Source: an optimization exercise on an open RTL-to-GDS flow (aim: small area, a short achievable clock period and few clock cycles). Production flows keep margins and buffers that such runs may drop. In this exercise RTL edits were held to simulation tests only and were not proved equivalent to the original. The series may have gaps, and a smaller design here may also do less where the tests do not look. Power figures rest on the tool's default switching activity, not on a simulated workload.

Run 1, zoomed window:
Bar = 10 um. Window x 234 to 259, y 333 to 358 um. Cells in gray, sequential cells in the stronger gray; small squares are vias.
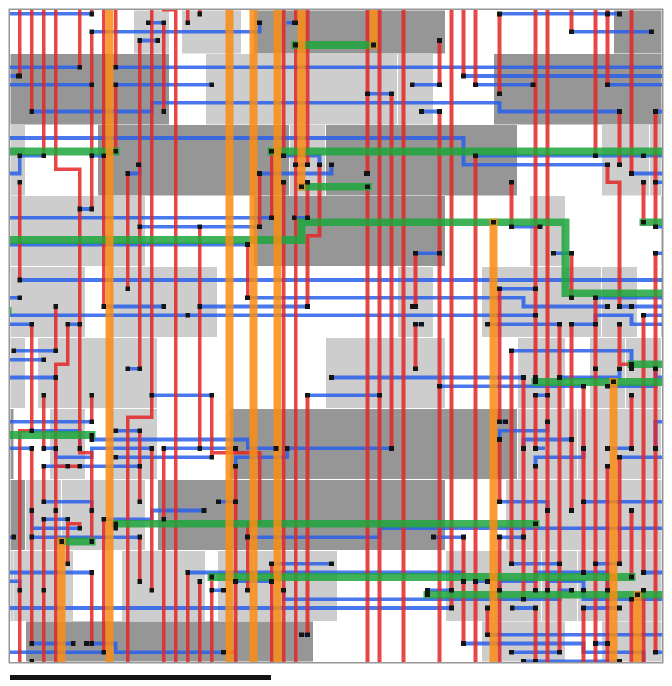
Run 1, port wiring:
Bar = 100 um.
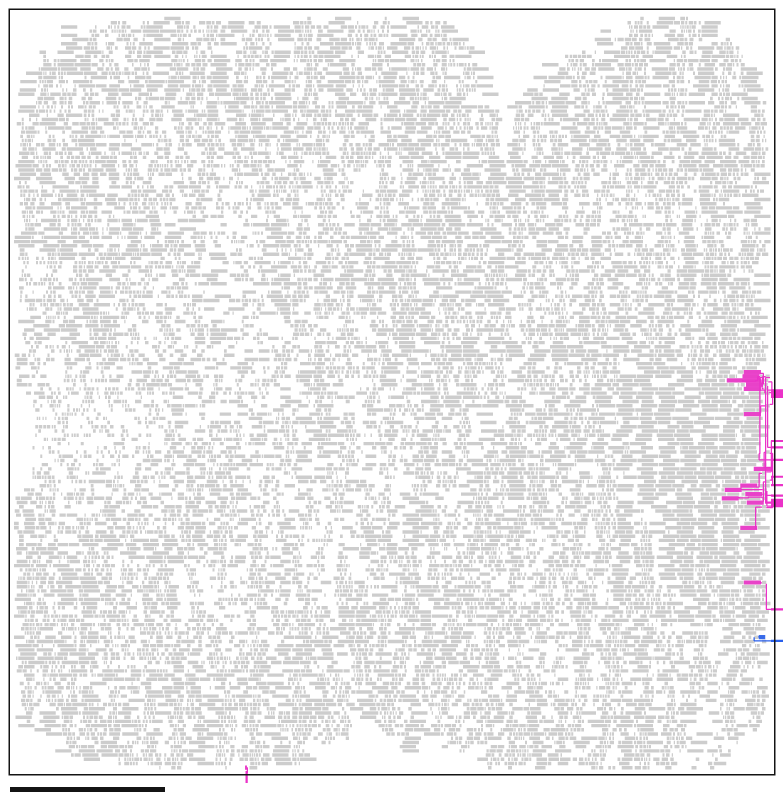
Run 1, clock tree branches:
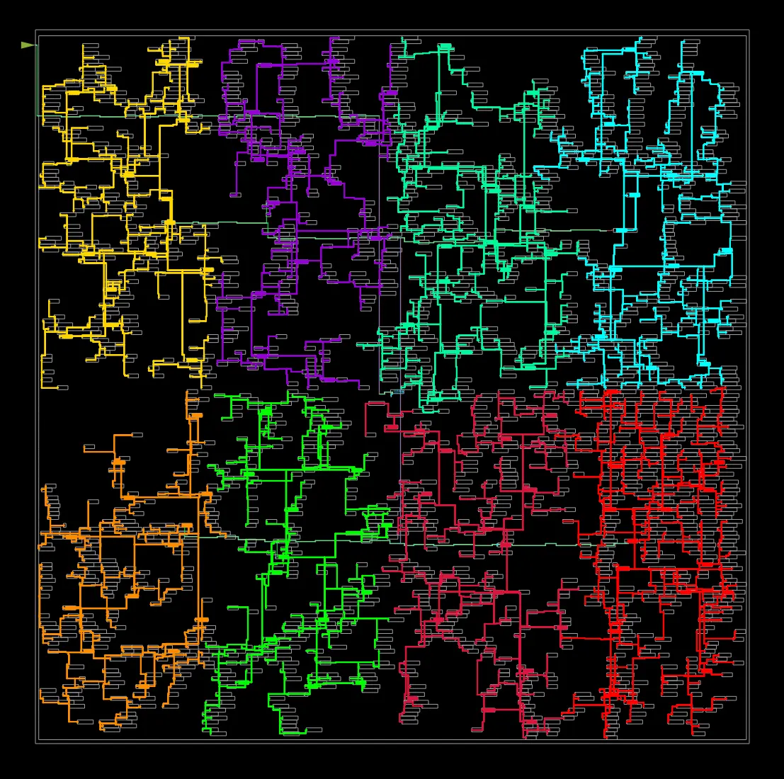
Run 1, signal metal coverage by tile:
The die is cut into 25 by 25 equal tiles; white is low, dark blue is high, scaled to the fullest tile. Values are wire area over tile area, all layers added.
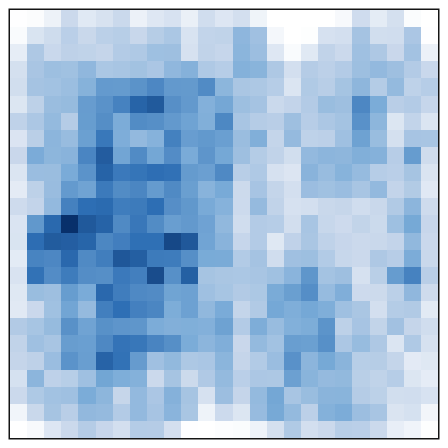
==> flow/design.v <==
module multi_64_33_9_10_16_3(clk, reset, s_data_in_x, s_valid_x, s_ready_x, m_data_out_y, m_valid_y, m_ready_y);
    parameter                      T = 16;
    input                          clk, reset, s_valid_x, m_ready_y;
    input signed [T-1:0]           s_data_in_x;
    output logic                   s_ready_x, m_valid_y;
    output logic signed [T-1:0]    m_data_out_y;
    logic [5:0] idx, idx_n;
    logic [3:0] credit, credit_n;
    logic accept, reserve, pop;
    assign accept   = s_valid_x & s_ready_x;
    assign reserve  = accept & (idx >= 6'd49);
    assign pop      = m_valid_y & m_ready_y;
    assign idx_n    = idx + {5'd0, accept};
    assign credit_n = credit - {3'd0, reserve} + {3'd0, pop};
    always_ff @(posedge clk) begin
        if (reset) begin
            idx       <= 6'd0;
            credit    <= 4'd15;
            s_ready_x <= 1'b1;
        end else begin
            idx       <= idx_n;
            credit    <= credit_n;
            s_ready_x <= (idx_n < 6'd49) | (credit_n != 0);
        end
    end
    logic signed [15:0] x0;
    logic v0;
    logic [2:0] t0;
    always_ff @(posedge clk) begin
        x0 <= s_data_in_x;
        t0 <= {idx >= 6'd49, idx >= 6'd40, idx >= 6'd32};
        if (reset) v0 <= 1'b0; else v0 <= accept;
    end
    logic [16:0] l1_x1;
    assign l1_x1 = {{1{x0[15]}}, x0};
    logic [16:0] l1_x3;
    assign l1_x3 = (l1_x1 << 1) + l1_x1;
    logic [16:0] l1_x5;
    assign l1_x5 = (l1_x1 << 2) + l1_x1;
    logic [16:0] l1_x7;
    assign l1_x7 = (l1_x1 << 3) - l1_x1;
    logic [16:0] l1_x9;
    assign l1_x9 = (l1_x1 << 3) + l1_x1;
    logic [16:0] l1_x15;
    assign l1_x15 = (l1_x1 << 4) - l1_x1;
    logic [32:0] l1_ovf;
    assign l1_ovf[0] = (x0 > 16'sd1260) | (x0 < -16'sd1260);
    assign l1_ovf[1] = (x0 > 16'sd138) | (x0 < -16'sd138);
    assign l1_ovf[2] = (x0 < -16'sd910) | (x0 > 16'sd910);
    assign l1_ovf[3] = (x0 < -16'sd1213) | (x0 > 16'sd1213);
    assign l1_ovf[4] = (x0 < -16'sd352) | (x0 > 16'sd352);
    assign l1_ovf[5] = (x0 > 16'sd295) | (x0 < -16'sd295);
    assign l1_ovf[6] = (x0 > 16'sd168) | (x0 < -16'sd168);
    assign l1_ovf[7] = (x0 > 16'sd287) | (x0 < -16'sd287);
    assign l1_ovf[8] = 1'b0;
    assign l1_ovf[9] = (x0 > 16'sd140) | (x0 < -16'sd140);
    assign l1_ovf[10] = (x0 < -16'sd162) | (x0 > 16'sd162);
    assign l1_ovf[11] = (x0 < -16'sd2340) | (x0 > 16'sd2340);
    assign l1_ovf[12] = (x0 > 16'sd266) | (x0 < -16'sd266);
    assign l1_ovf[13] = (x0 > 16'sd138) | (x0 < -16'sd138);
    assign l1_ovf[14] = (x0 > 16'sd780) | (x0 < -16'sd780);
    assign l1_ovf[15] = (x0 < -16'sd10922) | (x0 > 16'sd10922);
    assign l1_ovf[16] = (x0 > 16'sd187) | (x0 < -16'sd187);
    assign l1_ovf[17] = (x0 < -16'sd215) | (x0 > 16'sd215);
    assign l1_ovf[18] = (x0 > 16'sd420) | (x0 < -16'sd420);
    assign l1_ovf[19] = (x0 < -16'sd156) | (x0 > 16'sd156);
    assign l1_ovf[20] = (x0 < -16'sd130) | (x0 > 16'sd130);
    assign l1_ovf[21] = (x0 < -16'sd159) | (x0 > 16'sd159);
    assign l1_ovf[22] = (x0 > 16'sd364) | (x0 < -16'sd364);
    assign l1_ovf[23] = (x0 > 16'sd606) | (x0 < -16'sd606);
    assign l1_ovf[24] = (x0 > 16'sd165) | (x0 < -16'sd165);
    assign l1_ovf[25] = (x0 < -16'sd1092) | (x0 > 16'sd1092);
    assign l1_ovf[26] = (x0 > 16'sd148) | (x0 < -16'sd148);
    assign l1_ovf[27] = (x0 < -16'sd682) | (x0 > 16'sd682);
    assign l1_ovf[28] = (x0 < -16'sd4095) | (x0 > 16'sd4096);
    assign l1_ovf[29] = (x0 > 16'sd193) | (x0 < -16'sd193);
    assign l1_ovf[30] = (x0 > 16'sd309) | (x0 < -16'sd309);
    assign l1_ovf[31] = (x0 < -16'sd137) | (x0 > 16'sd137);
    assign l1_ovf[32] = (x0 > 16'sd219) | (x0 < -16'sd219);
    logic l1_neg;
    assign l1_neg = x0[15];
    logic [16:0] l1_b1, l1_b3, l1_b5, l1_b7, l1_b9, l1_b15;
    logic [32:0] l1_ovf_b;
    logic l1_neg_b, l1_v_b;
    logic [2:0] l1_t_b;
    always_ff @(posedge clk) begin
        l1_b1 <= l1_x1;
        l1_b3 <= l1_x3;
        l1_b5 <= l1_x5;
        l1_b7 <= l1_x7;
        l1_b9 <= l1_x9;
        l1_b15 <= l1_x15;
        l1_ovf_b <= l1_ovf;
        l1_neg_b <= l1_neg;
        l1_t_b <= t0;
        if (reset) l1_v_b <= 1'b0; else l1_v_b <= v0;
    end
    wire [16:0] l1_m1 = l1_b1;
    wire [16:0] l1_m3 = l1_b3;
    wire [16:0] l1_m7 = l1_b7;
    wire [16:0] l1_m9 = l1_b9;
    wire [16:0] l1_m13 = l1_b3 + (l1_b5 << 1);   
    wire [16:0] l1_m15 = l1_b15;
    wire [16:0] l1_m19 = l1_b1 + (l1_b9 << 1);   
    wire [16:0] l1_m21 = l1_b3 + (l1_b9 << 1);   
    wire [16:0] l1_m27 = l1_b9 + (l1_b9 << 1);   
    wire [16:0] l1_m39 = l1_b9 + (l1_b15 << 1);   
    wire [16:0] l1_m45 = l1_b15 + (l1_b15 << 1);   
    wire [16:0] l1_m53 = (l1_b15 << 2) - l1_b7;   
    wire [16:0] l1_m55 = (l1_b15 << 2) - l1_b5;   
    wire [16:0] l1_m57 = (l1_b15 << 2) - l1_b3;   
    wire [16:0] l1_m59 = (l1_b15 << 2) - l1_b1;   
    wire [16:0] l1_m93 = (l1_b3 << 5) - l1_b3;   
    wire [16:0] l1_m99 = l1_b3 + (l1_b3 << 5);   
    wire [16:0] l1_m101 = (l1_b3 << 5) + l1_b5;   
    wire [16:0] l1_m103 = (l1_b7 << 4) - l1_b9;   
    wire [16:0] l1_m105 = (l1_b15 << 3) - l1_b15;   
    wire [16:0] l1_m111 = (l1_b15 << 3) - l1_b9;   
    wire [16:0] l1_m117 = (l1_b15 << 3) - l1_b3;   
    wire [16:0] l1_m119 = (l1_b15 << 3) - l1_b1;   
    wire [16:0] l1_m123 = l1_b3 + (l1_b15 << 3);   
    wire [16:0] l1_m149 = l1_b5 + (l1_b9 << 4);   
    wire [16:0] l1_m169 = (l1_b5 << 5) + l1_b9;   
    wire [16:0] l1_m175 = (l1_b5 << 5) + l1_b15;   
    wire [16:0] l1_m195 = l1_b3 + (l1_b3 << 6);   
    wire [16:0] l1_m251 = (l1_b1 << 8) - l1_b5;   
    logic [15:0] l1_op0;
    logic [15:0] l1_op1;
    logic [16:0] l1_op2;
    logic [16:0] l1_op3;
    logic [16:0] l1_op4;
    logic [15:0] l1_op5;
    logic [15:0] l1_op6;
    logic [15:0] l1_op7;
    logic [15:0] l1_op8;
    logic [15:0] l1_op9;
    logic [16:0] l1_op10;
    logic [16:0] l1_op11;
    logic [15:0] l1_op12;
    logic [15:0] l1_op13;
    logic [15:0] l1_op14;
    logic [16:0] l1_op15;
    logic [15:0] l1_op16;
    logic [16:0] l1_op17;
    logic [15:0] l1_op18;
    logic [16:0] l1_op19;
    logic [16:0] l1_op20;
    logic [16:0] l1_op21;
    logic [15:0] l1_op22;
    logic [15:0] l1_op23;
    logic [15:0] l1_op24;
    logic [16:0] l1_op25;
    logic [15:0] l1_op26;
    logic [16:0] l1_op27;
    logic [16:0] l1_op28;
    logic [15:0] l1_op29;
    logic [15:0] l1_op30;
    logic [16:0] l1_op31;
    logic [15:0] l1_op32;
    logic l1_v_o;
    logic [2:0] l1_t_o;
    always_ff @(posedge clk) begin
        l1_op0 <= l1_ovf_b[0] ? (l1_neg_b ? 16'h8000 : 16'h7fff) : {l1_m13[14:0], 1'd0};
        l1_op1 <= l1_ovf_b[1] ? (l1_neg_b ? 16'h8000 : 16'h7fff) : {l1_m59[13:0], 2'd0};
        l1_op2 <= l1_ovf_b[2] ? (l1_neg_b ? 17'h18001 : 17'h08000) : {l1_m9[14:0], 2'd0};
        l1_op3 <= l1_ovf_b[3] ? (l1_neg_b ? 17'h18001 : 17'h08000) : l1_m27;
        l1_op4 <= l1_ovf_b[4] ? (l1_neg_b ? 17'h18001 : 17'h08000) : l1_m93;
        l1_op5 <= l1_ovf_b[5] ? (l1_neg_b ? 16'h8000 : 16'h7fff) : l1_m111[15:0];
        l1_op6 <= l1_ovf_b[6] ? (l1_neg_b ? 16'h8000 : 16'h7fff) : l1_m195[15:0];
        l1_op7 <= l1_ovf_b[7] ? (l1_neg_b ? 16'h8000 : 16'h7fff) : {l1_m57[14:0], 1'd0};
        l1_op8 <= l1_ovf_b[8] ? (l1_neg_b ? 16'h8000 : 16'h7fff) : l1_m1[15:0];
        l1_op9 <= l1_ovf_b[9] ? (l1_neg_b ? 16'h8000 : 16'h7fff) : {l1_m117[14:0], 1'd0};
        l1_op10 <= l1_ovf_b[10] ? (l1_neg_b ? 17'h18001 : 17'h08000) : {l1_m101[15:0], 1'd0};
        l1_op11 <= l1_ovf_b[11] ? (l1_neg_b ? 17'h18001 : 17'h08000) : {l1_m7[15:0], 1'd0};
        l1_op12 <= l1_ovf_b[12] ? (l1_neg_b ? 16'h8000 : 16'h7fff) : l1_m123[15:0];
        l1_op13 <= l1_ovf_b[13] ? (l1_neg_b ? 16'h8000 : 16'h7fff) : {l1_m59[13:0], 2'd0};
        l1_op14 <= l1_ovf_b[14] ? (l1_neg_b ? 16'h8000 : 16'h7fff) : {l1_m21[14:0], 1'd0};
        l1_op15 <= l1_ovf_b[15] ? (l1_neg_b ? 17'h18001 : 17'h08000) : l1_m3;
        l1_op16 <= l1_ovf_b[16] ? (l1_neg_b ? 16'h8000 : 16'h7fff) : l1_m175[15:0];
        l1_op17 <= l1_ovf_b[17] ? (l1_neg_b ? 17'h18001 : 17'h08000) : {l1_m19[13:0], 3'd0};
        l1_op18 <= l1_ovf_b[18] ? (l1_neg_b ? 16'h8000 : 16'h7fff) : {l1_m39[14:0], 1'd0};
        l1_op19 <= l1_ovf_b[19] ? (l1_neg_b ? 17'h18001 : 17'h08000) : {l1_m105[15:0], 1'd0};
        l1_op20 <= l1_ovf_b[20] ? (l1_neg_b ? 17'h18001 : 17'h08000) : l1_m251;
        l1_op21 <= l1_ovf_b[21] ? (l1_neg_b ? 17'h18001 : 17'h08000) : {l1_m103[15:0], 1'd0};
        l1_op22 <= l1_ovf_b[22] ? (l1_neg_b ? 16'h8000 : 16'h7fff) : {l1_m45[14:0], 1'd0};
        l1_op23 <= l1_ovf_b[23] ? (l1_neg_b ? 16'h8000 : 16'h7fff) : {l1_m27[14:0], 1'd0};
        l1_op24 <= l1_ovf_b[24] ? (l1_neg_b ? 16'h8000 : 16'h7fff) : {l1_m99[14:0], 1'd0};
        l1_op25 <= l1_ovf_b[25] ? (l1_neg_b ? 17'h18001 : 17'h08000) : {l1_m15[15:0], 1'd0};
        l1_op26 <= l1_ovf_b[26] ? (l1_neg_b ? 16'h8000 : 16'h7fff) : {l1_m55[13:0], 2'd0};
        l1_op27 <= l1_ovf_b[27] ? (l1_neg_b ? 17'h18001 : 17'h08000) : {l1_m3[12:0], 4'd0};
        l1_op28 <= l1_ovf_b[28] ? (l1_neg_b ? 17'h18001 : 17'h08000) : {l1_m1[13:0], 3'd0};
        l1_op29 <= l1_ovf_b[29] ? (l1_neg_b ? 16'h8000 : 16'h7fff) : l1_m169[15:0];
        l1_op30 <= l1_ovf_b[30] ? (l1_neg_b ? 16'h8000 : 16'h7fff) : {l1_m53[14:0], 1'd0};
        l1_op31 <= l1_ovf_b[31] ? (l1_neg_b ? 17'h18001 : 17'h08000) : {l1_m119[15:0], 1'd0};
        l1_op32 <= l1_ovf_b[32] ? (l1_neg_b ? 16'h8000 : 16'h7fff) : l1_m149[15:0];
        l1_t_o <= l1_t_b;
        if (reset) l1_v_o <= 1'b0; else l1_v_o <= l1_v_b;
    end
    logic signed [15:0] l1_s [0:31];
    logic [14:0] l1_y;
    wire [16:0] l1_sum0 = {l1_op0[15], l1_op0};
    wire [16:0] l1_sum1 = {l1_s[0][15], l1_s[0]} + {l1_op1[15], l1_op1};
    wire [16:0] l1_sum2 = {l1_s[1][15], l1_s[1]} - l1_op2;
    wire [16:0] l1_sum3 = {l1_s[2][15], l1_s[2]} - l1_op3;
    wire [16:0] l1_sum4 = {l1_s[3][15], l1_s[3]} - l1_op4;
    wire [16:0] l1_sum5 = {l1_s[4][15], l1_s[4]} + {l1_op5[15], l1_op5};
    wire [16:0] l1_sum6 = {l1_s[5][15], l1_s[5]} + {l1_op6[15], l1_op6};
    wire [16:0] l1_sum7 = {l1_s[6][15], l1_s[6]} + {l1_op7[15], l1_op7};
    wire [16:0] l1_sum8 = {l1_s[7][15], l1_s[7]} + {l1_op8[15], l1_op8};
    wire [16:0] l1_sum9 = {l1_s[8][15], l1_s[8]} + {l1_op9[15], l1_op9};
    wire [16:0] l1_sum10 = {l1_s[9][15], l1_s[9]} - l1_op10;
    wire [16:0] l1_sum11 = {l1_s[10][15], l1_s[10]} - l1_op11;
    wire [16:0] l1_sum12 = {l1_s[11][15], l1_s[11]} + {l1_op12[15], l1_op12};
    wire [16:0] l1_sum13 = {l1_s[12][15], l1_s[12]} + {l1_op13[15], l1_op13};
    wire [16:0] l1_sum14 = {l1_s[13][15], l1_s[13]} + {l1_op14[15], l1_op14};
    wire [16:0] l1_sum15 = {l1_s[14][15], l1_s[14]} - l1_op15;
    wire [16:0] l1_sum16 = {l1_s[15][15], l1_s[15]} + {l1_op16[15], l1_op16};
    wire [16:0] l1_sum17 = {l1_s[16][15], l1_s[16]} - l1_op17;
    wire [16:0] l1_sum18 = {l1_s[17][15], l1_s[17]} + {l1_op18[15], l1_op18};
    wire [16:0] l1_sum19 = {l1_s[18][15], l1_s[18]} - l1_op19;
    wire [16:0] l1_sum20 = {l1_s[19][15], l1_s[19]} - l1_op20;
    wire [16:0] l1_sum21 = {l1_s[20][15], l1_s[20]} - l1_op21;
    wire [16:0] l1_sum22 = {l1_s[21][15], l1_s[21]} + {l1_op22[15], l1_op22};
    wire [16:0] l1_sum23 = {l1_s[22][15], l1_s[22]} + {l1_op23[15], l1_op23};
    wire [16:0] l1_sum24 = {l1_s[23][15], l1_s[23]} + {l1_op24[15], l1_op24};
    wire [16:0] l1_sum25 = {l1_s[24][15], l1_s[24]} - l1_op25;
    wire [16:0] l1_sum26 = {l1_s[25][15], l1_s[25]} + {l1_op26[15], l1_op26};
    wire [16:0] l1_sum27 = {l1_s[26][15], l1_s[26]} - l1_op27;
    wire [16:0] l1_sum28 = {l1_s[27][15], l1_s[27]} - l1_op28;
    wire [16:0] l1_sum29 = {l1_s[28][15], l1_s[28]} + {l1_op29[15], l1_op29};
    wire [16:0] l1_sum30 = {l1_s[29][15], l1_s[29]} + {l1_op30[15], l1_op30};
    wire [16:0] l1_sum31 = {l1_s[30][15], l1_s[30]} - l1_op31;
    wire [16:0] l1_sum32 = {l1_s[31][15], l1_s[31]} + {l1_op32[15], l1_op32};
    always_ff @(posedge clk) begin
        if (l1_v_o) begin
            l1_s[0] <= (l1_sum0[16] != l1_sum0[15]) ? {l1_sum0[16], {15{~l1_sum0[16]}}} : l1_sum0[15:0];
            l1_s[1] <= (l1_sum1[16] != l1_sum1[15]) ? {l1_sum1[16], {15{~l1_sum1[16]}}} : l1_sum1[15:0];
            l1_s[2] <= (l1_sum2[16] != l1_sum2[15]) ? {l1_sum2[16], {15{~l1_sum2[16]}}} : l1_sum2[15:0];
            l1_s[3] <= (l1_sum3[16] != l1_sum3[15]) ? {l1_sum3[16], {15{~l1_sum3[16]}}} : l1_sum3[15:0];
            l1_s[4] <= (l1_sum4[16] != l1_sum4[15]) ? {l1_sum4[16], {15{~l1_sum4[16]}}} : l1_sum4[15:0];
            l1_s[5] <= (l1_sum5[16] != l1_sum5[15]) ? {l1_sum5[16], {15{~l1_sum5[16]}}} : l1_sum5[15:0];
            l1_s[6] <= (l1_sum6[16] != l1_sum6[15]) ? {l1_sum6[16], {15{~l1_sum6[16]}}} : l1_sum6[15:0];
            l1_s[7] <= (l1_sum7[16] != l1_sum7[15]) ? {l1_sum7[16], {15{~l1_sum7[16]}}} : l1_sum7[15:0];
            l1_s[8] <= (l1_sum8[16] != l1_sum8[15]) ? {l1_sum8[16], {15{~l1_sum8[16]}}} : l1_sum8[15:0];
            l1_s[9] <= (l1_sum9[16] != l1_sum9[15]) ? {l1_sum9[16], {15{~l1_sum9[16]}}} : l1_sum9[15:0];
            l1_s[10] <= (l1_sum10[16] != l1_sum10[15]) ? {l1_sum10[16], {15{~l1_sum10[16]}}} : l1_sum10[15:0];
            l1_s[11] <= (l1_sum11[16] != l1_sum11[15]) ? {l1_sum11[16], {15{~l1_sum11[16]}}} : l1_sum11[15:0];
            l1_s[12] <= (l1_sum12[16] != l1_sum12[15]) ? {l1_sum12[16], {15{~l1_sum12[16]}}} : l1_sum12[15:0];
            l1_s[13] <= (l1_sum13[16] != l1_sum13[15]) ? {l1_sum13[16], {15{~l1_sum13[16]}}} : l1_sum13[15:0];
            l1_s[14] <= (l1_sum14[16] != l1_sum14[15]) ? {l1_sum14[16], {15{~l1_sum14[16]}}} : l1_sum14[15:0];
            l1_s[15] <= (l1_sum15[16] != l1_sum15[15]) ? {l1_sum15[16], {15{~l1_sum15[16]}}} : l1_sum15[15:0];
            l1_s[16] <= (l1_sum16[16] != l1_sum16[15]) ? {l1_sum16[16], {15{~l1_sum16[16]}}} : l1_sum16[15:0];
            l1_s[17] <= (l1_sum17[16] != l1_sum17[15]) ? {l1_sum17[16], {15{~l1_sum17[16]}}} : l1_sum17[15:0];
            l1_s[18] <= (l1_sum18[16] != l1_sum18[15]) ? {l1_sum18[16], {15{~l1_sum18[16]}}} : l1_sum18[15:0];
            l1_s[19] <= (l1_sum19[16] != l1_sum19[15]) ? {l1_sum19[16], {15{~l1_sum19[16]}}} : l1_sum19[15:0];
            l1_s[20] <= (l1_sum20[16] != l1_sum20[15]) ? {l1_sum20[16], {15{~l1_sum20[16]}}} : l1_sum20[15:0];
            l1_s[21] <= (l1_sum21[16] != l1_sum21[15]) ? {l1_sum21[16], {15{~l1_sum21[16]}}} : l1_sum21[15:0];
            l1_s[22] <= (l1_sum22[16] != l1_sum22[15]) ? {l1_sum22[16], {15{~l1_sum22[16]}}} : l1_sum22[15:0];
            l1_s[23] <= (l1_sum23[16] != l1_sum23[15]) ? {l1_sum23[16], {15{~l1_sum23[16]}}} : l1_sum23[15:0];
            l1_s[24] <= (l1_sum24[16] != l1_sum24[15]) ? {l1_sum24[16], {15{~l1_sum24[16]}}} : l1_sum24[15:0];
            l1_s[25] <= (l1_sum25[16] != l1_sum25[15]) ? {l1_sum25[16], {15{~l1_sum25[16]}}} : l1_sum25[15:0];
            l1_s[26] <= (l1_sum26[16] != l1_sum26[15]) ? {l1_sum26[16], {15{~l1_sum26[16]}}} : l1_sum26[15:0];
            l1_s[27] <= (l1_sum27[16] != l1_sum27[15]) ? {l1_sum27[16], {15{~l1_sum27[16]}}} : l1_sum27[15:0];
            l1_s[28] <= (l1_sum28[16] != l1_sum28[15]) ? {l1_sum28[16], {15{~l1_sum28[16]}}} : l1_sum28[15:0];
            l1_s[29] <= (l1_sum29[16] != l1_sum29[15]) ? {l1_sum29[16], {15{~l1_sum29[16]}}} : l1_sum29[15:0];
            l1_s[30] <= (l1_sum30[16] != l1_sum30[15]) ? {l1_sum30[16], {15{~l1_sum30[16]}}} : l1_sum30[15:0];
            l1_s[31] <= (l1_sum31[16] != l1_sum31[15]) ? {l1_sum31[16], {15{~l1_sum31[16]}}} : l1_sum31[15:0];
            l1_y <= (l1_sum32[16] ? 15'd0 : (l1_sum32[15] ? 15'h7fff : l1_sum32[14:0]));
        end
    end
    logic l1_vo;
    logic [2:0] l1_to;
    always_ff @(posedge clk) begin
        l1_to <= l1_t_o;
        if (reset) l1_vo <= 1'b0; else l1_vo <= l1_v_o & l1_t_o[0];
    end
    logic [16:0] l2_x1;
    assign l2_x1 = {2'd0, l1_y};
    logic [16:0] l2_x3;
    assign l2_x3 = (l2_x1 << 1) + l2_x1;
    logic [16:0] l2_x5;
    assign l2_x5 = (l2_x1 << 2) + l2_x1;
    logic [8:0] l2_ovf;
    assign l2_ovf[0] = (l1_y > 15'd176);
    assign l2_ovf[1] = (l1_y > 15'd3640);
    assign l2_ovf[2] = (l1_y > 15'd163);
    assign l2_ovf[3] = (l1_y > 15'd181);
    assign l2_ovf[4] = (l1_y > 15'd468);
    assign l2_ovf[5] = (l1_y > 15'd192);
    assign l2_ovf[6] = (l1_y > 15'd442);
    assign l2_ovf[7] = (l1_y > 15'd356);
    assign l2_ovf[8] = (l1_y > 15'd146);
    logic l2_neg;
    assign l2_neg = 1'b0;
    logic [16:0] l2_b1, l2_b3, l2_b5;
    logic [8:0] l2_ovf_b;
    logic l2_neg_b, l2_v_b;
    logic [2:0] l2_t_b;
    always_ff @(posedge clk) begin
        l2_b1 <= l2_x1;
        l2_b3 <= l2_x3;
        l2_b5 <= l2_x5;
        l2_ovf_b <= l2_ovf;
        l2_neg_b <= l2_neg;
        l2_t_b <= l1_to;
        if (reset) l2_v_b <= 1'b0; else l2_v_b <= l1_vo;
    end
    wire [16:0] l2_m7 = l2_b1 + (l2_b3 << 1);   
    wire [16:0] l2_m9 = l2_b3 + (l2_b3 << 1);   
    wire [16:0] l2_m23 = l2_b3 + (l2_b5 << 2);   
    wire [16:0] l2_m25 = l2_b5 + (l2_b5 << 2);   
    wire [16:0] l2_m35 = (l2_b5 << 3) - l2_b5;   
    wire [16:0] l2_m37 = (l2_b5 << 3) - l2_b3;   
    wire [16:0] l2_m85 = l2_b5 + (l2_b5 << 4);   
    wire [16:0] l2_m93 = (l2_b3 << 5) - l2_b3;   
    wire [16:0] l2_m181 = l2_b1 - (l2_b3 << 2) + (l2_b3 << 6);   
    logic [16:0] l2_op0;
    logic [16:0] l2_op1;
    logic [16:0] l2_op2;
    logic [15:0] l2_op3;
    logic [16:0] l2_op4;
    logic [15:0] l2_op5;
    logic [16:0] l2_op6;
    logic [16:0] l2_op7;
    logic [15:0] l2_op8;
    logic l2_v_o;
    logic [2:0] l2_t_o;
    always_ff @(posedge clk) begin
        l2_op0 <= l2_ovf_b[0] ? (l2_neg_b ? 17'h18001 : 17'h08000) : {l2_m93[15:0], 1'd0};
        l2_op1 <= l2_ovf_b[1] ? (l2_neg_b ? 17'h18001 : 17'h08000) : l2_m9;
        l2_op2 <= l2_ovf_b[2] ? (l2_neg_b ? 17'h18001 : 17'h08000) : {l2_m25[13:0], 3'd0};
        l2_op3 <= l2_ovf_b[3] ? (l2_neg_b ? 16'h8000 : 16'h7fff) : l2_m181[15:0];
        l2_op4 <= l2_ovf_b[4] ? (l2_neg_b ? 17'h18001 : 17'h08000) : {l2_m35[15:0], 1'd0};
        l2_op5 <= l2_ovf_b[5] ? (l2_neg_b ? 16'h8000 : 16'h7fff) : {l2_m85[14:0], 1'd0};
        l2_op6 <= l2_ovf_b[6] ? (l2_neg_b ? 17'h18001 : 17'h08000) : {l2_m37[15:0], 1'd0};
        l2_op7 <= l2_ovf_b[7] ? (l2_neg_b ? 17'h18001 : 17'h08000) : {l2_m23[14:0], 2'd0};
        l2_op8 <= l2_ovf_b[8] ? (l2_neg_b ? 16'h8000 : 16'h7fff) : {l2_m7[10:0], 5'd0};
        l2_t_o <= l2_t_b;
        if (reset) l2_v_o <= 1'b0; else l2_v_o <= l2_v_b;
    end
    logic signed [15:0] l2_s [0:7];
    logic [14:0] l2_y;
    wire [16:0] l2_sum0 = 17'd0 - l2_op0;
    wire [16:0] l2_sum1 = {l2_s[0][15], l2_s[0]} - l2_op1;
    wire [16:0] l2_sum2 = {l2_s[1][15], l2_s[1]} - l2_op2;
    wire [16:0] l2_sum3 = {l2_s[2][15], l2_s[2]} + {l2_op3[15], l2_op3};
    wire [16:0] l2_sum4 = {l2_s[3][15], l2_s[3]} - l2_op4;
    wire [16:0] l2_sum5 = {l2_s[4][15], l2_s[4]} + {l2_op5[15], l2_op5};
    wire [16:0] l2_sum6 = {l2_s[5][15], l2_s[5]} - l2_op6;
    wire [16:0] l2_sum7 = {l2_s[6][15], l2_s[6]} - l2_op7;
    wire [16:0] l2_sum8 = {l2_s[7][15], l2_s[7]} + {l2_op8[15], l2_op8};
    always_ff @(posedge clk) begin
        if (l2_v_o) begin
            l2_s[0] <= (l2_sum0[16] != l2_sum0[15]) ? {l2_sum0[16], {15{~l2_sum0[16]}}} : l2_sum0[15:0];
            l2_s[1] <= (l2_sum1[16] != l2_sum1[15]) ? {l2_sum1[16], {15{~l2_sum1[16]}}} : l2_sum1[15:0];
            l2_s[2] <= (l2_sum2[16] != l2_sum2[15]) ? {l2_sum2[16], {15{~l2_sum2[16]}}} : l2_sum2[15:0];
            l2_s[3] <= (l2_sum3[16] != l2_sum3[15]) ? {l2_sum3[16], {15{~l2_sum3[16]}}} : l2_sum3[15:0];
            l2_s[4] <= (l2_sum4[16] != l2_sum4[15]) ? {l2_sum4[16], {15{~l2_sum4[16]}}} : l2_sum4[15:0];
            l2_s[5] <= (l2_sum5[16] != l2_sum5[15]) ? {l2_sum5[16], {15{~l2_sum5[16]}}} : l2_sum5[15:0];
            l2_s[6] <= (l2_sum6[16] != l2_sum6[15]) ? {l2_sum6[16], {15{~l2_sum6[16]}}} : l2_sum6[15:0];
            l2_s[7] <= (l2_sum7[16] != l2_sum7[15]) ? {l2_sum7[16], {15{~l2_sum7[16]}}} : l2_sum7[15:0];
            l2_y <= (l2_sum8[16] ? 15'd0 : (l2_sum8[15] ? 15'h7fff : l2_sum8[14:0]));
        end
    end
    logic l2_vo;
    logic [2:0] l2_to;
    always_ff @(posedge clk) begin
        l2_to <= l2_t_o;
        if (reset) l2_vo <= 1'b0; else l2_vo <= l2_v_o & l2_t_o[1];
    end
    logic [16:0] l3_x1;
    assign l3_x1 = {2'd0, l2_y};
    logic [16:0] l3_x5;
    assign l3_x5 = (l3_x1 << 2) + l3_x1;
    logic [16:0] l3_x7;
    assign l3_x7 = (l3_x1 << 3) - l3_x1;
    logic [16:0] l3_x9;
    assign l3_x9 = (l3_x1 << 3) + l3_x1;
    logic [9:0] l3_ovf;
    assign l3_ovf[0] = (l2_y > 15'd195);
    assign l3_ovf[1] = (l2_y > 15'd146);
    assign l3_ovf[2] = (l2_y > 15'd160);
    assign l3_ovf[3] = (l2_y > 15'd712);
    assign l3_ovf[4] = (l2_y > 15'd1129);
    assign l3_ovf[5] = (l2_y > 15'd266);
    assign l3_ovf[6] = (l2_y > 15'd564);
    assign l3_ovf[7] = (l2_y > 15'd219);
    assign l3_ovf[8] = (l2_y > 15'd193);
    assign l3_ovf[9] = (l2_y > 15'd511);
    logic l3_neg;
    assign l3_neg = 1'b0;
    logic [16:0] l3_b1, l3_b5, l3_b7, l3_b9;
    logic [9:0] l3_ovf_b;
    logic l3_neg_b, l3_v_b;
    logic [2:0] l3_t_b;
    always_ff @(posedge clk) begin
        l3_b1 <= l3_x1;
        l3_b5 <= l3_x5;
        l3_b7 <= l3_x7;
        l3_b9 <= l3_x9;
        l3_ovf_b <= l3_ovf;
        l3_neg_b <= l3_neg;
        l3_t_b <= l2_to;
        if (reset) l3_v_b <= 1'b0; else l3_v_b <= l2_vo;
    end
    wire [16:0] l3_m1 = l3_b1;
    wire [16:0] l3_m7 = l3_b7;
    wire [16:0] l3_m21 = l3_b7 + (l3_b7 << 1);   
    wire [16:0] l3_m23 = l3_b5 + (l3_b9 << 1);   
    wire [16:0] l3_m29 = l3_b1 + (l3_b7 << 2);   
    wire [16:0] l3_m51 = (l3_b7 << 3) - l3_b5;   
    wire [16:0] l3_m123 = (l3_b1 << 7) - l3_b5;   
    wire [16:0] l3_m149 = l3_b5 + (l3_b9 << 4);   
    wire [16:0] l3_m169 = (l3_b5 << 5) + l3_b9;   
    logic [15:0] l3_op0;
    logic [16:0] l3_op1;
    logic [15:0] l3_op2;
    logic [16:0] l3_op3;
    logic [15:0] l3_op4;
    logic [15:0] l3_op5;
    logic [15:0] l3_op6;
    logic [16:0] l3_op7;
    logic [15:0] l3_op8;
    logic [15:0] l3_op9;
    logic l3_v_o;
    logic [2:0] l3_t_o;
    always_ff @(posedge clk) begin
        l3_op0 <= l3_ovf_b[0] ? (l3_neg_b ? 16'h8000 : 16'h7fff) : {l3_m21[12:0], 3'd0};
        l3_op1 <= l3_ovf_b[1] ? (l3_neg_b ? 17'h18001 : 17'h08000) : {l3_m7[11:0], 5'd0};
        l3_op2 <= l3_ovf_b[2] ? (l3_neg_b ? 16'h8000 : 16'h7fff) : {l3_m51[13:0], 2'd0};
        l3_op3 <= l3_ovf_b[3] ? (l3_neg_b ? 17'h18001 : 17'h08000) : {l3_m23[15:0], 1'd0};
        l3_op4 <= l3_ovf_b[4] ? (l3_neg_b ? 16'h8000 : 16'h7fff) : l3_m29[15:0];
        l3_op5 <= l3_ovf_b[5] ? (l3_neg_b ? 16'h8000 : 16'h7fff) : l3_m123[15:0];
        l3_op6 <= l3_ovf_b[6] ? (l3_neg_b ? 16'h8000 : 16'h7fff) : {l3_m29[14:0], 1'd0};
        l3_op7 <= l3_ovf_b[7] ? (l3_neg_b ? 17'h18001 : 17'h08000) : l3_m149;
        l3_op8 <= l3_ovf_b[8] ? (l3_neg_b ? 16'h8000 : 16'h7fff) : l3_m169[15:0];
        l3_op9 <= l3_ovf_b[9] ? (l3_neg_b ? 16'h8000 : 16'h7fff) : {l3_m1[9:0], 6'd0};
        l3_t_o <= l3_t_b;
        if (reset) l3_v_o <= 1'b0; else l3_v_o <= l3_v_b;
    end
    logic signed [15:0] l3_s [0:8];
    logic [14:0] l3_y;
    wire [16:0] l3_sum0 = {l3_op0[15], l3_op0};
    wire [16:0] l3_sum1 = {l3_s[0][15], l3_s[0]} - l3_op1;
    wire [16:0] l3_sum2 = {l3_s[1][15], l3_s[1]} + {l3_op2[15], l3_op2};
    wire [16:0] l3_sum3 = {l3_s[2][15], l3_s[2]} - l3_op3;
    wire [16:0] l3_sum4 = {l3_s[3][15], l3_s[3]} + {l3_op4[15], l3_op4};
    wire [16:0] l3_sum5 = {l3_s[4][15], l3_s[4]} + {l3_op5[15], l3_op5};
    wire [16:0] l3_sum6 = {l3_s[5][15], l3_s[5]} + {l3_op6[15], l3_op6};
    wire [16:0] l3_sum7 = {l3_s[6][15], l3_s[6]} - l3_op7;
    wire [16:0] l3_sum8 = {l3_s[7][15], l3_s[7]} + {l3_op8[15], l3_op8};
    wire [16:0] l3_sum9 = {l3_s[8][15], l3_s[8]} + {l3_op9[15], l3_op9};
    always_ff @(posedge clk) begin
        if (l3_v_o) begin
            l3_s[0] <= (l3_sum0[16] != l3_sum0[15]) ? {l3_sum0[16], {15{~l3_sum0[16]}}} : l3_sum0[15:0];
            l3_s[1] <= (l3_sum1[16] != l3_sum1[15]) ? {l3_sum1[16], {15{~l3_sum1[16]}}} : l3_sum1[15:0];
            l3_s[2] <= (l3_sum2[16] != l3_sum2[15]) ? {l3_sum2[16], {15{~l3_sum2[16]}}} : l3_sum2[15:0];
            l3_s[3] <= (l3_sum3[16] != l3_sum3[15]) ? {l3_sum3[16], {15{~l3_sum3[16]}}} : l3_sum3[15:0];
            l3_s[4] <= (l3_sum4[16] != l3_sum4[15]) ? {l3_sum4[16], {15{~l3_sum4[16]}}} : l3_sum4[15:0];
            l3_s[5] <= (l3_sum5[16] != l3_sum5[15]) ? {l3_sum5[16], {15{~l3_sum5[16]}}} : l3_sum5[15:0];
            l3_s[6] <= (l3_sum6[16] != l3_sum6[15]) ? {l3_sum6[16], {15{~l3_sum6[16]}}} : l3_sum6[15:0];
            l3_s[7] <= (l3_sum7[16] != l3_sum7[15]) ? {l3_sum7[16], {15{~l3_sum7[16]}}} : l3_sum7[15:0];
            l3_s[8] <= (l3_sum8[16] != l3_sum8[15]) ? {l3_sum8[16], {15{~l3_sum8[16]}}} : l3_sum8[15:0];
        end
    end
    wire [14:0] res = (l3_sum9[16] ? 15'd0 : (l3_sum9[15] ? 15'h7fff : l3_sum9[14:0]));
    wire res_wr = l3_v_o & l3_t_o[2];
    logic [14:0] mem [0:13];
    logic [3:0] wp, rp;
    logic [3:0] cnt;
    logic [3:0] rel, rel_n;
    logic hv, take, direct;
    assign take = ~hv | pop;
    assign direct = (cnt == '0);
    assign rel_n = rel + ((accept && idx == 6'd63) ? 4'd15 : 4'd0) - {3'd0, pop};
    always_ff @(posedge clk) begin
        if (res_wr & ~(direct & take)) mem[wp] <= res;
        if (take) m_data_out_y <= {1'b0, direct ? res : mem[rp]};
        if (reset) begin
            wp <= '0;
            rp <= '0;
            cnt <= '0;
            hv <= 1'b0;
            rel <= '0;
            m_valid_y <= 1'b0;
        end else begin
            if (res_wr & ~(direct & take)) wp <= (wp == 4'd13) ? '0 : wp + 1'b1;
            if (take & ~direct) rp <= (rp == 4'd13) ? '0 : rp + 1'b1;
            cnt <= cnt + {3'd0, res_wr & ~(direct & take)} - {3'd0, take & ~direct};
            hv <= take ? (~direct | res_wr) : hv;
            rel <= rel_n;
            m_valid_y <= (take ? (~direct | res_wr) : hv) & (rel_n != '0);
        end
    end
endmodule
==> flow/run.sh <==
#!/bin/bash
# synth_recipe.tcl (not shown) runs the flow's synth.tcl, then flattens the netlist and writes it again
# the make line also repeats each setting of config.mk as NAME=value (left out here)
make -C /OpenROAD-flow-scripts/flow DESIGN_CONFIG=/design/flow/config.mk WORK_HOME=/design/flow/orfs CLKGATE_MAP_FILE= SYNTH_SCRIPT=/design/flow/synth_recipe.tcl finish
==> flow/config.mk <==
export PLATFORM = sky130hd
export DESIGN_NAME = multi_64_33_9_10_16_3
export DESIGN_NICKNAME = multi_64_33_9_10_16_3
export VERILOG_FILES = /design/flow/design.v
export SDC_FILE = /design/flow/constraint.sdc
export NUM_CORES = 4
export LEC_CHECK = 0
export CAP_MARGIN = 20
export CORE_MARGIN = 2
export CORE_UTILIZATION = 55
export CTS_BUF_LIST = sky130_fd_sc_hd__clkbuf_16
export CTS_CLUSTER_DIAMETER = 80
export CTS_CLUSTER_SIZE = 30
export PLACE_DENSITY = 0.7
export SETUP_SLACK_MARGIN = 4.7
export SLEW_MARGIN = 20
==> flow/constraint.sdc <==
create_clock -name core_clock -period 8.0 [get_ports {clk}]
set_input_delay 1.6000 -clock core_clock [delete_from_list [all_inputs] [get_ports {clk}]]
set_output_delay 1.6000 -clock core_clock [all_outputs]
set_load 0.01 [all_outputs]
==> impl_results.md, run 1 <==
- Status: timing/DRC/antenna clean
- I/O pin count: 38
- Die Height: ~500 um
- M1 wire length: 162 mm
- Longest Clk Path Bufs: 3
- Hold/Removal Path Class: reg -> reg
- Seq power: 12.9 mW
- Syn nets: 15.2k
- Clk Latency, worst-skew pair: between 0.8 and 0.9 ns
- Cts bufs inserted: 121
- Number of global-route vias before repair: 99.1k
- Full die area: 244,000 um2
- Initial Util: 55.4%
- Crit path kind: reg -> reg
- P_int: between 15 and 20 mW
- Initial DRT Pass Iterations: 6
- Fmax: 0.304 GHz
- Crit end category: register
- Met3 WL: 22.8 mm
- Largest net degree at the start of global routing: roughly 160
- Hold Violations, Final: 0
- Final period util: 41.1%
- Max-cap violations: 0
- Post-synth cell types: 110
- Unrepaired setup endpoints after global routing: true
- Synth area leader: edfxtp_1
- Syn Std Cell Area: between 100,000 and 150,000 um2
- Max incr delay on CP: 0.49 ns
- Initial drt markers: 8,428
- Crit path arrival time: 3.98 ns
- Layout Utilization: between 60% and 70%
- TritonCTS clock tree: yes
- Most common cell in the netlist: ha_1
- Top pwr grp: registers
- First-pass GRT wire length: between 500 and 600 mm
- Shortest period the worst path allows: 3.29 ns
- Worst path cell trace: inv_1, ha_1, and3_2, and2_1, nand2_1, o21ai_0, a211oi_1, a31oi_1
- Syn. warnings: 4
- Synth area leaders: edfxtp_1, dfxtp_1, ha_1
- Switching Power: ~11 mW
- Ys async rst share: 0%
- Sw Ratio: 36.4%
- Startpoint types: register
- Main synth FF type: dfxtp_1
- IO Port Bufs: 36
- DRC Markers: 0
- Crit path max-delay cell type: dfxtp_1
- Comb pwr: 10.9 mW
- Logic pwr share: between 30% and 40%
- WHS: around 0.34 ns
- Chip width: a little under 500 um
- Fin Setup TNS: 0 ns
- Hold path depth: 0
- Post-DRT Antenna Nets: 0
- Met2 WL post-DR: 187 mm
- Clock power share: 24.1%
- Synth Instances: 13.7k
- Required @ worst endpoint: 8.70 ns
- Share of cells above drive strength 1: under 10%
- CORE AREA: 238,000 um2
- Worst Path Max Fanout: 10
- Seq/Total Area, Yosys: 40.5%
- Worst slew margin: between 10% and 20%
- Share of power burned in registers: about 40%
Testbench counts for the RTL of run 1, summed over its fixed seeds: cycles 12,408.
About 'zoomed window':
legend:
  red:
    layer: met2
  orange:
    layer: met4
  blue:
    layer: met1
  green:
    layer: met3
cells with their middle in the window: 45
sequential cells in the window: 9
most frequent: dfxtp_1 (6), nor2_1 (5), ha_1 (5)
netlist names of flops here include: l1_op3 (6), l1_s (3)

About 'port wiring':
legend:
  magenta:
    port: m_data_out_y
    direction: output
    end_cells: 16
    buffers: 15
    wire: 488 um
  blue:
    port: m_ready_y
    direction: input
    end_cells: 1
    buffers: 1
    wire: 15.3 um

About 'clock tree branches':
H-tree depth: 3
sequential cell count: 2,153
clock root buffer: clkbuf_16

About 'signal metal coverage by tile':
nearly empty tiles: 2.2%
tiles over half the peak: 25%
mean over tiles: 0.28
gr usage total: 31.7%
routed len/inst: 23.5 um
final WL: 402 mm
via count: 103k

==> run 1: cells by family (layout without fill, tap and decap cells) <==
group           Yosys count  in the layout  synth area share (%)
compound gates         3962           3963                  18.5
simple gates           3151           3171                  11.6
flops                  2153           2153                  40.5
fa+ha+maj              1664           1664                  16.0
buf+inv                1464           1723                  4.22
xor+xnor               1136           1137                  7.56
mux                     120            120                  1.51
other cells               1             15               0.00284
==> run 1: final cells by class <==
class	count	area [um2]
antenna	14	35.0
inverter	1141	4360
timing repair buffer	353	3120
fill	19800	93500
clock buffer	123	3080
clock inverter	106	1430
multi-input combinational	10100	75300
sequential	2153	53500
tap	3167	3960
==> run 1: cell usage in the layout (no fill, tap or decap), types with 429 or more instances in the layout <==
master,synthesis,routed
inv_1,1138,1128
a21oi_1,1222,1175
xnor2_1,695,677
o21ai_0,1061,1011
edfxtp_1,1035,1035
ha_1,1463,1443
nor2_1,1053,999
nand2_1,603,570
xor2_1,438,429
dfxtp_1,1118,1086
==> run 1: per-stage QoR <==
stage                     area, um2  cells  setup slack, ns
final                        145000  17100             4.71
after global routing         145000  17100             4.59
after CTS                    142000  16900             4.62
after detailed placement     136000  16600             3.50
after global placement       136000  16600             3.38
after floorplan              132000  13700             3.69
==> run 1: per-layer routing <==
metal	vias to the layer above	track usage (%)
li1	49200	-
met2	3372	52.8
met3	940	4.23
met5	-	0
met4	14	19.8
met1	49600	38.9
==> run 1: critical path, delay by kind of cell (launching register included) <==
family                     cells  cell delay, ns
AOI/OAI and AO/OA              3            0.86
adders and majority gates      1            0.47
buffers and inverters          1            0.33
DFF                            1            0.49
and+or+nand+nor                3            0.98
==> run 1: final timing paths <==
kind | from | endpoint | slack [ns]
worst min register to register | l1_to[2] | l2_t_b[2] | 0.34
worst min-delay path | l1_to[2] | l2_t_b[2] | 0.34
worst max register to register | x0[13] | l1_ovf_b[17] | 4.71
worst max-delay path | x0[13] | l1_ovf_b[17] | 4.71
==> run 1: flip-flops by register name (all words and copies together), names as in the netlist, 31 cells and up, named ones only <==
register and count:
l3_s 140, l1_s 512, l2_s 128, l1_ovf_b 31
mem 210
==> run 1: repair_timing <==
action | 4_1_cts | 5_1_grt
gates cloned | 3 | 21
setup endpoints to repair | 927 | 970
gates resized for setup | 253 | 382
buffers inserted | 68 | 140
pin swaps | 26 | 142
Run 1, path with the least slack:
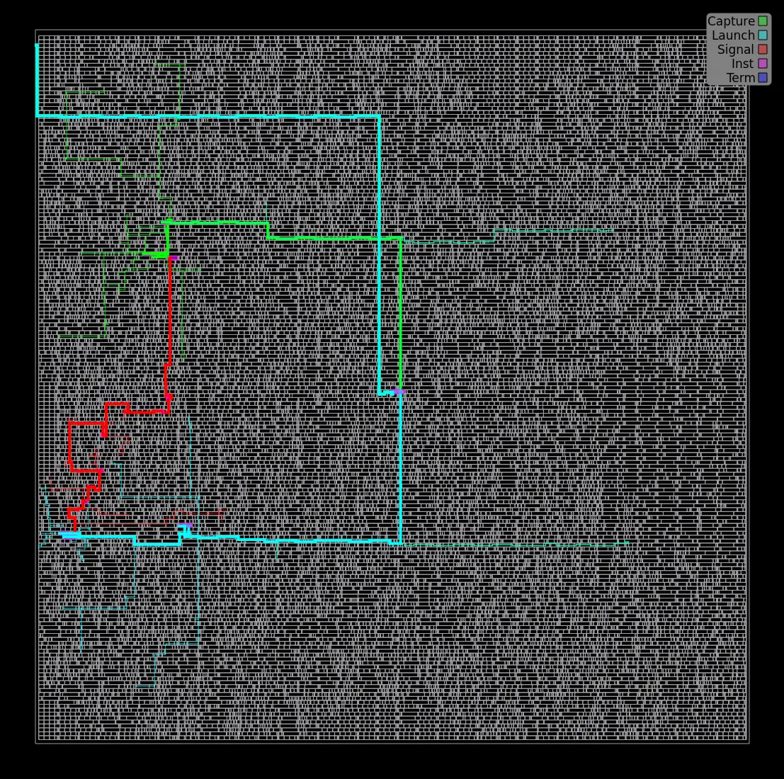

==> run 1 -> run 2 <==
--- a/flow/config.mk
+++ b/flow/config.mk
@@ -9,8 +9,8 @@
 export CORE_MARGIN = 2
 export CORE_UTILIZATION = 55
 export CTS_BUF_LIST = sky130_fd_sc_hd__clkbuf_16
-export CTS_CLUSTER_DIAMETER = 80
-export CTS_CLUSTER_SIZE = 30
+export CTS_CLUSTER_DIAMETER = 70
+export CTS_CLUSTER_SIZE = 24
 export PLACE_DENSITY = 0.7
 export SETUP_SLACK_MARGIN = 4.7
 export SLEW_MARGIN = 20
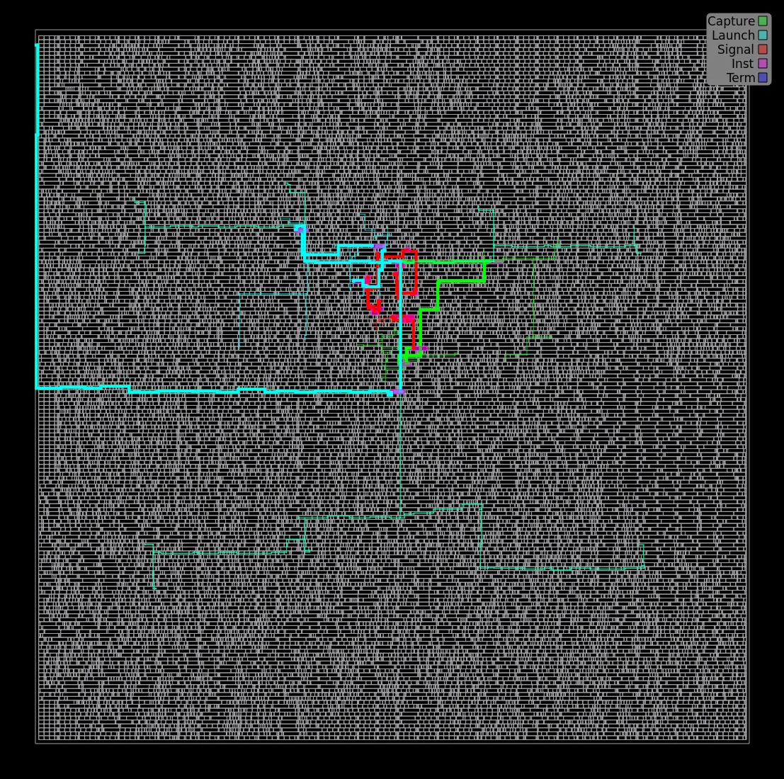
Run 2: path with the least slack
Layout Utilization: 61.2%
shortest period the worst path allows: 3.33 ns
Final Instance Count excl. Fillers: 17.2k
Fin Setup TNS: 0 ns

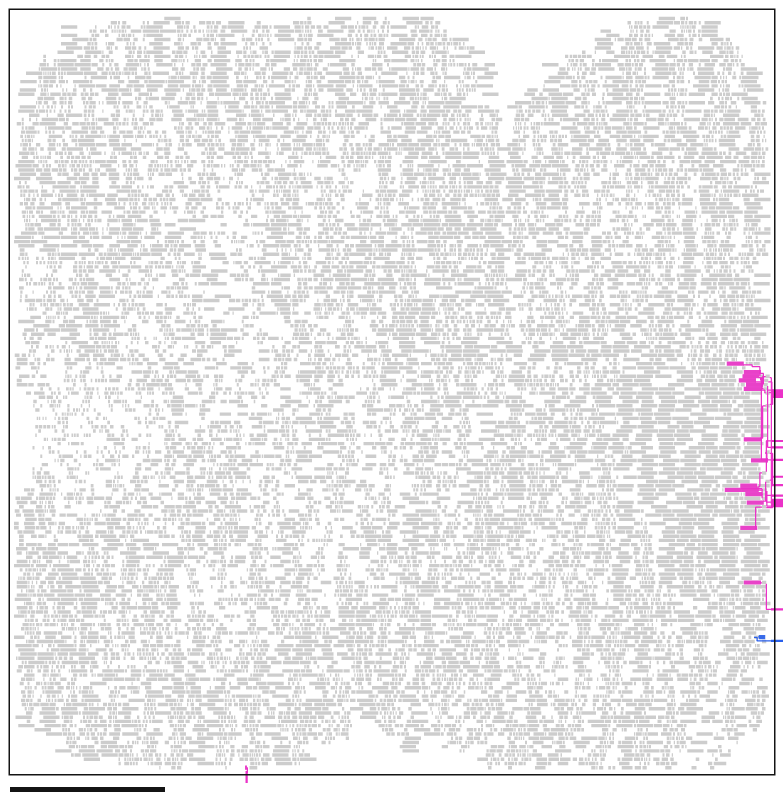
Run 2: port wiring
Bar = 100 um.
legend:
  magenta:
    port: m_data_out_y
    direction: output
    end_cells: 16
    buffers: 15
    wire: 486 um
  blue:
    port: m_ready_y
    direction: input
    end_cells: 1
    buffers: 1
    wire: 15.3 um

==> run 2 against run 1 <==
Cell count is 0.33% higher. Largest cell class unchanged. First-iteration DRC count is 5.6% higher. Die area stayed put. Cell area is 0.72% higher. Maximum frequency is 1.4% lower. Sequential cell count stayed put. Total power is 3.5% higher. Clock power is 14% higher. Count of clock-buffer cells in the layout is 40 higher. Synthesized cell count stayed put.
==> impl_results.md, run 2 <==
- First-pass GRT wire length: 596 mm
- DRC Markers: 0
- Required @ worst endpoint: around 8.7 ns
- I/O pin count: 38
- Crit path max-delay cell type: edfxtp_1
- Hold EP: l2_t_b[2]
- P_int: 20.9 mW
- Crit Reg-Reg Endpoint: l1_s[3][11]
- Post-DRT Antenna Nets: 0
- Initial DRT Pass Iterations: 6
- H-tree depth: 4
- Longest Clk Path Bufs: 3
- Cell family with most CP delay: compound AO/OA/AOI/OAI gates
- Startpoint types: register
- Via count: 104k
- Cell Area, Placed: around 140,000 um2
- Hold wc startpoint: l1_to[2]
- Post-Synth XOR/XNOR Area: 7.56%
- Adder-Cell Fraction of Synth Area: between 10% and 20%
- Mux cell area share after synthesis: 1.51%
- Unrepaired setup endpoints after global routing: true
- Crit path kind: reg -> reg
- Syn nets: 15.2k
- Worst-margin pin slew: 1.19 ns
- Fmax: 0.300 GHz
- Post-Synth Simple-Gate Area: a little under an eighth
- GPL Wtd Cong: 1.00
- Hold/Removal Path Class: reg -> reg
- Crit end category: register
- Largest family of logic cells by synthesized area: compound AO/OA/AOI/OAI gates
- Synth area leader: edfxtp_1
- Number of global-route vias before repair: 99.5k
- Routed len/inst: ~24 um
- Max-cap violations: 0
- Most common cell in the netlist: ha_1
- Reg2reg start: l1_s[2][0]
- Share of cells above drive strength 1: under 10%
- Largest net degree at the start of global routing: 157
- Worst slew margin: ~20%
- Post-route design area: around 150,000 um2
- R2R Setup Slk: 4.67 ns
- Biggest regs: l1_s x512, mem x210, l3_s x140
- Final WL: 405 mm
- Die Height: 494 um
- Hold path depth: 0
- Worst path cell trace: inv_1, ha_1, inv_1, fa_2, a211o_1, a21oi_2, o21ai_1, a21oi_2, nand3_2, a31oi_2, xor2_2, buf_6, nor2_4, buf_12, o31ai_2
- Initial Util: 55.4%
- Switching Power: ~12 mW
- Reg2reg path depth: 15
- Main synth FF type: dfxtp_1
- Commonest non-fill, non-tap cell in the layout: ha_1
- Logic pwr share: roughly 34%
- Post-synth cell types: 110
- Share of power burned in registers: between 30% and 40%
- Largest register FFs: a little over 500
- Syn Std Cell Area: about 130,000 um2
- Seq/Total Area, Yosys: 40.5%
- Syn. warnings: 4
- Ys async rst share: 0%
- WHS: between 0.3 and 0.4 ns
- Synth Instances: approximately 14k
- Max incr delay on CP: 0.39 ns
- Chip width: 494 um
- TritonCTS clock tree: yes
- Fill count: 19.8k
- Worst Path Max Fanout: 7
- Worst path buffer plus inverter count: 4
- Synth Area in Compound Gates: about 19%
- CORE AREA: between 200,000 and 250,000 um2
- IO Port Bufs: 36
- Status: timing/DRC/antenna clean
- Dpl ws: 3.50 ns
- Gr usage total: 31.9%
- Hold Violations, Final: 0
- Most frequent cells in the layout: ha_1, a21oi_1, inv_1
- Grt total ovfl: 0
- Worst Slack Setup Final: between 4 and 5 ns
- Crit path arrival time: roughly 4.0 ns
- Sw Ratio: 35.9%
run 2: cell counts after synthesis:
Identical to the previous run, type by type.
run 2: routing by layer:
metal / part of all wire (%) / GRT usage [%] / vias up
li1: - / - / 49300
met1: 40 / 39.1 / 49800
met2: 47 / 53.2 / 3514
met3: 5.8 / 4.50 / 1000
met4: 7.2 / 19.8 / 14
met5: 0.023 / 0 / -
run 2: layout make-up:
type	instances	area, um2	share of cell area [%]
sequential	2153	53500	36.7
tap	3167	3960	2.72
clock inverter	121	1430	0.981
multi-input combinational	10100	75300	51.6
clock buffer	163	4080	2.80
timing repair buffer	353	3150	2.16
inverter	1141	4360	2.99
antenna	16	40.0	0.0275
run 2: what timing repair did:
action / in CTS / in global routing
hold endpoints to repair: 0 / 0
setup buffers: 66 / 141
hold buffers: 0 / 0
gates cloned: 4 / 22
gates resized for setup: 263 / 382
endpoints found under the setup margin: 924 / 924
pin swaps: 24 / 134
run 2: stage by stage:
stage / instances / utilization [%]
floorplan: 13700 / -
global placement: 16600 / 57.0
detailed placement: 16600 / 57.0
CTS: 17000 / 60.0
global route: 17200 / 61.2
finish: 17200 / 61.2
run 2: logic make-up after synthesis:
logic type,count (synthesis)
multiplexers,120
buffers and inverters,1464
AO/OA/AOI/OAI,3962
AND/OR/NAND/NOR,3151
other,1
adder cells (fa/ha/maj),1664
flip-flops,2153
XOR/XNOR,1136
run 2: worst max path at each step:
stage	cells after the start	startpoint	slack, ns	end
2_1_floorplan	0	l1_v_o	3.69	l1_s[0][0]
3_3_place_gp	13	s_valid_x	3.38	s_ready_x
3_5_place_dp	13	s_valid_x	3.50	s_ready_x
4_1_cts	13	l1_b9[1]	4.66	l1_op5[12]
5_1_grt	10	l3_s[8][1]	4.52	mem[6][1]
6_report	15	l1_s[2][0]	4.67	l1_s[3][11]
run 2: power groups by stage:
stage | registers [mW] | logic, mW | clock network, mW
2_1_floorplan | 13.0 | 7.25 | 0
3_3_place_gp | 13.2 | 9.94 | 0
3_5_place_dp | 13.2 | 10.1 | 0
4_1_cts | 12.9 | 10.4 | 8.78
5_1_grt | 13.0 | 11.9 | 9.16
6_report | 12.9 | 11.0 | 8.64
Run 2, clock tree branches:
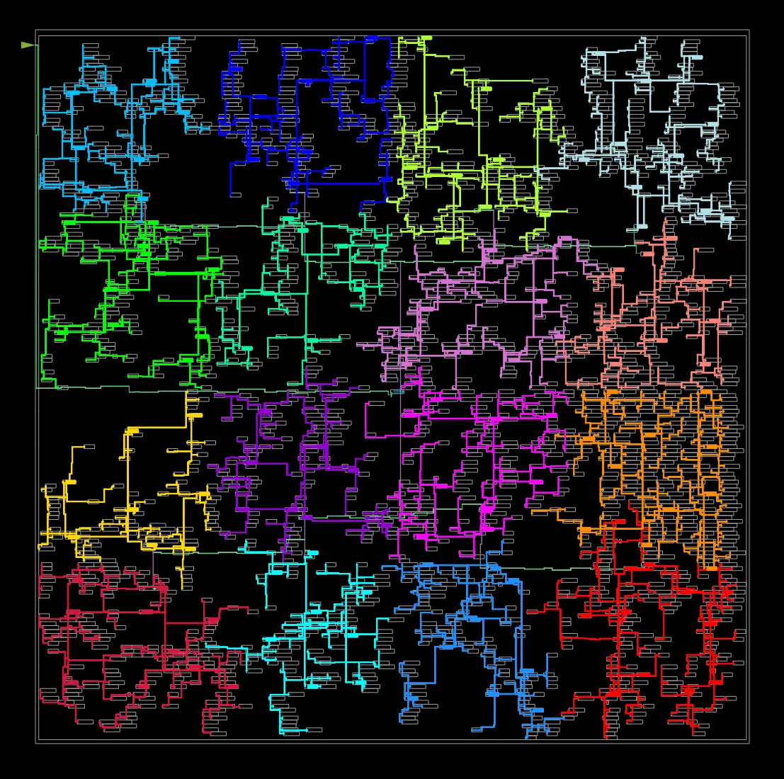

==> run 2 -> run 3 <==
--- a/flow/config.mk
+++ b/flow/config.mk
@@ -12,5 +12,5 @@
 export CTS_CLUSTER_DIAMETER = 70
 export CTS_CLUSTER_SIZE = 24
 export PLACE_DENSITY = 0.7
-export SETUP_SLACK_MARGIN = 4.7
+export SETUP_SLACK_MARGIN = 4.85
 export SLEW_MARGIN = 20
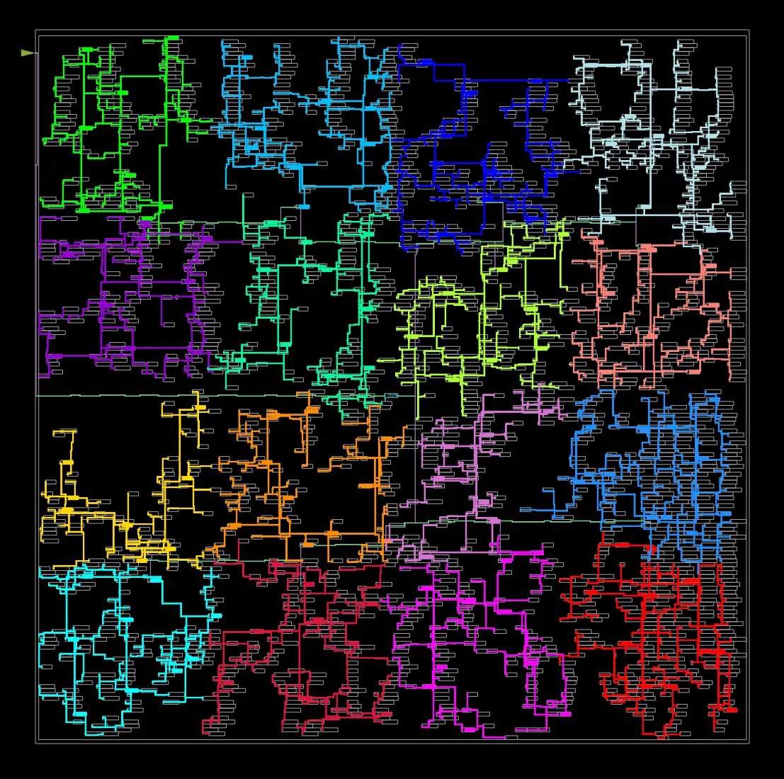
Run 3: clock tree branches
H-tree depth: 4
cts bufs inserted: 154

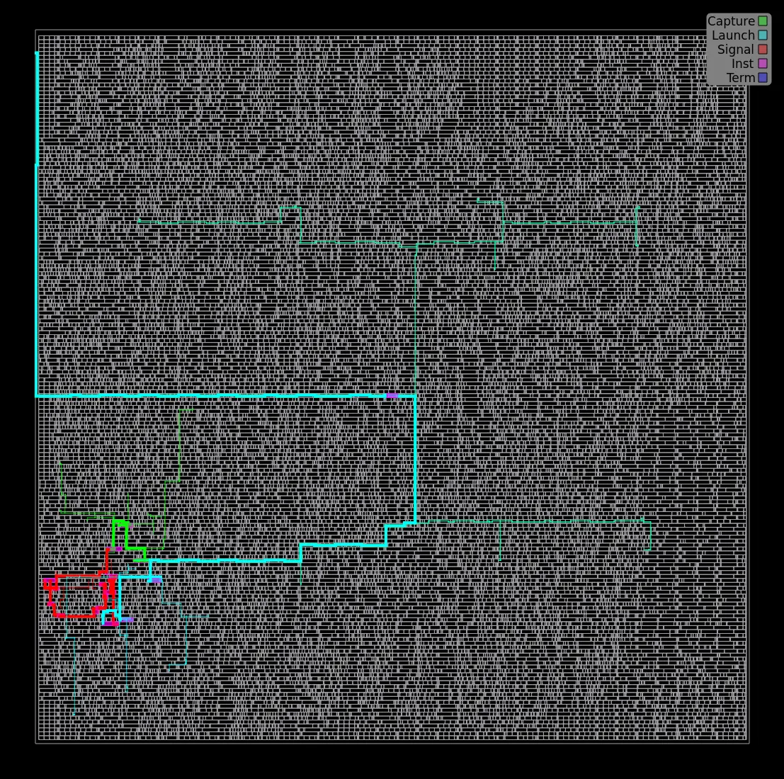
Run 3: path with the least slack
shortest period the worst path allows: 3.31 ns
Layout Utilization: 62.7%

==> run 3 against run 2 <==
Still clean on timing, DRC and antenna. First-iteration DRC count rose by 2.1%. Total power rose by 1.8%. Combinational power rose by 4%. Clock skew grew 0.0038 ns. Synthesized cell count did not move. Via count increased by 1.4%. Worst setup slack improved by 0.028 ns. Count of clock-buffer cells in the layout shrank 1. Worst hold slack gained 0.0016 ns. Global-route usage is 0.33 points higher. Utilization rose by 1.5 points. Critical endpoint is now l1_s[11][0]. Largest power group unchanged.
==> impl_results.md, run 3 <==
- Die Height: 494 um
- Initial antenna violation count: 23
- Fill count: about 19k
- Commonest non-fill, non-tap cell in the layout: ha_1
- Share of cells above drive strength 1: 12.6%
- Routed len/inst: ~24 um
- Unrepaired setup endpoints after global routing: true
- Via density: 6.06
- Via count: 105k
- Initial Util: a little under three fifths
- Post-synth cell types: 110
- First-pass GRT wire length: 602 mm
- I/O pin count: 38
- Dpl ws: 3.55 ns
- Post-Synth XOR/XNOR Area: 7.56%
- IO Port Bufs: 36
- Crit end category: register
- Chip width: 494 um
- Top reg by flops: l1_s
- Mux cell area share after synthesis: under 10%
- Hold/Removal Path Class: reg -> reg
- CTS Sinks: 2,153
- Worst-margin pin slew: 1.15 ns
- Worst Slack Setup Final: 4.69 ns
- Clk Latency, worst-skew pair: 0.86 ns
- Ys async rst share: 0%
- Syn Std Cell Area: roughly 130,000 um2
- Hold Violations, Final: 0
- Biggest regs: l1_s x512, mem x210, l3_s x140
- Max-cap violations: 0
- GPL Wtd Cong: 0.998
- TritonCTS clock tree: yes
- Synth area leaders: edfxtp_1, dfxtp_1, ha_1
- Crit path kind: reg -> reg
- Initial DRT Pass Iterations: 6
- Largest net degree at the start of global routing: 140
- Cell Area, Placed: 136,000 um2
- Post-cts hold buffer count: 0
- Adder-Cell Fraction of Synth Area: approximately 16%
- DRC Markers: 0
- Synth area leader: edfxtp_1
- Worst slew margin: 23.3%
- Fin Setup TNS: 0 ns
- WHS: 0.327 ns
- DP HPWL: 302 mm
- Placed insts: approximately 17k
- Startpoint types: register
- Gr usage total: between 30 and 40%
- Post-DRT Antenna Nets: 0
- Post-Synth Simple-Gate Area: 11.6%
- Pleak: 59.9 nW
- Seq/Total Area, Yosys: 40.5%
- Synth Instances: roughly 14k
- Seq cells post-synth: 2,153
- Max Slew Vio Count: 0
- Worst Path Max Fanout: 7
- Post-synth top area share: a little under a quarter
- Most common cell in the netlist: ha_1
- Number of global-route vias before repair: 101k
- Clock root buffer: clkbuf_16
- Overall power: 33.1 mW
- Syn. warnings: 4
- Initial drt markers: between 9k and 10k
- Grt total ovfl: 0
- Fmax: 0.302 GHz
- Final Instance Count excl. Fillers: 17.3k
- Mean post-synth cell area: slightly below 10 um2
- Main synth FF type: dfxtp_1
- Syn nets: approximately 15k
- Full die area: 244,000 um2
- Post-route design area: 149,000 um2
- R2R Setup Slk: 4.69 ns
- CORE AREA: 238,000 um2
- Final WL: 412 mm
- Required @ worst endpoint: 8.58 ns
- Synth Area in Compound Gates: 18.5%
- Final period util: 41.3%
- Peak supply drop: 0.176 mV
- Longest Clk Path Bufs: 3
- Crit path arrival time: 3.89 ns
- Largest family of logic cells by synthesized area: compound AO/OA/AOI/OAI gates
- Largest register FFs: 512
- Most frequent cells in the layout: ha_1, inv_1, a21oi_1
- Status: timing/DRC/antenna clean
[run 3: cell counts after synthesis]
No cell type changed its count.
[run 3: final timing paths]
check / start / cells past startpoint / end
min: l3_t_b[2] / 0 / l3_t_o[2]
max reg2reg: l1_s[10][0] / 13 / l1_s[11][0]
max: l1_s[10][0] / 13 / l1_s[11][0]
min reg2reg: l3_t_b[2] / 0 / l3_t_o[2]
[run 3: cell type report]
| class | instances | area, um2 | area share, % |
|---|---|---|---|
| diodes | 14 | 35.0 | 0.0235 |
| clock buffers | 162 | 4050 | 2.71 |
| flip-flops and latches | 2153 | 53600 | 35.9 |
| repair buffers | 489 | 4680 | 3.13 |
| multi-input cells | 10100 | 77200 | 51.7 |
| inverters | 1141 | 4370 | 2.93 |
| clock inverters | 126 | 1490 | 0.999 |
| well taps | 3167 | 3960 | 2.65 |
[run 3: metal layers]
metal / wire length [um] / up-vias / track usage [%]
met5: 97 / - / 0
met1: 160000 / 50400 / 38.5
met3: 26000 / 1118 / 4.93
met2: 195000 / 3814 / 54.3
met4: 31700 / 14 / 20.7
li1: - / 49600 / -
[run 3: where the power goes]
part / total (mW) / leakage [nW] / internal (mW) / switching (mW)
Sequential: 13.0 / 18.6 / 12.4 / 0.611
Clock: 8.72 / 2.74 / 4.11 / 4.61
Combinational: 11.4 / 38.6 / 4.68 / 6.74
Total: 33.1 / 59.9 / 21.2 / 12.0
[run 3: worst max-delay path: stages, from the launching register on]
cell	delay, ns
edfxtp_1	0.40
inv_1	0.07
ha_2	0.18
inv_2	0.04
fa_2	0.34
a21oi_2	0.15
o21bai_2	0.11
a211oi_2	0.24
nor3_2	0.10
or4b_4	0.50
a2111o_1	0.40
o311a_4	0.20
nor2_4	0.22
o21ai_1	0.10
[run 3: repair_timing]
item,4_1_cts,5_1_grt
setup endpoints to repair,1263,1121
pin swaps,101,233
gates cloned,15,24
resized for setup,471,659
buffers inserted,133,210
[run 3: kinds of logic (layout without fill, tap and decap cells)]
kind of cell | after synthesis | count (layout)
xor gates and xnor gates | 1136 | 1137
other | 1 | 15
buffers and inverters | 1464 | 1918
DFF | 2153 | 2153
muxes | 120 | 120
AOI/OAI and AO/OA | 3962 | 3963
adders and majority gates | 1664 | 1664
and+or+nand+nor | 3151 | 3180
Run 3, port wiring:
Bar = 100 um.
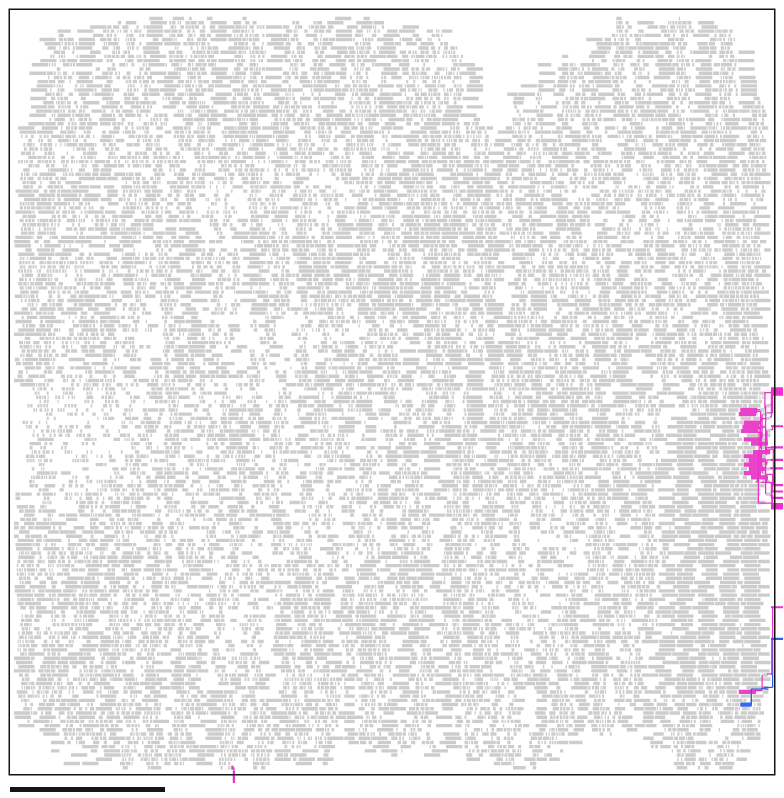

==> run 3 -> run 4 <==
--- a/flow/config.mk
+++ b/flow/config.mk
@@ -12,5 +12,5 @@
 export CTS_CLUSTER_DIAMETER = 70
 export CTS_CLUSTER_SIZE = 24
 export PLACE_DENSITY = 0.7
-export SETUP_SLACK_MARGIN = 4.85
+export SETUP_SLACK_MARGIN = 4.5
 export SLEW_MARGIN = 20
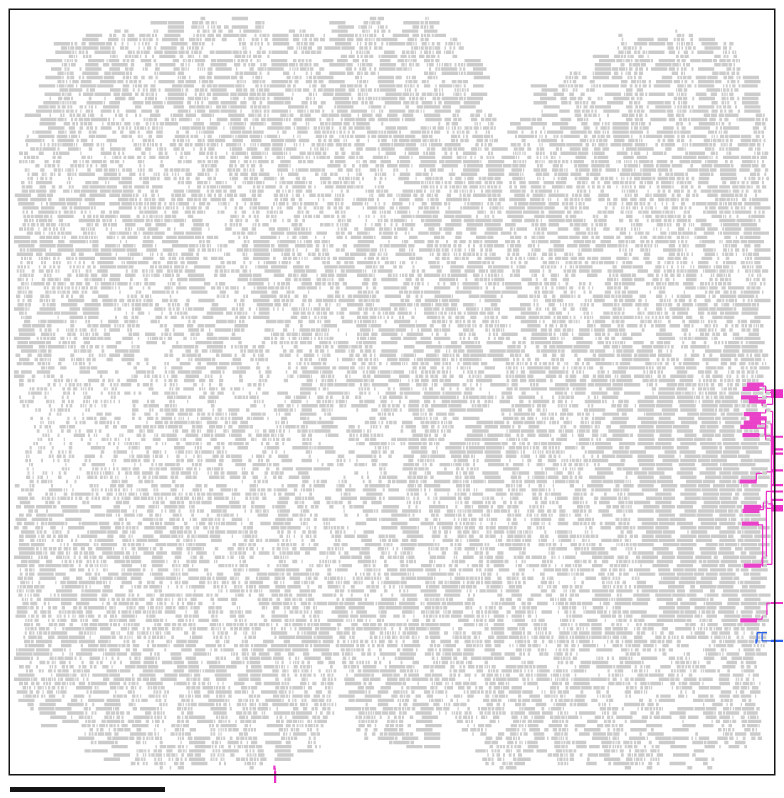
Run 4: port wiring
Bar = 100 um.
legend:
  magenta:
    port: m_data_out_y
    direction: output
    end_cells: 16
    buffers: 15
    wire: 387 um
  blue:
    port: m_ready_y
    direction: input
    end_cells: 1
    buffers: 1
    wire: 24.7 um
IO Port Bufs: 36
I/O pin count: 38

==> run 4 against run 3 <==
Still clean on timing, DRC and antenna. Sequential share of layout area up 1.5 points. Register-to-register slack worse by 0.34 ns. Sequential power about the same. Critical endpoint is now l1_op4[16]. Largest cell class unchanged. Largest power group unchanged. Highest routed layer unchanged.
==> impl_results.md, run 4 <==
- Post-DRT Antenna Nets: 0
- Cts bufs inserted: 149
- Synth area leaders: edfxtp_1, dfxtp_1, ha_1
- Crit. Startpoint: l1_b3[12]
- Seq cells post-synth: 2,153
- Initial DRT Pass Iterations: 6
- Die Height: 494 um
- Post-synth top area share: a little under a quarter
- Max incr delay on CP: 0.95 ns
- Post-synth cell types: 110
- Worst Path Max Fanout: 7
- Crit end category: register
- Chip width: 494 um
- Switching Power: 11.4 mW
- Reg2reg path depth: 9
- Logic pwr share: between 30% and 40%
- Fin Setup TNS: 0 ns
- Initial Util: 55.4%
- Clock root buffer: clkbuf_16
- Clk Latency, worst-skew pair: ~0.85 ns
- Grt total ovfl: 0
- Seq/Total Area, Yosys: 40.5%
- R2R Setup Slk: 4.36 ns
- Sw Ratio: 35.8%
- WHS: 0.331 ns
- Syn. warnings: 4
- Status: timing/DRC/antenna clean
- Via density: 6.05
- GPL Wtd Cong: 1.01
- P_int: 20.5 mW
- Hold wc startpoint: t0[0]
- Startpoint types: register
- Worst path buffer plus inverter count: 1
- CORE AREA: 238,000 um2
- Peak supply drop: 0.181 mV
- Reg2reg start: l1_b3[12]
- Max-cap violations: 0
- Largest net degree at the start of global routing: roughly 160
- Mean post-synth cell area: 9.66 um2
- Max Slew Vio Count: 0
- Initial drt markers: 8,509
- Clock power share: 26.4%
- Post-cts hold buffer count: 0
- Most common cell in the netlist: ha_1
- Critical path endpoint: l1_op4[16]
- Pleak: 57.5 nW
- Ys async rst share: 0%
- Crit path kind: reg -> reg
- Hold Violations, Final: 0
- Main synth FF type: dfxtp_1
- Synth area leader: edfxtp_1
- Share of cells above drive strength 1: 7.05%
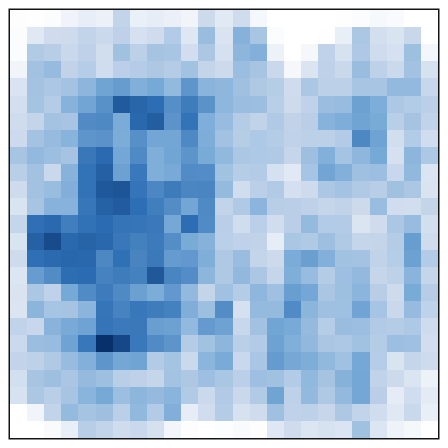
Run 4: signal metal coverage by tile
The die is cut into 25 by 25 equal tiles; white is low, dark blue is high, scaled to the fullest tile. Values are wire area over tile area, all layers added.
final WL: 394 mm
routed len/inst: 23.2 um
gr usage total: 31.4%

run 4: cell counts after synthesis:
No cell type changed its count.
run 4: per-layer routing:
layer	wire length (um)	global-route usage, %	part of all wire [%]	up-vias
met5	25	0	0.0063	-
met4	30200	20.4	7.7	4
met3	24800	5.15	6.3	1080
met2	181000	51.6	46	3576
met1	158000	38.3	40	49200
li1	-	-	-	48900
run 4: worst register-to-register path, stage by stage, from the launching register on:
cell and delay [ns]:
dfxtp_1 0.95, inv_1 0.74, ha_1 0.65, nand3_1 0.14, nand2_1 0.09, a211o_1 0.31
or2_1 0.21, a31oi_1 0.19, xnor2_1 0.13, o21ai_0 0.08
run 4: cell families after synthesis:
family | Yosys count | synth area share (%)
compound gates | 3962 | 18.5
xor+xnor | 1136 | 7.56
fa+ha+maj | 1664 | 16.0
buf+inv | 1464 | 4.22
flops | 2153 | 40.5
mux | 120 | 1.51
other cells | 1 | 0.00284
simple gates | 3151 | 11.6
run 4: power groups by stage:
| stage | Combinational [mW] | Sequential [mW] | Clock [mW] |
|---|---|---|---|
| final | 10.5 | 13.0 | 8.44 |
| after global routing | 11.5 | 13.0 | 8.94 |
| after CTS | 10.1 | 13.0 | 8.57 |
| after detailed placement | 9.99 | 13.2 | 0 |
| after global placement | 9.79 | 13.2 | 0 |
| after floorplan | 7.25 | 13.0 | 0 |
run 4: through the flow:
step | util [%] | setup slack, ns | instances | cell area [um2] | power (mW)
after floorplan | - | 3.69 | 13700 | 132000 | 20.2
after global placement | 57.0 | 3.50 | 16600 | 136000 | 23.0
after detailed placement | 57.0 | 3.43 | 16600 | 136000 | 23.2
after CTS | 59.5 | 4.46 | 16900 | 142000 | 31.7
after global routing | 60.1 | 4.42 | 17000 | 143000 | 33.4
final | 60.1 | 4.36 | 17000 | 143000 | 32.0
run 4: area by class of cell:
| cell class | count | area, um2 |
|---|---|---|
| repair buffers | 196 | 1830 |
| inverters | 1141 | 4320 |
| clock inverters | 122 | 1380 |
| fillers | 20100 | 95000 |
| multi-input cells | 10000 | 74300 |
| diodes | 13 | 32.5 |
| well taps | 3167 | 3960 |
| flip-flops and latches | 2153 | 53500 |
| clock buffers | 157 | 3930 |
run 4: what timing repair did:
action,in CTS,in global routing
resized for setup,112,220
setup endpoints to repair,675,833
gates cloned,1,6
pin swaps,8,44
setup buffers,20,46
Run 4, clock tree branches:
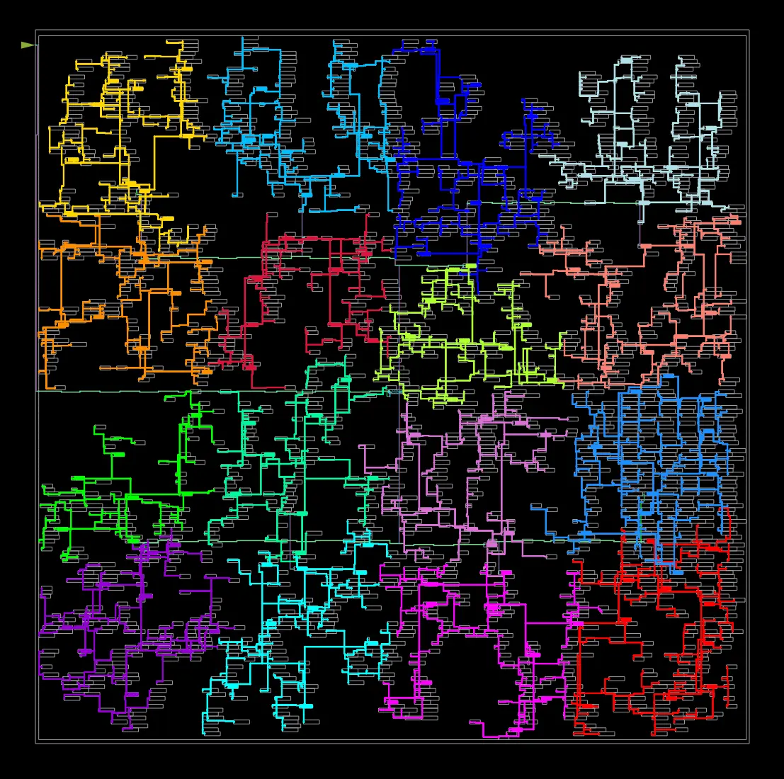

==> run 4 -> run 5 <==
--- a/flow/config.mk
+++ b/flow/config.mk
@@ -12,5 +12,5 @@
 export CTS_CLUSTER_DIAMETER = 70
 export CTS_CLUSTER_SIZE = 24
 export PLACE_DENSITY = 0.7
-export SETUP_SLACK_MARGIN = 4.5
+export SETUP_SLACK_MARGIN = 4.3
 export SLEW_MARGIN = 20
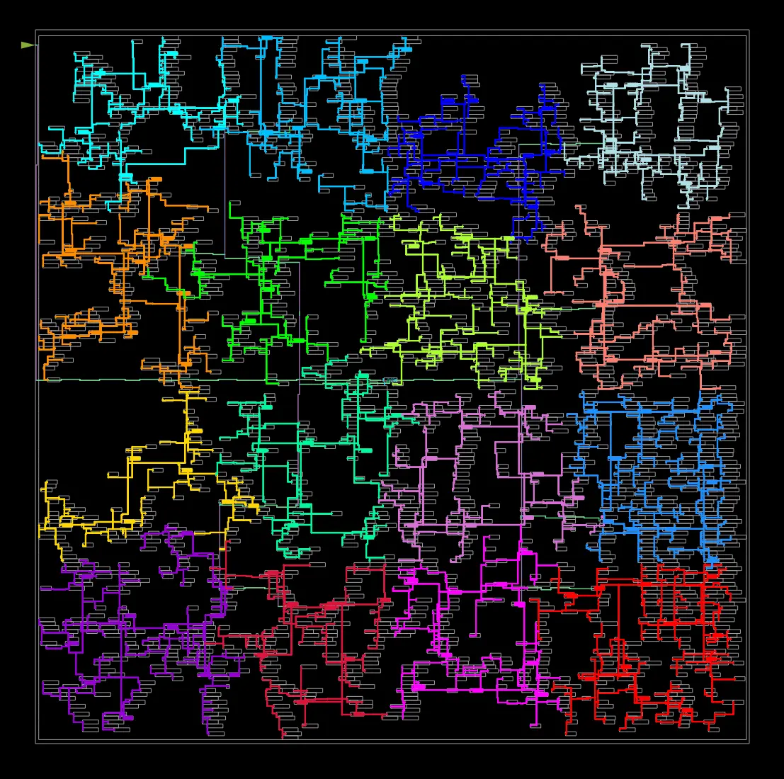
Run 5: clock tree branches
CTS Sinks: 2,153
cts bufs inserted: 152

==> run 5 against run 4 <==
Synthesized cell count did not move. Highest routed layer unchanged. Combinational power about the same. Die area stayed put. Clock skew increased by 0.011 ns. Global-route usage rose by 0.28 points. Worst setup slack got worse by 0.0016 ns. Still clean. Clock power is 1% higher. Via count fell by 0.51%.
==> impl_results.md, run 5 <==
- Status: timing/DRC/antenna clean
- Grt peak-use layer: met2
- Die Height: 494 um
- Synth area leaders: edfxtp_1, dfxtp_1, ha_1
- Number of global-route vias before repair: roughly 100k
- Seq cells post-synth: 2,153
- Fin Setup TNS: 0 ns
- Worst Path Max Fanout: 10
- Longest Clk Path Bufs: 3
- Initial Util: 55.4%
- Ys async rst share: 0%
- Seq/Total Area, Yosys: 40.5%
- CTS-repair resized insts: 44
- Peak supply drop: 0.193 mV
- First-pass GRT wire length: a little under 600 mm
- Largest net degree at the start of global routing: 178
- Synth Instances: 13.7k
- Post-synth cell types: 110
- Most frequent cells in the layout: ha_1, a21oi_1, inv_1
- TritonCTS clock tree: yes
- Overall power: between 30 and 40 mW
- Worst-margin pin slew: 1.14 ns
- DRC Markers: 0
- Initial drt markers: 8,233
- Most common cell in the netlist: ha_1
- Met3 Usage GRT: 4.79%
- Crit end category: register
- Worst slew margin: 23.9%
- Via density: 6.02
- GPL Wtd Cong: 0.998
- Initial DRT Pass Iterations: 8
- Main synth FF type: dfxtp_1
- Dpl ws: 2.84 ns
- Uppermost layer routed: met5
- Syn Std Cell Area: 132,000 um2
- Grt total ovfl: 0
- H-tree depth: 4
- Syn. warnings: 4
- Layout Utilization: roughly 60%
- Met3 WL: 23.2 mm
- Syn nets: roughly 15k
- Final period util: 45.5%
- Post-synth top area share: 23.6%
- Top reg by flops: l1_s
- Shortest period the worst path allows: 3.64 ns
- CORE AREA: about 240,000 um2
- M1 wire length: between 150 and 200 mm
- Hold/Removal Path Class: reg -> reg
- Max-cap violations: 0
- Met1 usage: 38.5%
- Clock root buffer: clkbuf_16
- Worst Slack Setup Final: 4.36 ns
- Unrepaired setup endpoints after global routing: true
- Chip width: a little under 500 um
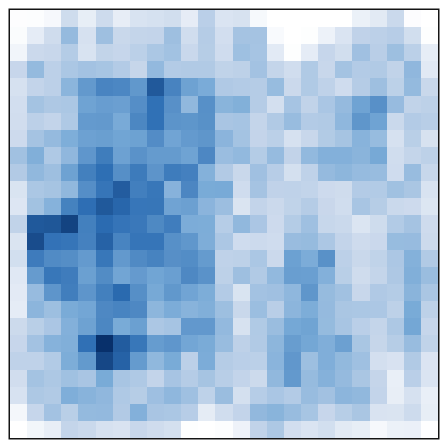
Run 5: signal metal coverage by tile
The die is cut into 25 by 25 equal tiles; white is low, dark blue is high, scaled to the fullest tile. Values are wire area over tile area, all layers added.
mean over tiles: 0.27
fullest tile: 0.72
nearly empty tiles: 2.9%
tiles over half the peak: 24%
via count: 102k
final WL: 396 mm
routed len/inst: 23.3 um
gr usage total: 31.7%

-- run 5: cell types whose count changed in the layout (fill, tap and decap cells not counted), moves of 8 or more --
cell	change
o21ai_0	+17
o21ai_1	-13
nor2_4	-17
a31oi_1	+8
nand2_1	+9
nor2_2	+10
a21oi_2	-8
-- run 5: power breakdown --
| part | switching (mW) | leakage (nW) | internal (mW) |
|---|---|---|---|
| registers | 0.642 | 18.6 | 12.4 |
| logic | 6.25 | 36.1 | 4.13 |
| clock network | 4.55 | 2.67 | 3.99 |
-- run 5: worst max-delay path, cell delays in order (launching register included) --
cell and delay (ns):
dfxtp_1 0.30, buf_4 0.23, inv_1 0.73, ha_1 0.41, inv_1 0.15, o21ai_0 0.10, a21oi_1 0.19, o21ai_0 0.10
a21o_1 0.21, a221o_1 0.31, nor4bb_1 0.15, nor4_1 0.61
-- run 5: path summary, 6_finish.rpt --
| check | endpoint | from | slack, ns | cells past startpoint |
|---|---|---|---|---|
| worst max-delay path | l1_op24[15] | l1_b3[8] | 4.36 | 11 |
| worst min-delay path | l2_t_o[1] | l2_t_b[1] | 0.33 | 0 |
| worst max register to register | l1_op24[15] | l1_b3[8] | 4.36 | 11 |
| worst min register to register | l2_t_o[1] | l2_t_b[1] | 0.33 | 0 |
-- run 5: cell families after synthesis --
| kind of cell | after synthesis | share of synthesized area (%) |
|---|---|---|
| other | 1 | 0.00284 |
| AND/OR/NAND/NOR | 3151 | 11.6 |
| flip-flops | 2153 | 40.5 |
| buffers and inverters | 1464 | 4.22 |
| multiplexers | 120 | 1.51 |
| XOR/XNOR | 1136 | 7.56 |
| AO/OA/AOI/OAI | 3962 | 18.5 |
| adder cells (fa/ha/maj) | 1664 | 16.0 |
-- run 5: layout make-up --
cell class | instances | area [um2]
repair buffers | 181 | 1610
multi-input cells | 10000 | 73600
well taps | 3167 | 3960
clock buffers | 157 | 3930
diodes | 14 | 35.0
flip-flops and latches | 2153 | 53500
inverters | 1141 | 4310
fillers | 20200 | 95900
clock inverters | 126 | 1460
-- run 5: stage by stage --
stage / hold WS [ns] / cells / instance area, um2
finish: 0.333 / 17000 / 142000
global route: 0.343 / 17000 / 142000
CTS: 0.334 / 16900 / 142000
detailed placement: 0.312 / 16600 / 136000
global placement: 0.313 / 16600 / 136000
floorplan: 0.310 / 13700 / 132000
Run 5, zoomed window:
Bar = 10 um. Window x 234 to 259, y 333 to 358 um. Cells in gray, sequential cells in the stronger gray; small squares are vias.
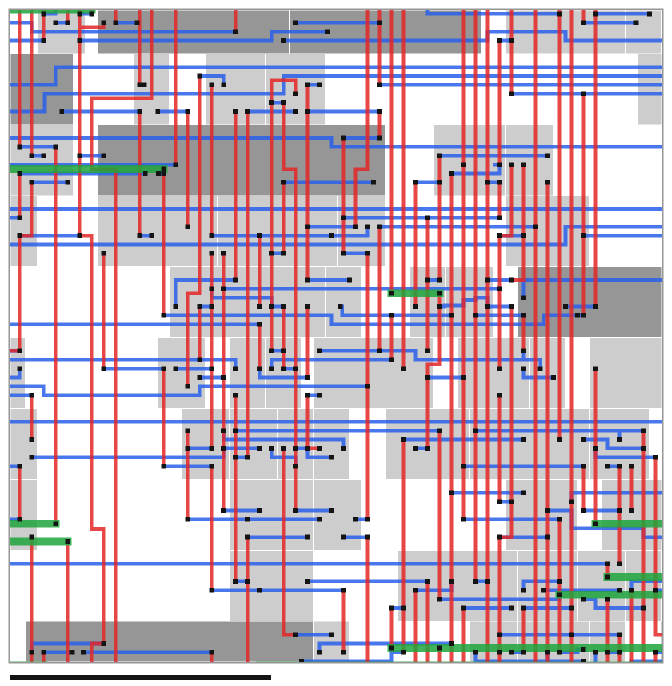

==> run 5 -> run 6 <==
--- a/flow/config.mk
+++ b/flow/config.mk
@@ -7,10 +7,10 @@
 export LEC_CHECK = 0
 export CAP_MARGIN = 20
 export CORE_MARGIN = 2
-export CORE_UTILIZATION = 55
+export CORE_UTILIZATION = 65
 export CTS_BUF_LIST = sky130_fd_sc_hd__clkbuf_16
 export CTS_CLUSTER_DIAMETER = 70
 export CTS_CLUSTER_SIZE = 24
-export PLACE_DENSITY = 0.7
-export SETUP_SLACK_MARGIN = 4.3
+export PLACE_DENSITY = 0.75
+export SETUP_SLACK_MARGIN = 4.7
 export SLEW_MARGIN = 20
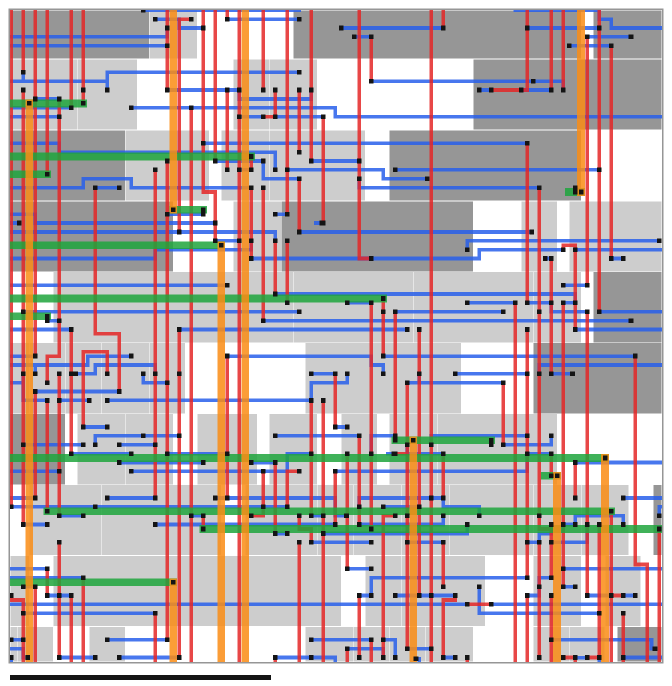
Run 6: zoomed window
Bar = 10 um. Window x 215 to 240, y 306 to 331 um. Cells in gray, sequential cells in the stronger gray; small squares are vias.
legend:
  green:
    layer: met3
  orange:
    layer: met4
  red:
    layer: met2
  blue:
    layer: met1
cells with their middle in the window: 58
sequential cells in the window: 8
netlist names of flops here include: l1_op26 (3), l1_op23 (2), l1_s (2)
most frequent: nor2_1 (10), o21ai_0 (8), dfxtp_1 (6)

==> run 6 against run 5 <==
Wire length up 0.18%. Cell area is 1.3% higher. Largest cell class unchanged. Clock skew is 0.00078 ns higher. Highest routed layer unchanged. Largest power group unchanged. Critical path type unchanged. Sequential cell count unchanged. Synthesized area stayed put. Register-to-register slack better by 0.25 ns. Synthesized cell count stayed put. Critical path depth rose by 1. Die area decreased by 15%.
==> impl_results.md, run 6 <==
- Status: timing/DRC/antenna clean
- Max-cap violations: 0
- Clock root buffer: clkbuf_16
- Top reg by flops: l1_s
- Cts bufs inserted: 144
- Routed len/inst: 23.9 um
- Clock power share: 25.5%
- Final WL: 396 mm
- Worst slew margin: about a fifth
- Fin Setup TNS: 0 ns
- Seq/Total Area, Yosys: 40.5%
- Number of global-route vias before repair: 101k
- Post-Synth XOR/XNOR Area: between 7 and 8%
- Via count: 105k
- Seq power: 13.0 mW
- Hold/Removal Path Class: reg -> reg
- Seq cells post-synth: 2,153
- Hold Violations, Final: 0
- Main synth FF type: dfxtp_1
- TritonCTS clock tree: yes
- Worst-margin pin slew: 1.18 ns
- Max incr delay on CP: roughly 0.53 ns
- Mux cell area share after synthesis: 1.51%
- Synth Area in Compound Gates: 18.5%
- Top pwr grp: registers
- Switching Power: approximately 11 mW
- Startpoint types: register
- Most frequent cells in the layout: ha_1, a21oi_1, inv_1
- Die Height: between 400 and 500 um
- Initial antenna violation count: 17
- GPL Wtd Cong: 1.01
- I/O pin count: 38
- Crit path arrival time: 4.00 ns
- Fmax: just under 0.3 GHz
- Initial DRT Pass Iterations: 6
- Logic pwr share: 33.6%
- Commonest non-fill, non-tap cell in the layout: ha_1
- DP HPWL: just under 300 mm
- Peak supply drop: between 0.2 and 0.3 mV
- Longest Clk Path Bufs: 3
- Initial Util: around two thirds
- Largest net degree at the start of global routing: 132
- Syn nets: approximately 15k
- Clk Latency, worst-skew pair: ~0.86 ns
- CORE AREA: 202,000 um2
- Share of cells above drive strength 1: 8.71%
- Comb pwr: 10.7 mW
- Synth area leader: edfxtp_1
- Crit path kind: reg -> reg
- H-tree depth: 4
- Most common cell in the netlist: ha_1
- Via density: 6.34
- Full die area: 207,000 um2
- Ys async rst share: 0%
- Synth area leaders: edfxtp_1, dfxtp_1, ha_1
- Gr usage total: 37.0%
- Post-Synth Simple-Gate Area: a little under an eighth
- Final period util: 42.4%
- Sw Ratio: between 30% and 40%
- Syn. warnings: 4
- DRC Markers: 0
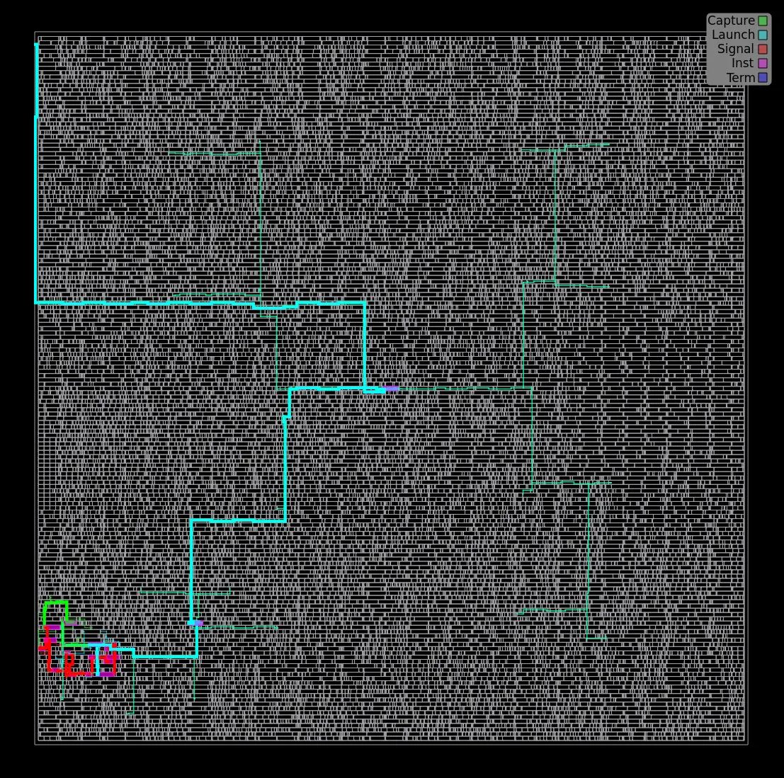
Run 6: path with the least slack
shortest period the worst path allows: 3.39 ns
Final Instance Count excl. Fillers: 16.6k
Layout Utilization: 71.5%
Worst Slack Setup Final: 4.61 ns

-- run 6: cell counts after synthesis --
No cell type changed its count.
-- run 6: critical path: cells and delay by family, from the launching register on --
kind                       cells  cell delay (ns)
DFF                            1             0.39
AOI/OAI and AO/OA              5             1.12
and+or+nand+nor                2             0.63
adders and majority gates      3             0.91
buffers and inverters          2             0.11
-- run 6: layer usage --
metal	global-route usage [%]	share of wire, %	up-vias
met3	6.09	7.9	1195
met5	0	0.0096	-
met1	45.9	39	50300
met4	25.2	7.9	6
li1	-	-	49200
met2	59.2	45	4623
-- run 6: metrics by stage --
step / power, mW / setup WS, ns / hold WS [ns] / utilization [%] / area (um2)
5_1_grt: 33.3 / 4.45 / 0.341 / 71.4 / 144000
6_report: 31.9 / 4.61 / 0.335 / 71.5 / 144000
3_5_place_dp: 23.2 / 3.61 / 0.314 / 67.0 / 135000
4_1_cts: 31.4 / 4.65 / 0.336 / 70.2 / 142000
2_1_floorplan: 20.2 / 3.69 / 0.310 / - / 132000
3_3_place_gp: 22.9 / 3.50 / 0.313 / 67.0 / 135000
-- run 6: layout make-up --
class / instances / area (um2)
diodes: 26 / 65.1
clock buffers: 159 / 3980
clock inverters: 110 / 1080
fillers: 14700 / 57600
inverters: 1141 / 4330
multi-input cells: 10100 / 75200
flip-flops and latches: 2153 / 53500
well taps: 2672 / 3340
repair buffers: 301 / 2750
-- run 6: cell families after synthesis --
family,Yosys count
XOR/XNOR,1136
other,1
buffers and inverters,1464
adder cells (fa/ha/maj),1664
AO/OA/AOI/OAI,3962
multiplexers,120
AND/OR/NAND/NOR,3151
flip-flops,2153
-- run 6: path summary, 6_finish.rpt --
check,startpoint,endpoint,slack [ns],cells after the start
hold / removal,l1_to[2],l2_t_b[2],0.34,0
setup / recovery,l1_s[10][0],l1_s[11][13],4.61,12
hold reg to reg,l1_to[2],l2_t_b[2],0.34,0
setup reg to reg,l1_s[10][0],l1_s[11][13],4.61,12
-- run 6: what timing repair did --
| item | CTS | global route |
|---|---|---|
| setup endpoints to repair | 870 | 960 |
| gates resized for setup | 242 | 373 |
| pin swaps | 31 | 110 |
| cloned | 2 | 16 |
| buffers inserted | 50 | 115 |
Run 6, clock tree branches:
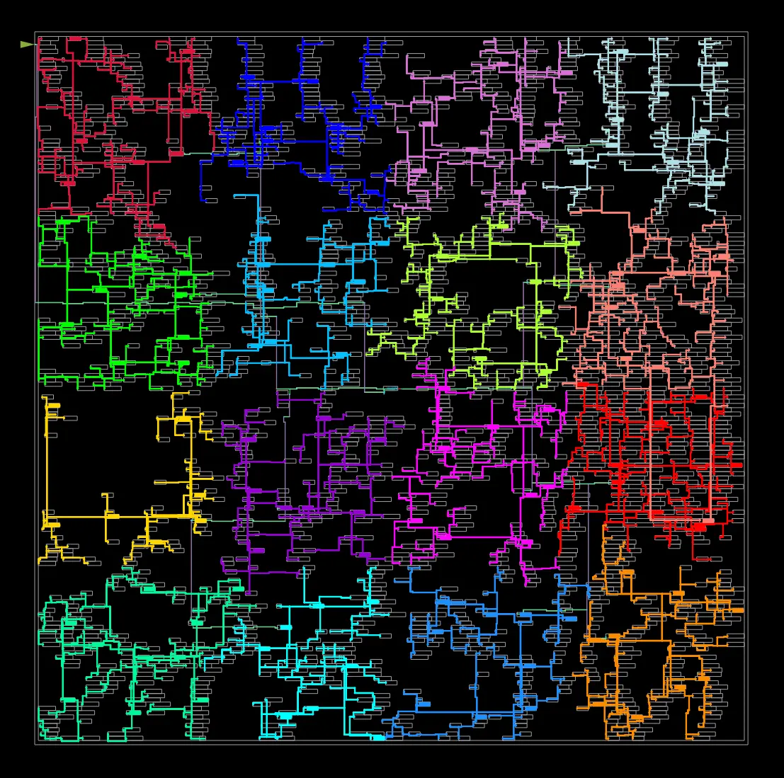

==> run 6 -> run 7 <==
==> flow/config.mk (replaced) <==
export PLATFORM = sky130hd
export DESIGN_NAME = multi_64_33_9_10_16_3
export DESIGN_NICKNAME = multi_64_33_9_10_16_3
export VERILOG_FILES = /design/flow/design.v
export SDC_FILE = /design/flow/constraint.sdc
export NUM_CORES = 4
export LEC_CHECK = 0
export CAP_MARGIN = 20
export CORE_MARGIN = 2
export CORE_UTILIZATION = 55
export CTS_BUF_LIST = sky130_fd_sc_hd__clkbuf_8
export CTS_CLUSTER_DIAMETER = 40
export CTS_CLUSTER_SIZE = 16
export PLACE_DENSITY = 0.7
export SETUP_SLACK_MARGIN = 5
export SLEW_MARGIN = 20
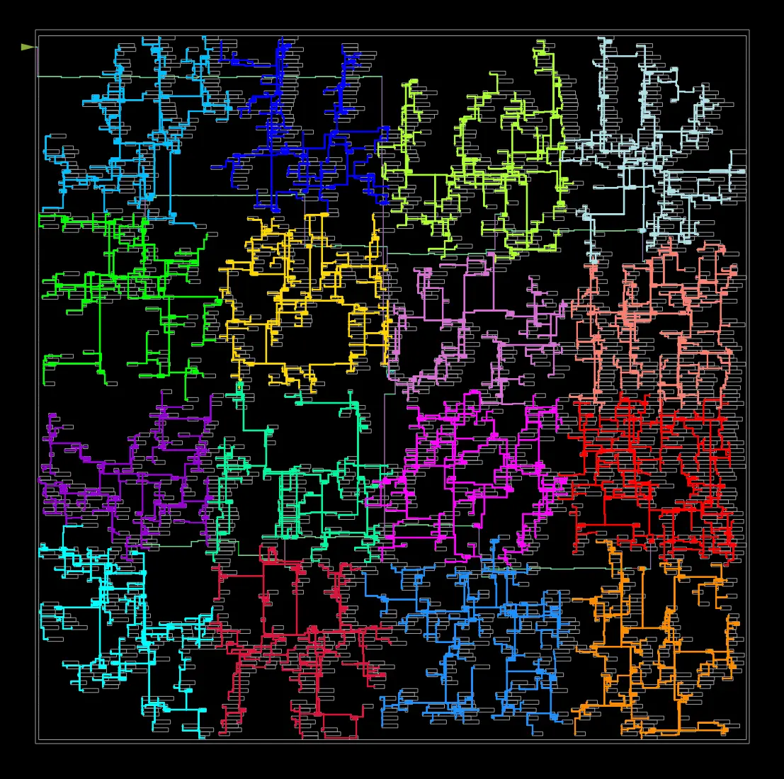
Run 7: clock tree branches
cts bufs inserted: 364
clock root buffer: clkbuf_8

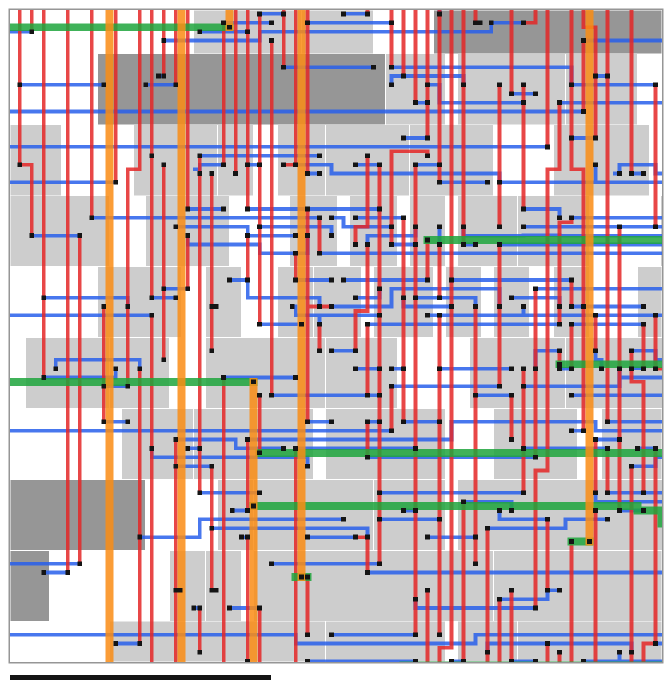
Run 7: zoomed window
Bar = 10 um. Window x 234 to 259, y 333 to 358 um. Cells in gray, sequential cells in the stronger gray; small squares are vias.

==> run 7 against run 6 <==
Die area rose by 18%. Sequential share of layout area fell by 2.9 points. Clock skew rose by 0.046 ns. Worst hold slack got worse by 0.026 ns. Count of clock-buffer cells in the layout rose by 223. Sequential cell count did not move. Combinational power rose by 14%. Clock power rose by 38%. Worst setup slack improved by 0.0039 ns. Maximum frequency rose by 0.12%. First-iteration DRC count fell by 2.1%.
==> impl_results.md, run 7 <==
- Hold wc startpoint: l1_t_b[0]
- Max incr delay on CP: a little under 0.5 ns
- Unrepaired setup endpoints after global routing: true
- Post-synth top area share: 23.6%
- Overall power: 36.6 mW
- Fin Setup TNS: 0 ns
- First-pass GRT wire length: 611 mm
- Synth area leaders: edfxtp_1, dfxtp_1, ha_1
- Main synth FF type: dfxtp_1
- Most frequent cells in the layout: ha_1, inv_1, dfxtp_1
- IO Port Bufs: 36
- Required @ worst endpoint: 6.40 ns
- Peak supply drop: between 0.15 and 0.2 mV
- Worst path cell trace: buf_2
- Syn nets: roughly 15k
- Initial DRT Pass Iterations: 8
- Full die area: roughly 240,000 um2
- I/O pin count: 38
- Initial antenna violation count: 15
- Gr usage total: 32.4%
- Sw Ratio: 36.2%
- Commonest non-fill, non-tap cell in the layout: ha_1
- Reg2reg start: l3_op9[4]
- Share of power burned in registers: 35.7%
- Synth Instances: 13.7k
- Share of cells above drive strength 1: 19.2%
- Crit path arrival time: ~1.8 ns
- Initial drt markers: 9,619
- Syn. warnings: 4
- Fill count: 18.5k
- Via count: 108k
- Crit. Startpoint: m_data_out_y[14]
- Clock power share: 30.9%
- Shortest period the worst path allows: 3.39 ns
- Worst Path Max Fanout: 1
- Fmax: 0.295 GHz
- Syn Std Cell Area: 132,000 um2
- Status: timing/DRC/antenna clean
- Post-cts hold buffer count: 0
- Post-synth cell types: 110
- Ys async rst share: 0%
==> run 7: path summary, 6_finish.rpt <==
check	end	slack (ns)	cells past startpoint
worst min-delay path	l1_t_o[0]	0.31	0
worst max-delay path	m_data_out_y[14]	4.61	1
worst max register to register	mem[9][2]	4.72	14
worst min register to register	l1_t_o[0]	0.31	0
==> run 7: logic make-up (layout without fill, tap and decap cells) <==
logic type,after synthesis,in the layout,share of synthesized area [%]
AOI/OAI and AO/OA,3962,3968,18.5
and+or+nand+nor,3151,3187,11.6
DFF,2153,2153,40.5
adders and majority gates,1664,1664,16.0
buffers and inverters,1464,2531,4.22
xor gates and xnor gates,1136,1138,7.56
muxes,120,120,1.51
other,1,16,0.00284
==> run 7: per-layer routing <==
metal  part of all wire [%]  up-vias  global-route usage [%]  routed length (um)
met4                    7.4        8                    20.6               30800
li1                       -    50700                       -                   -
met3                    7.1     1367                    5.69               29600
met1                     39    52100                    39.9              165000
met2                     46     4232                    52.7              193000
met5                  0.011        -                       0                  48
==> run 7: cell type report <==
cell class | instances | area [um2] | share of cell area [%]
inverters | 1141 | 4420 | 2.82
flip-flops and latches | 2153 | 53600 | 34.2
diodes | 15 | 37.5 | 0.0239
repair inverters | 1 | 11.3 | 0.00717
well taps | 3167 | 3960 | 2.52
repair buffers | 727 | 6890 | 4.39
clock buffers | 382 | 5260 | 3.35
multi-input cells | 10100 | 79700 | 50.8
clock inverters | 280 | 3080 | 1.96
==> run 7: repair_timing <==
item / 4_1_cts / 5_1_grt
gates cloned: 30 / 29
setup endpoints to repair: 1282 / 1124
pin swaps: 244 / 506
setup buffers: 303 / 289
gates resized for setup: 900 / 997
==> run 7: power by group through the flow <==
stage / clock [mW] / combinational, mW / sequential, mW
3_3_place_gp: 0 / 9.85 / 13.3
4_1_cts: 11.5 / 11.0 / 13.0
5_1_grt: 11.9 / 13.2 / 13.1
3_5_place_dp: 0 / 10.1 / 13.3
2_1_floorplan: 0 / 7.28 / 13.0
6_report: 11.3 / 12.2 / 13.1
==> run 7: through the flow <==
step	instances	cell area (um2)	hold WS [ns]	util (%)	setup slack, ns
detailed placement	16600	136000	0.315	57.1	3.54
finish	17900	157000	0.309	65.9	4.61
global route	17900	157000	0.323	65.9	4.56
floorplan	13700	132000	0.310	-	3.69
CTS	17600	150000	0.331	63.1	4.55
global placement	16600	136000	0.312	57.0	3.47

## re-timing with driven ports
Ports are ideal in the flow. The routed layouts listed here were re-timed in OpenROAD.
Step 1 assumes that a clkbuf_16 drives the clock port and a buf_2 every other input.
Step 2 times the ports against the registers' clock, not the clock port: input delays grow and output delays shrink by t, the midpoint of the rising clock arrivals with the driver on.
Slacks: ideal ports / drivers / drivers and shift; pairs: ideal ports / drivers.
run | shift t [ns] | slack for setup (ns) | worst setup path at the end | worst slew at a driven data input, ns
run 1 | 0.940 | 4.712 / 4.712 / 3.992 | input to register | 0.04
run 2 | 0.954 | 4.666 / 4.666 / 3.994 | input to register | 0.04
run 3 | 0.936 | 4.694 / 4.694 / 4.047 | input to register | 0.05
run 4 | 0.934 | 4.358 / 4.358 / 3.748 | input to register | 0.04
run 5 | 0.944 | 4.356 / 4.356 / 3.529 | input to register | 0.04
run 6 | 0.940 | 4.608 / 4.608 / 3.928 | input to register | 0.04
run 7 | 1.163 | 4.612 / 4.516 / 4.030 | input to register | 0.03
After both steps setup and hold are still met in every run listed. For run 5, which loses most, drivers alone change the setup slack by 0.000 ns; drivers and shift together by -0.827 ns.
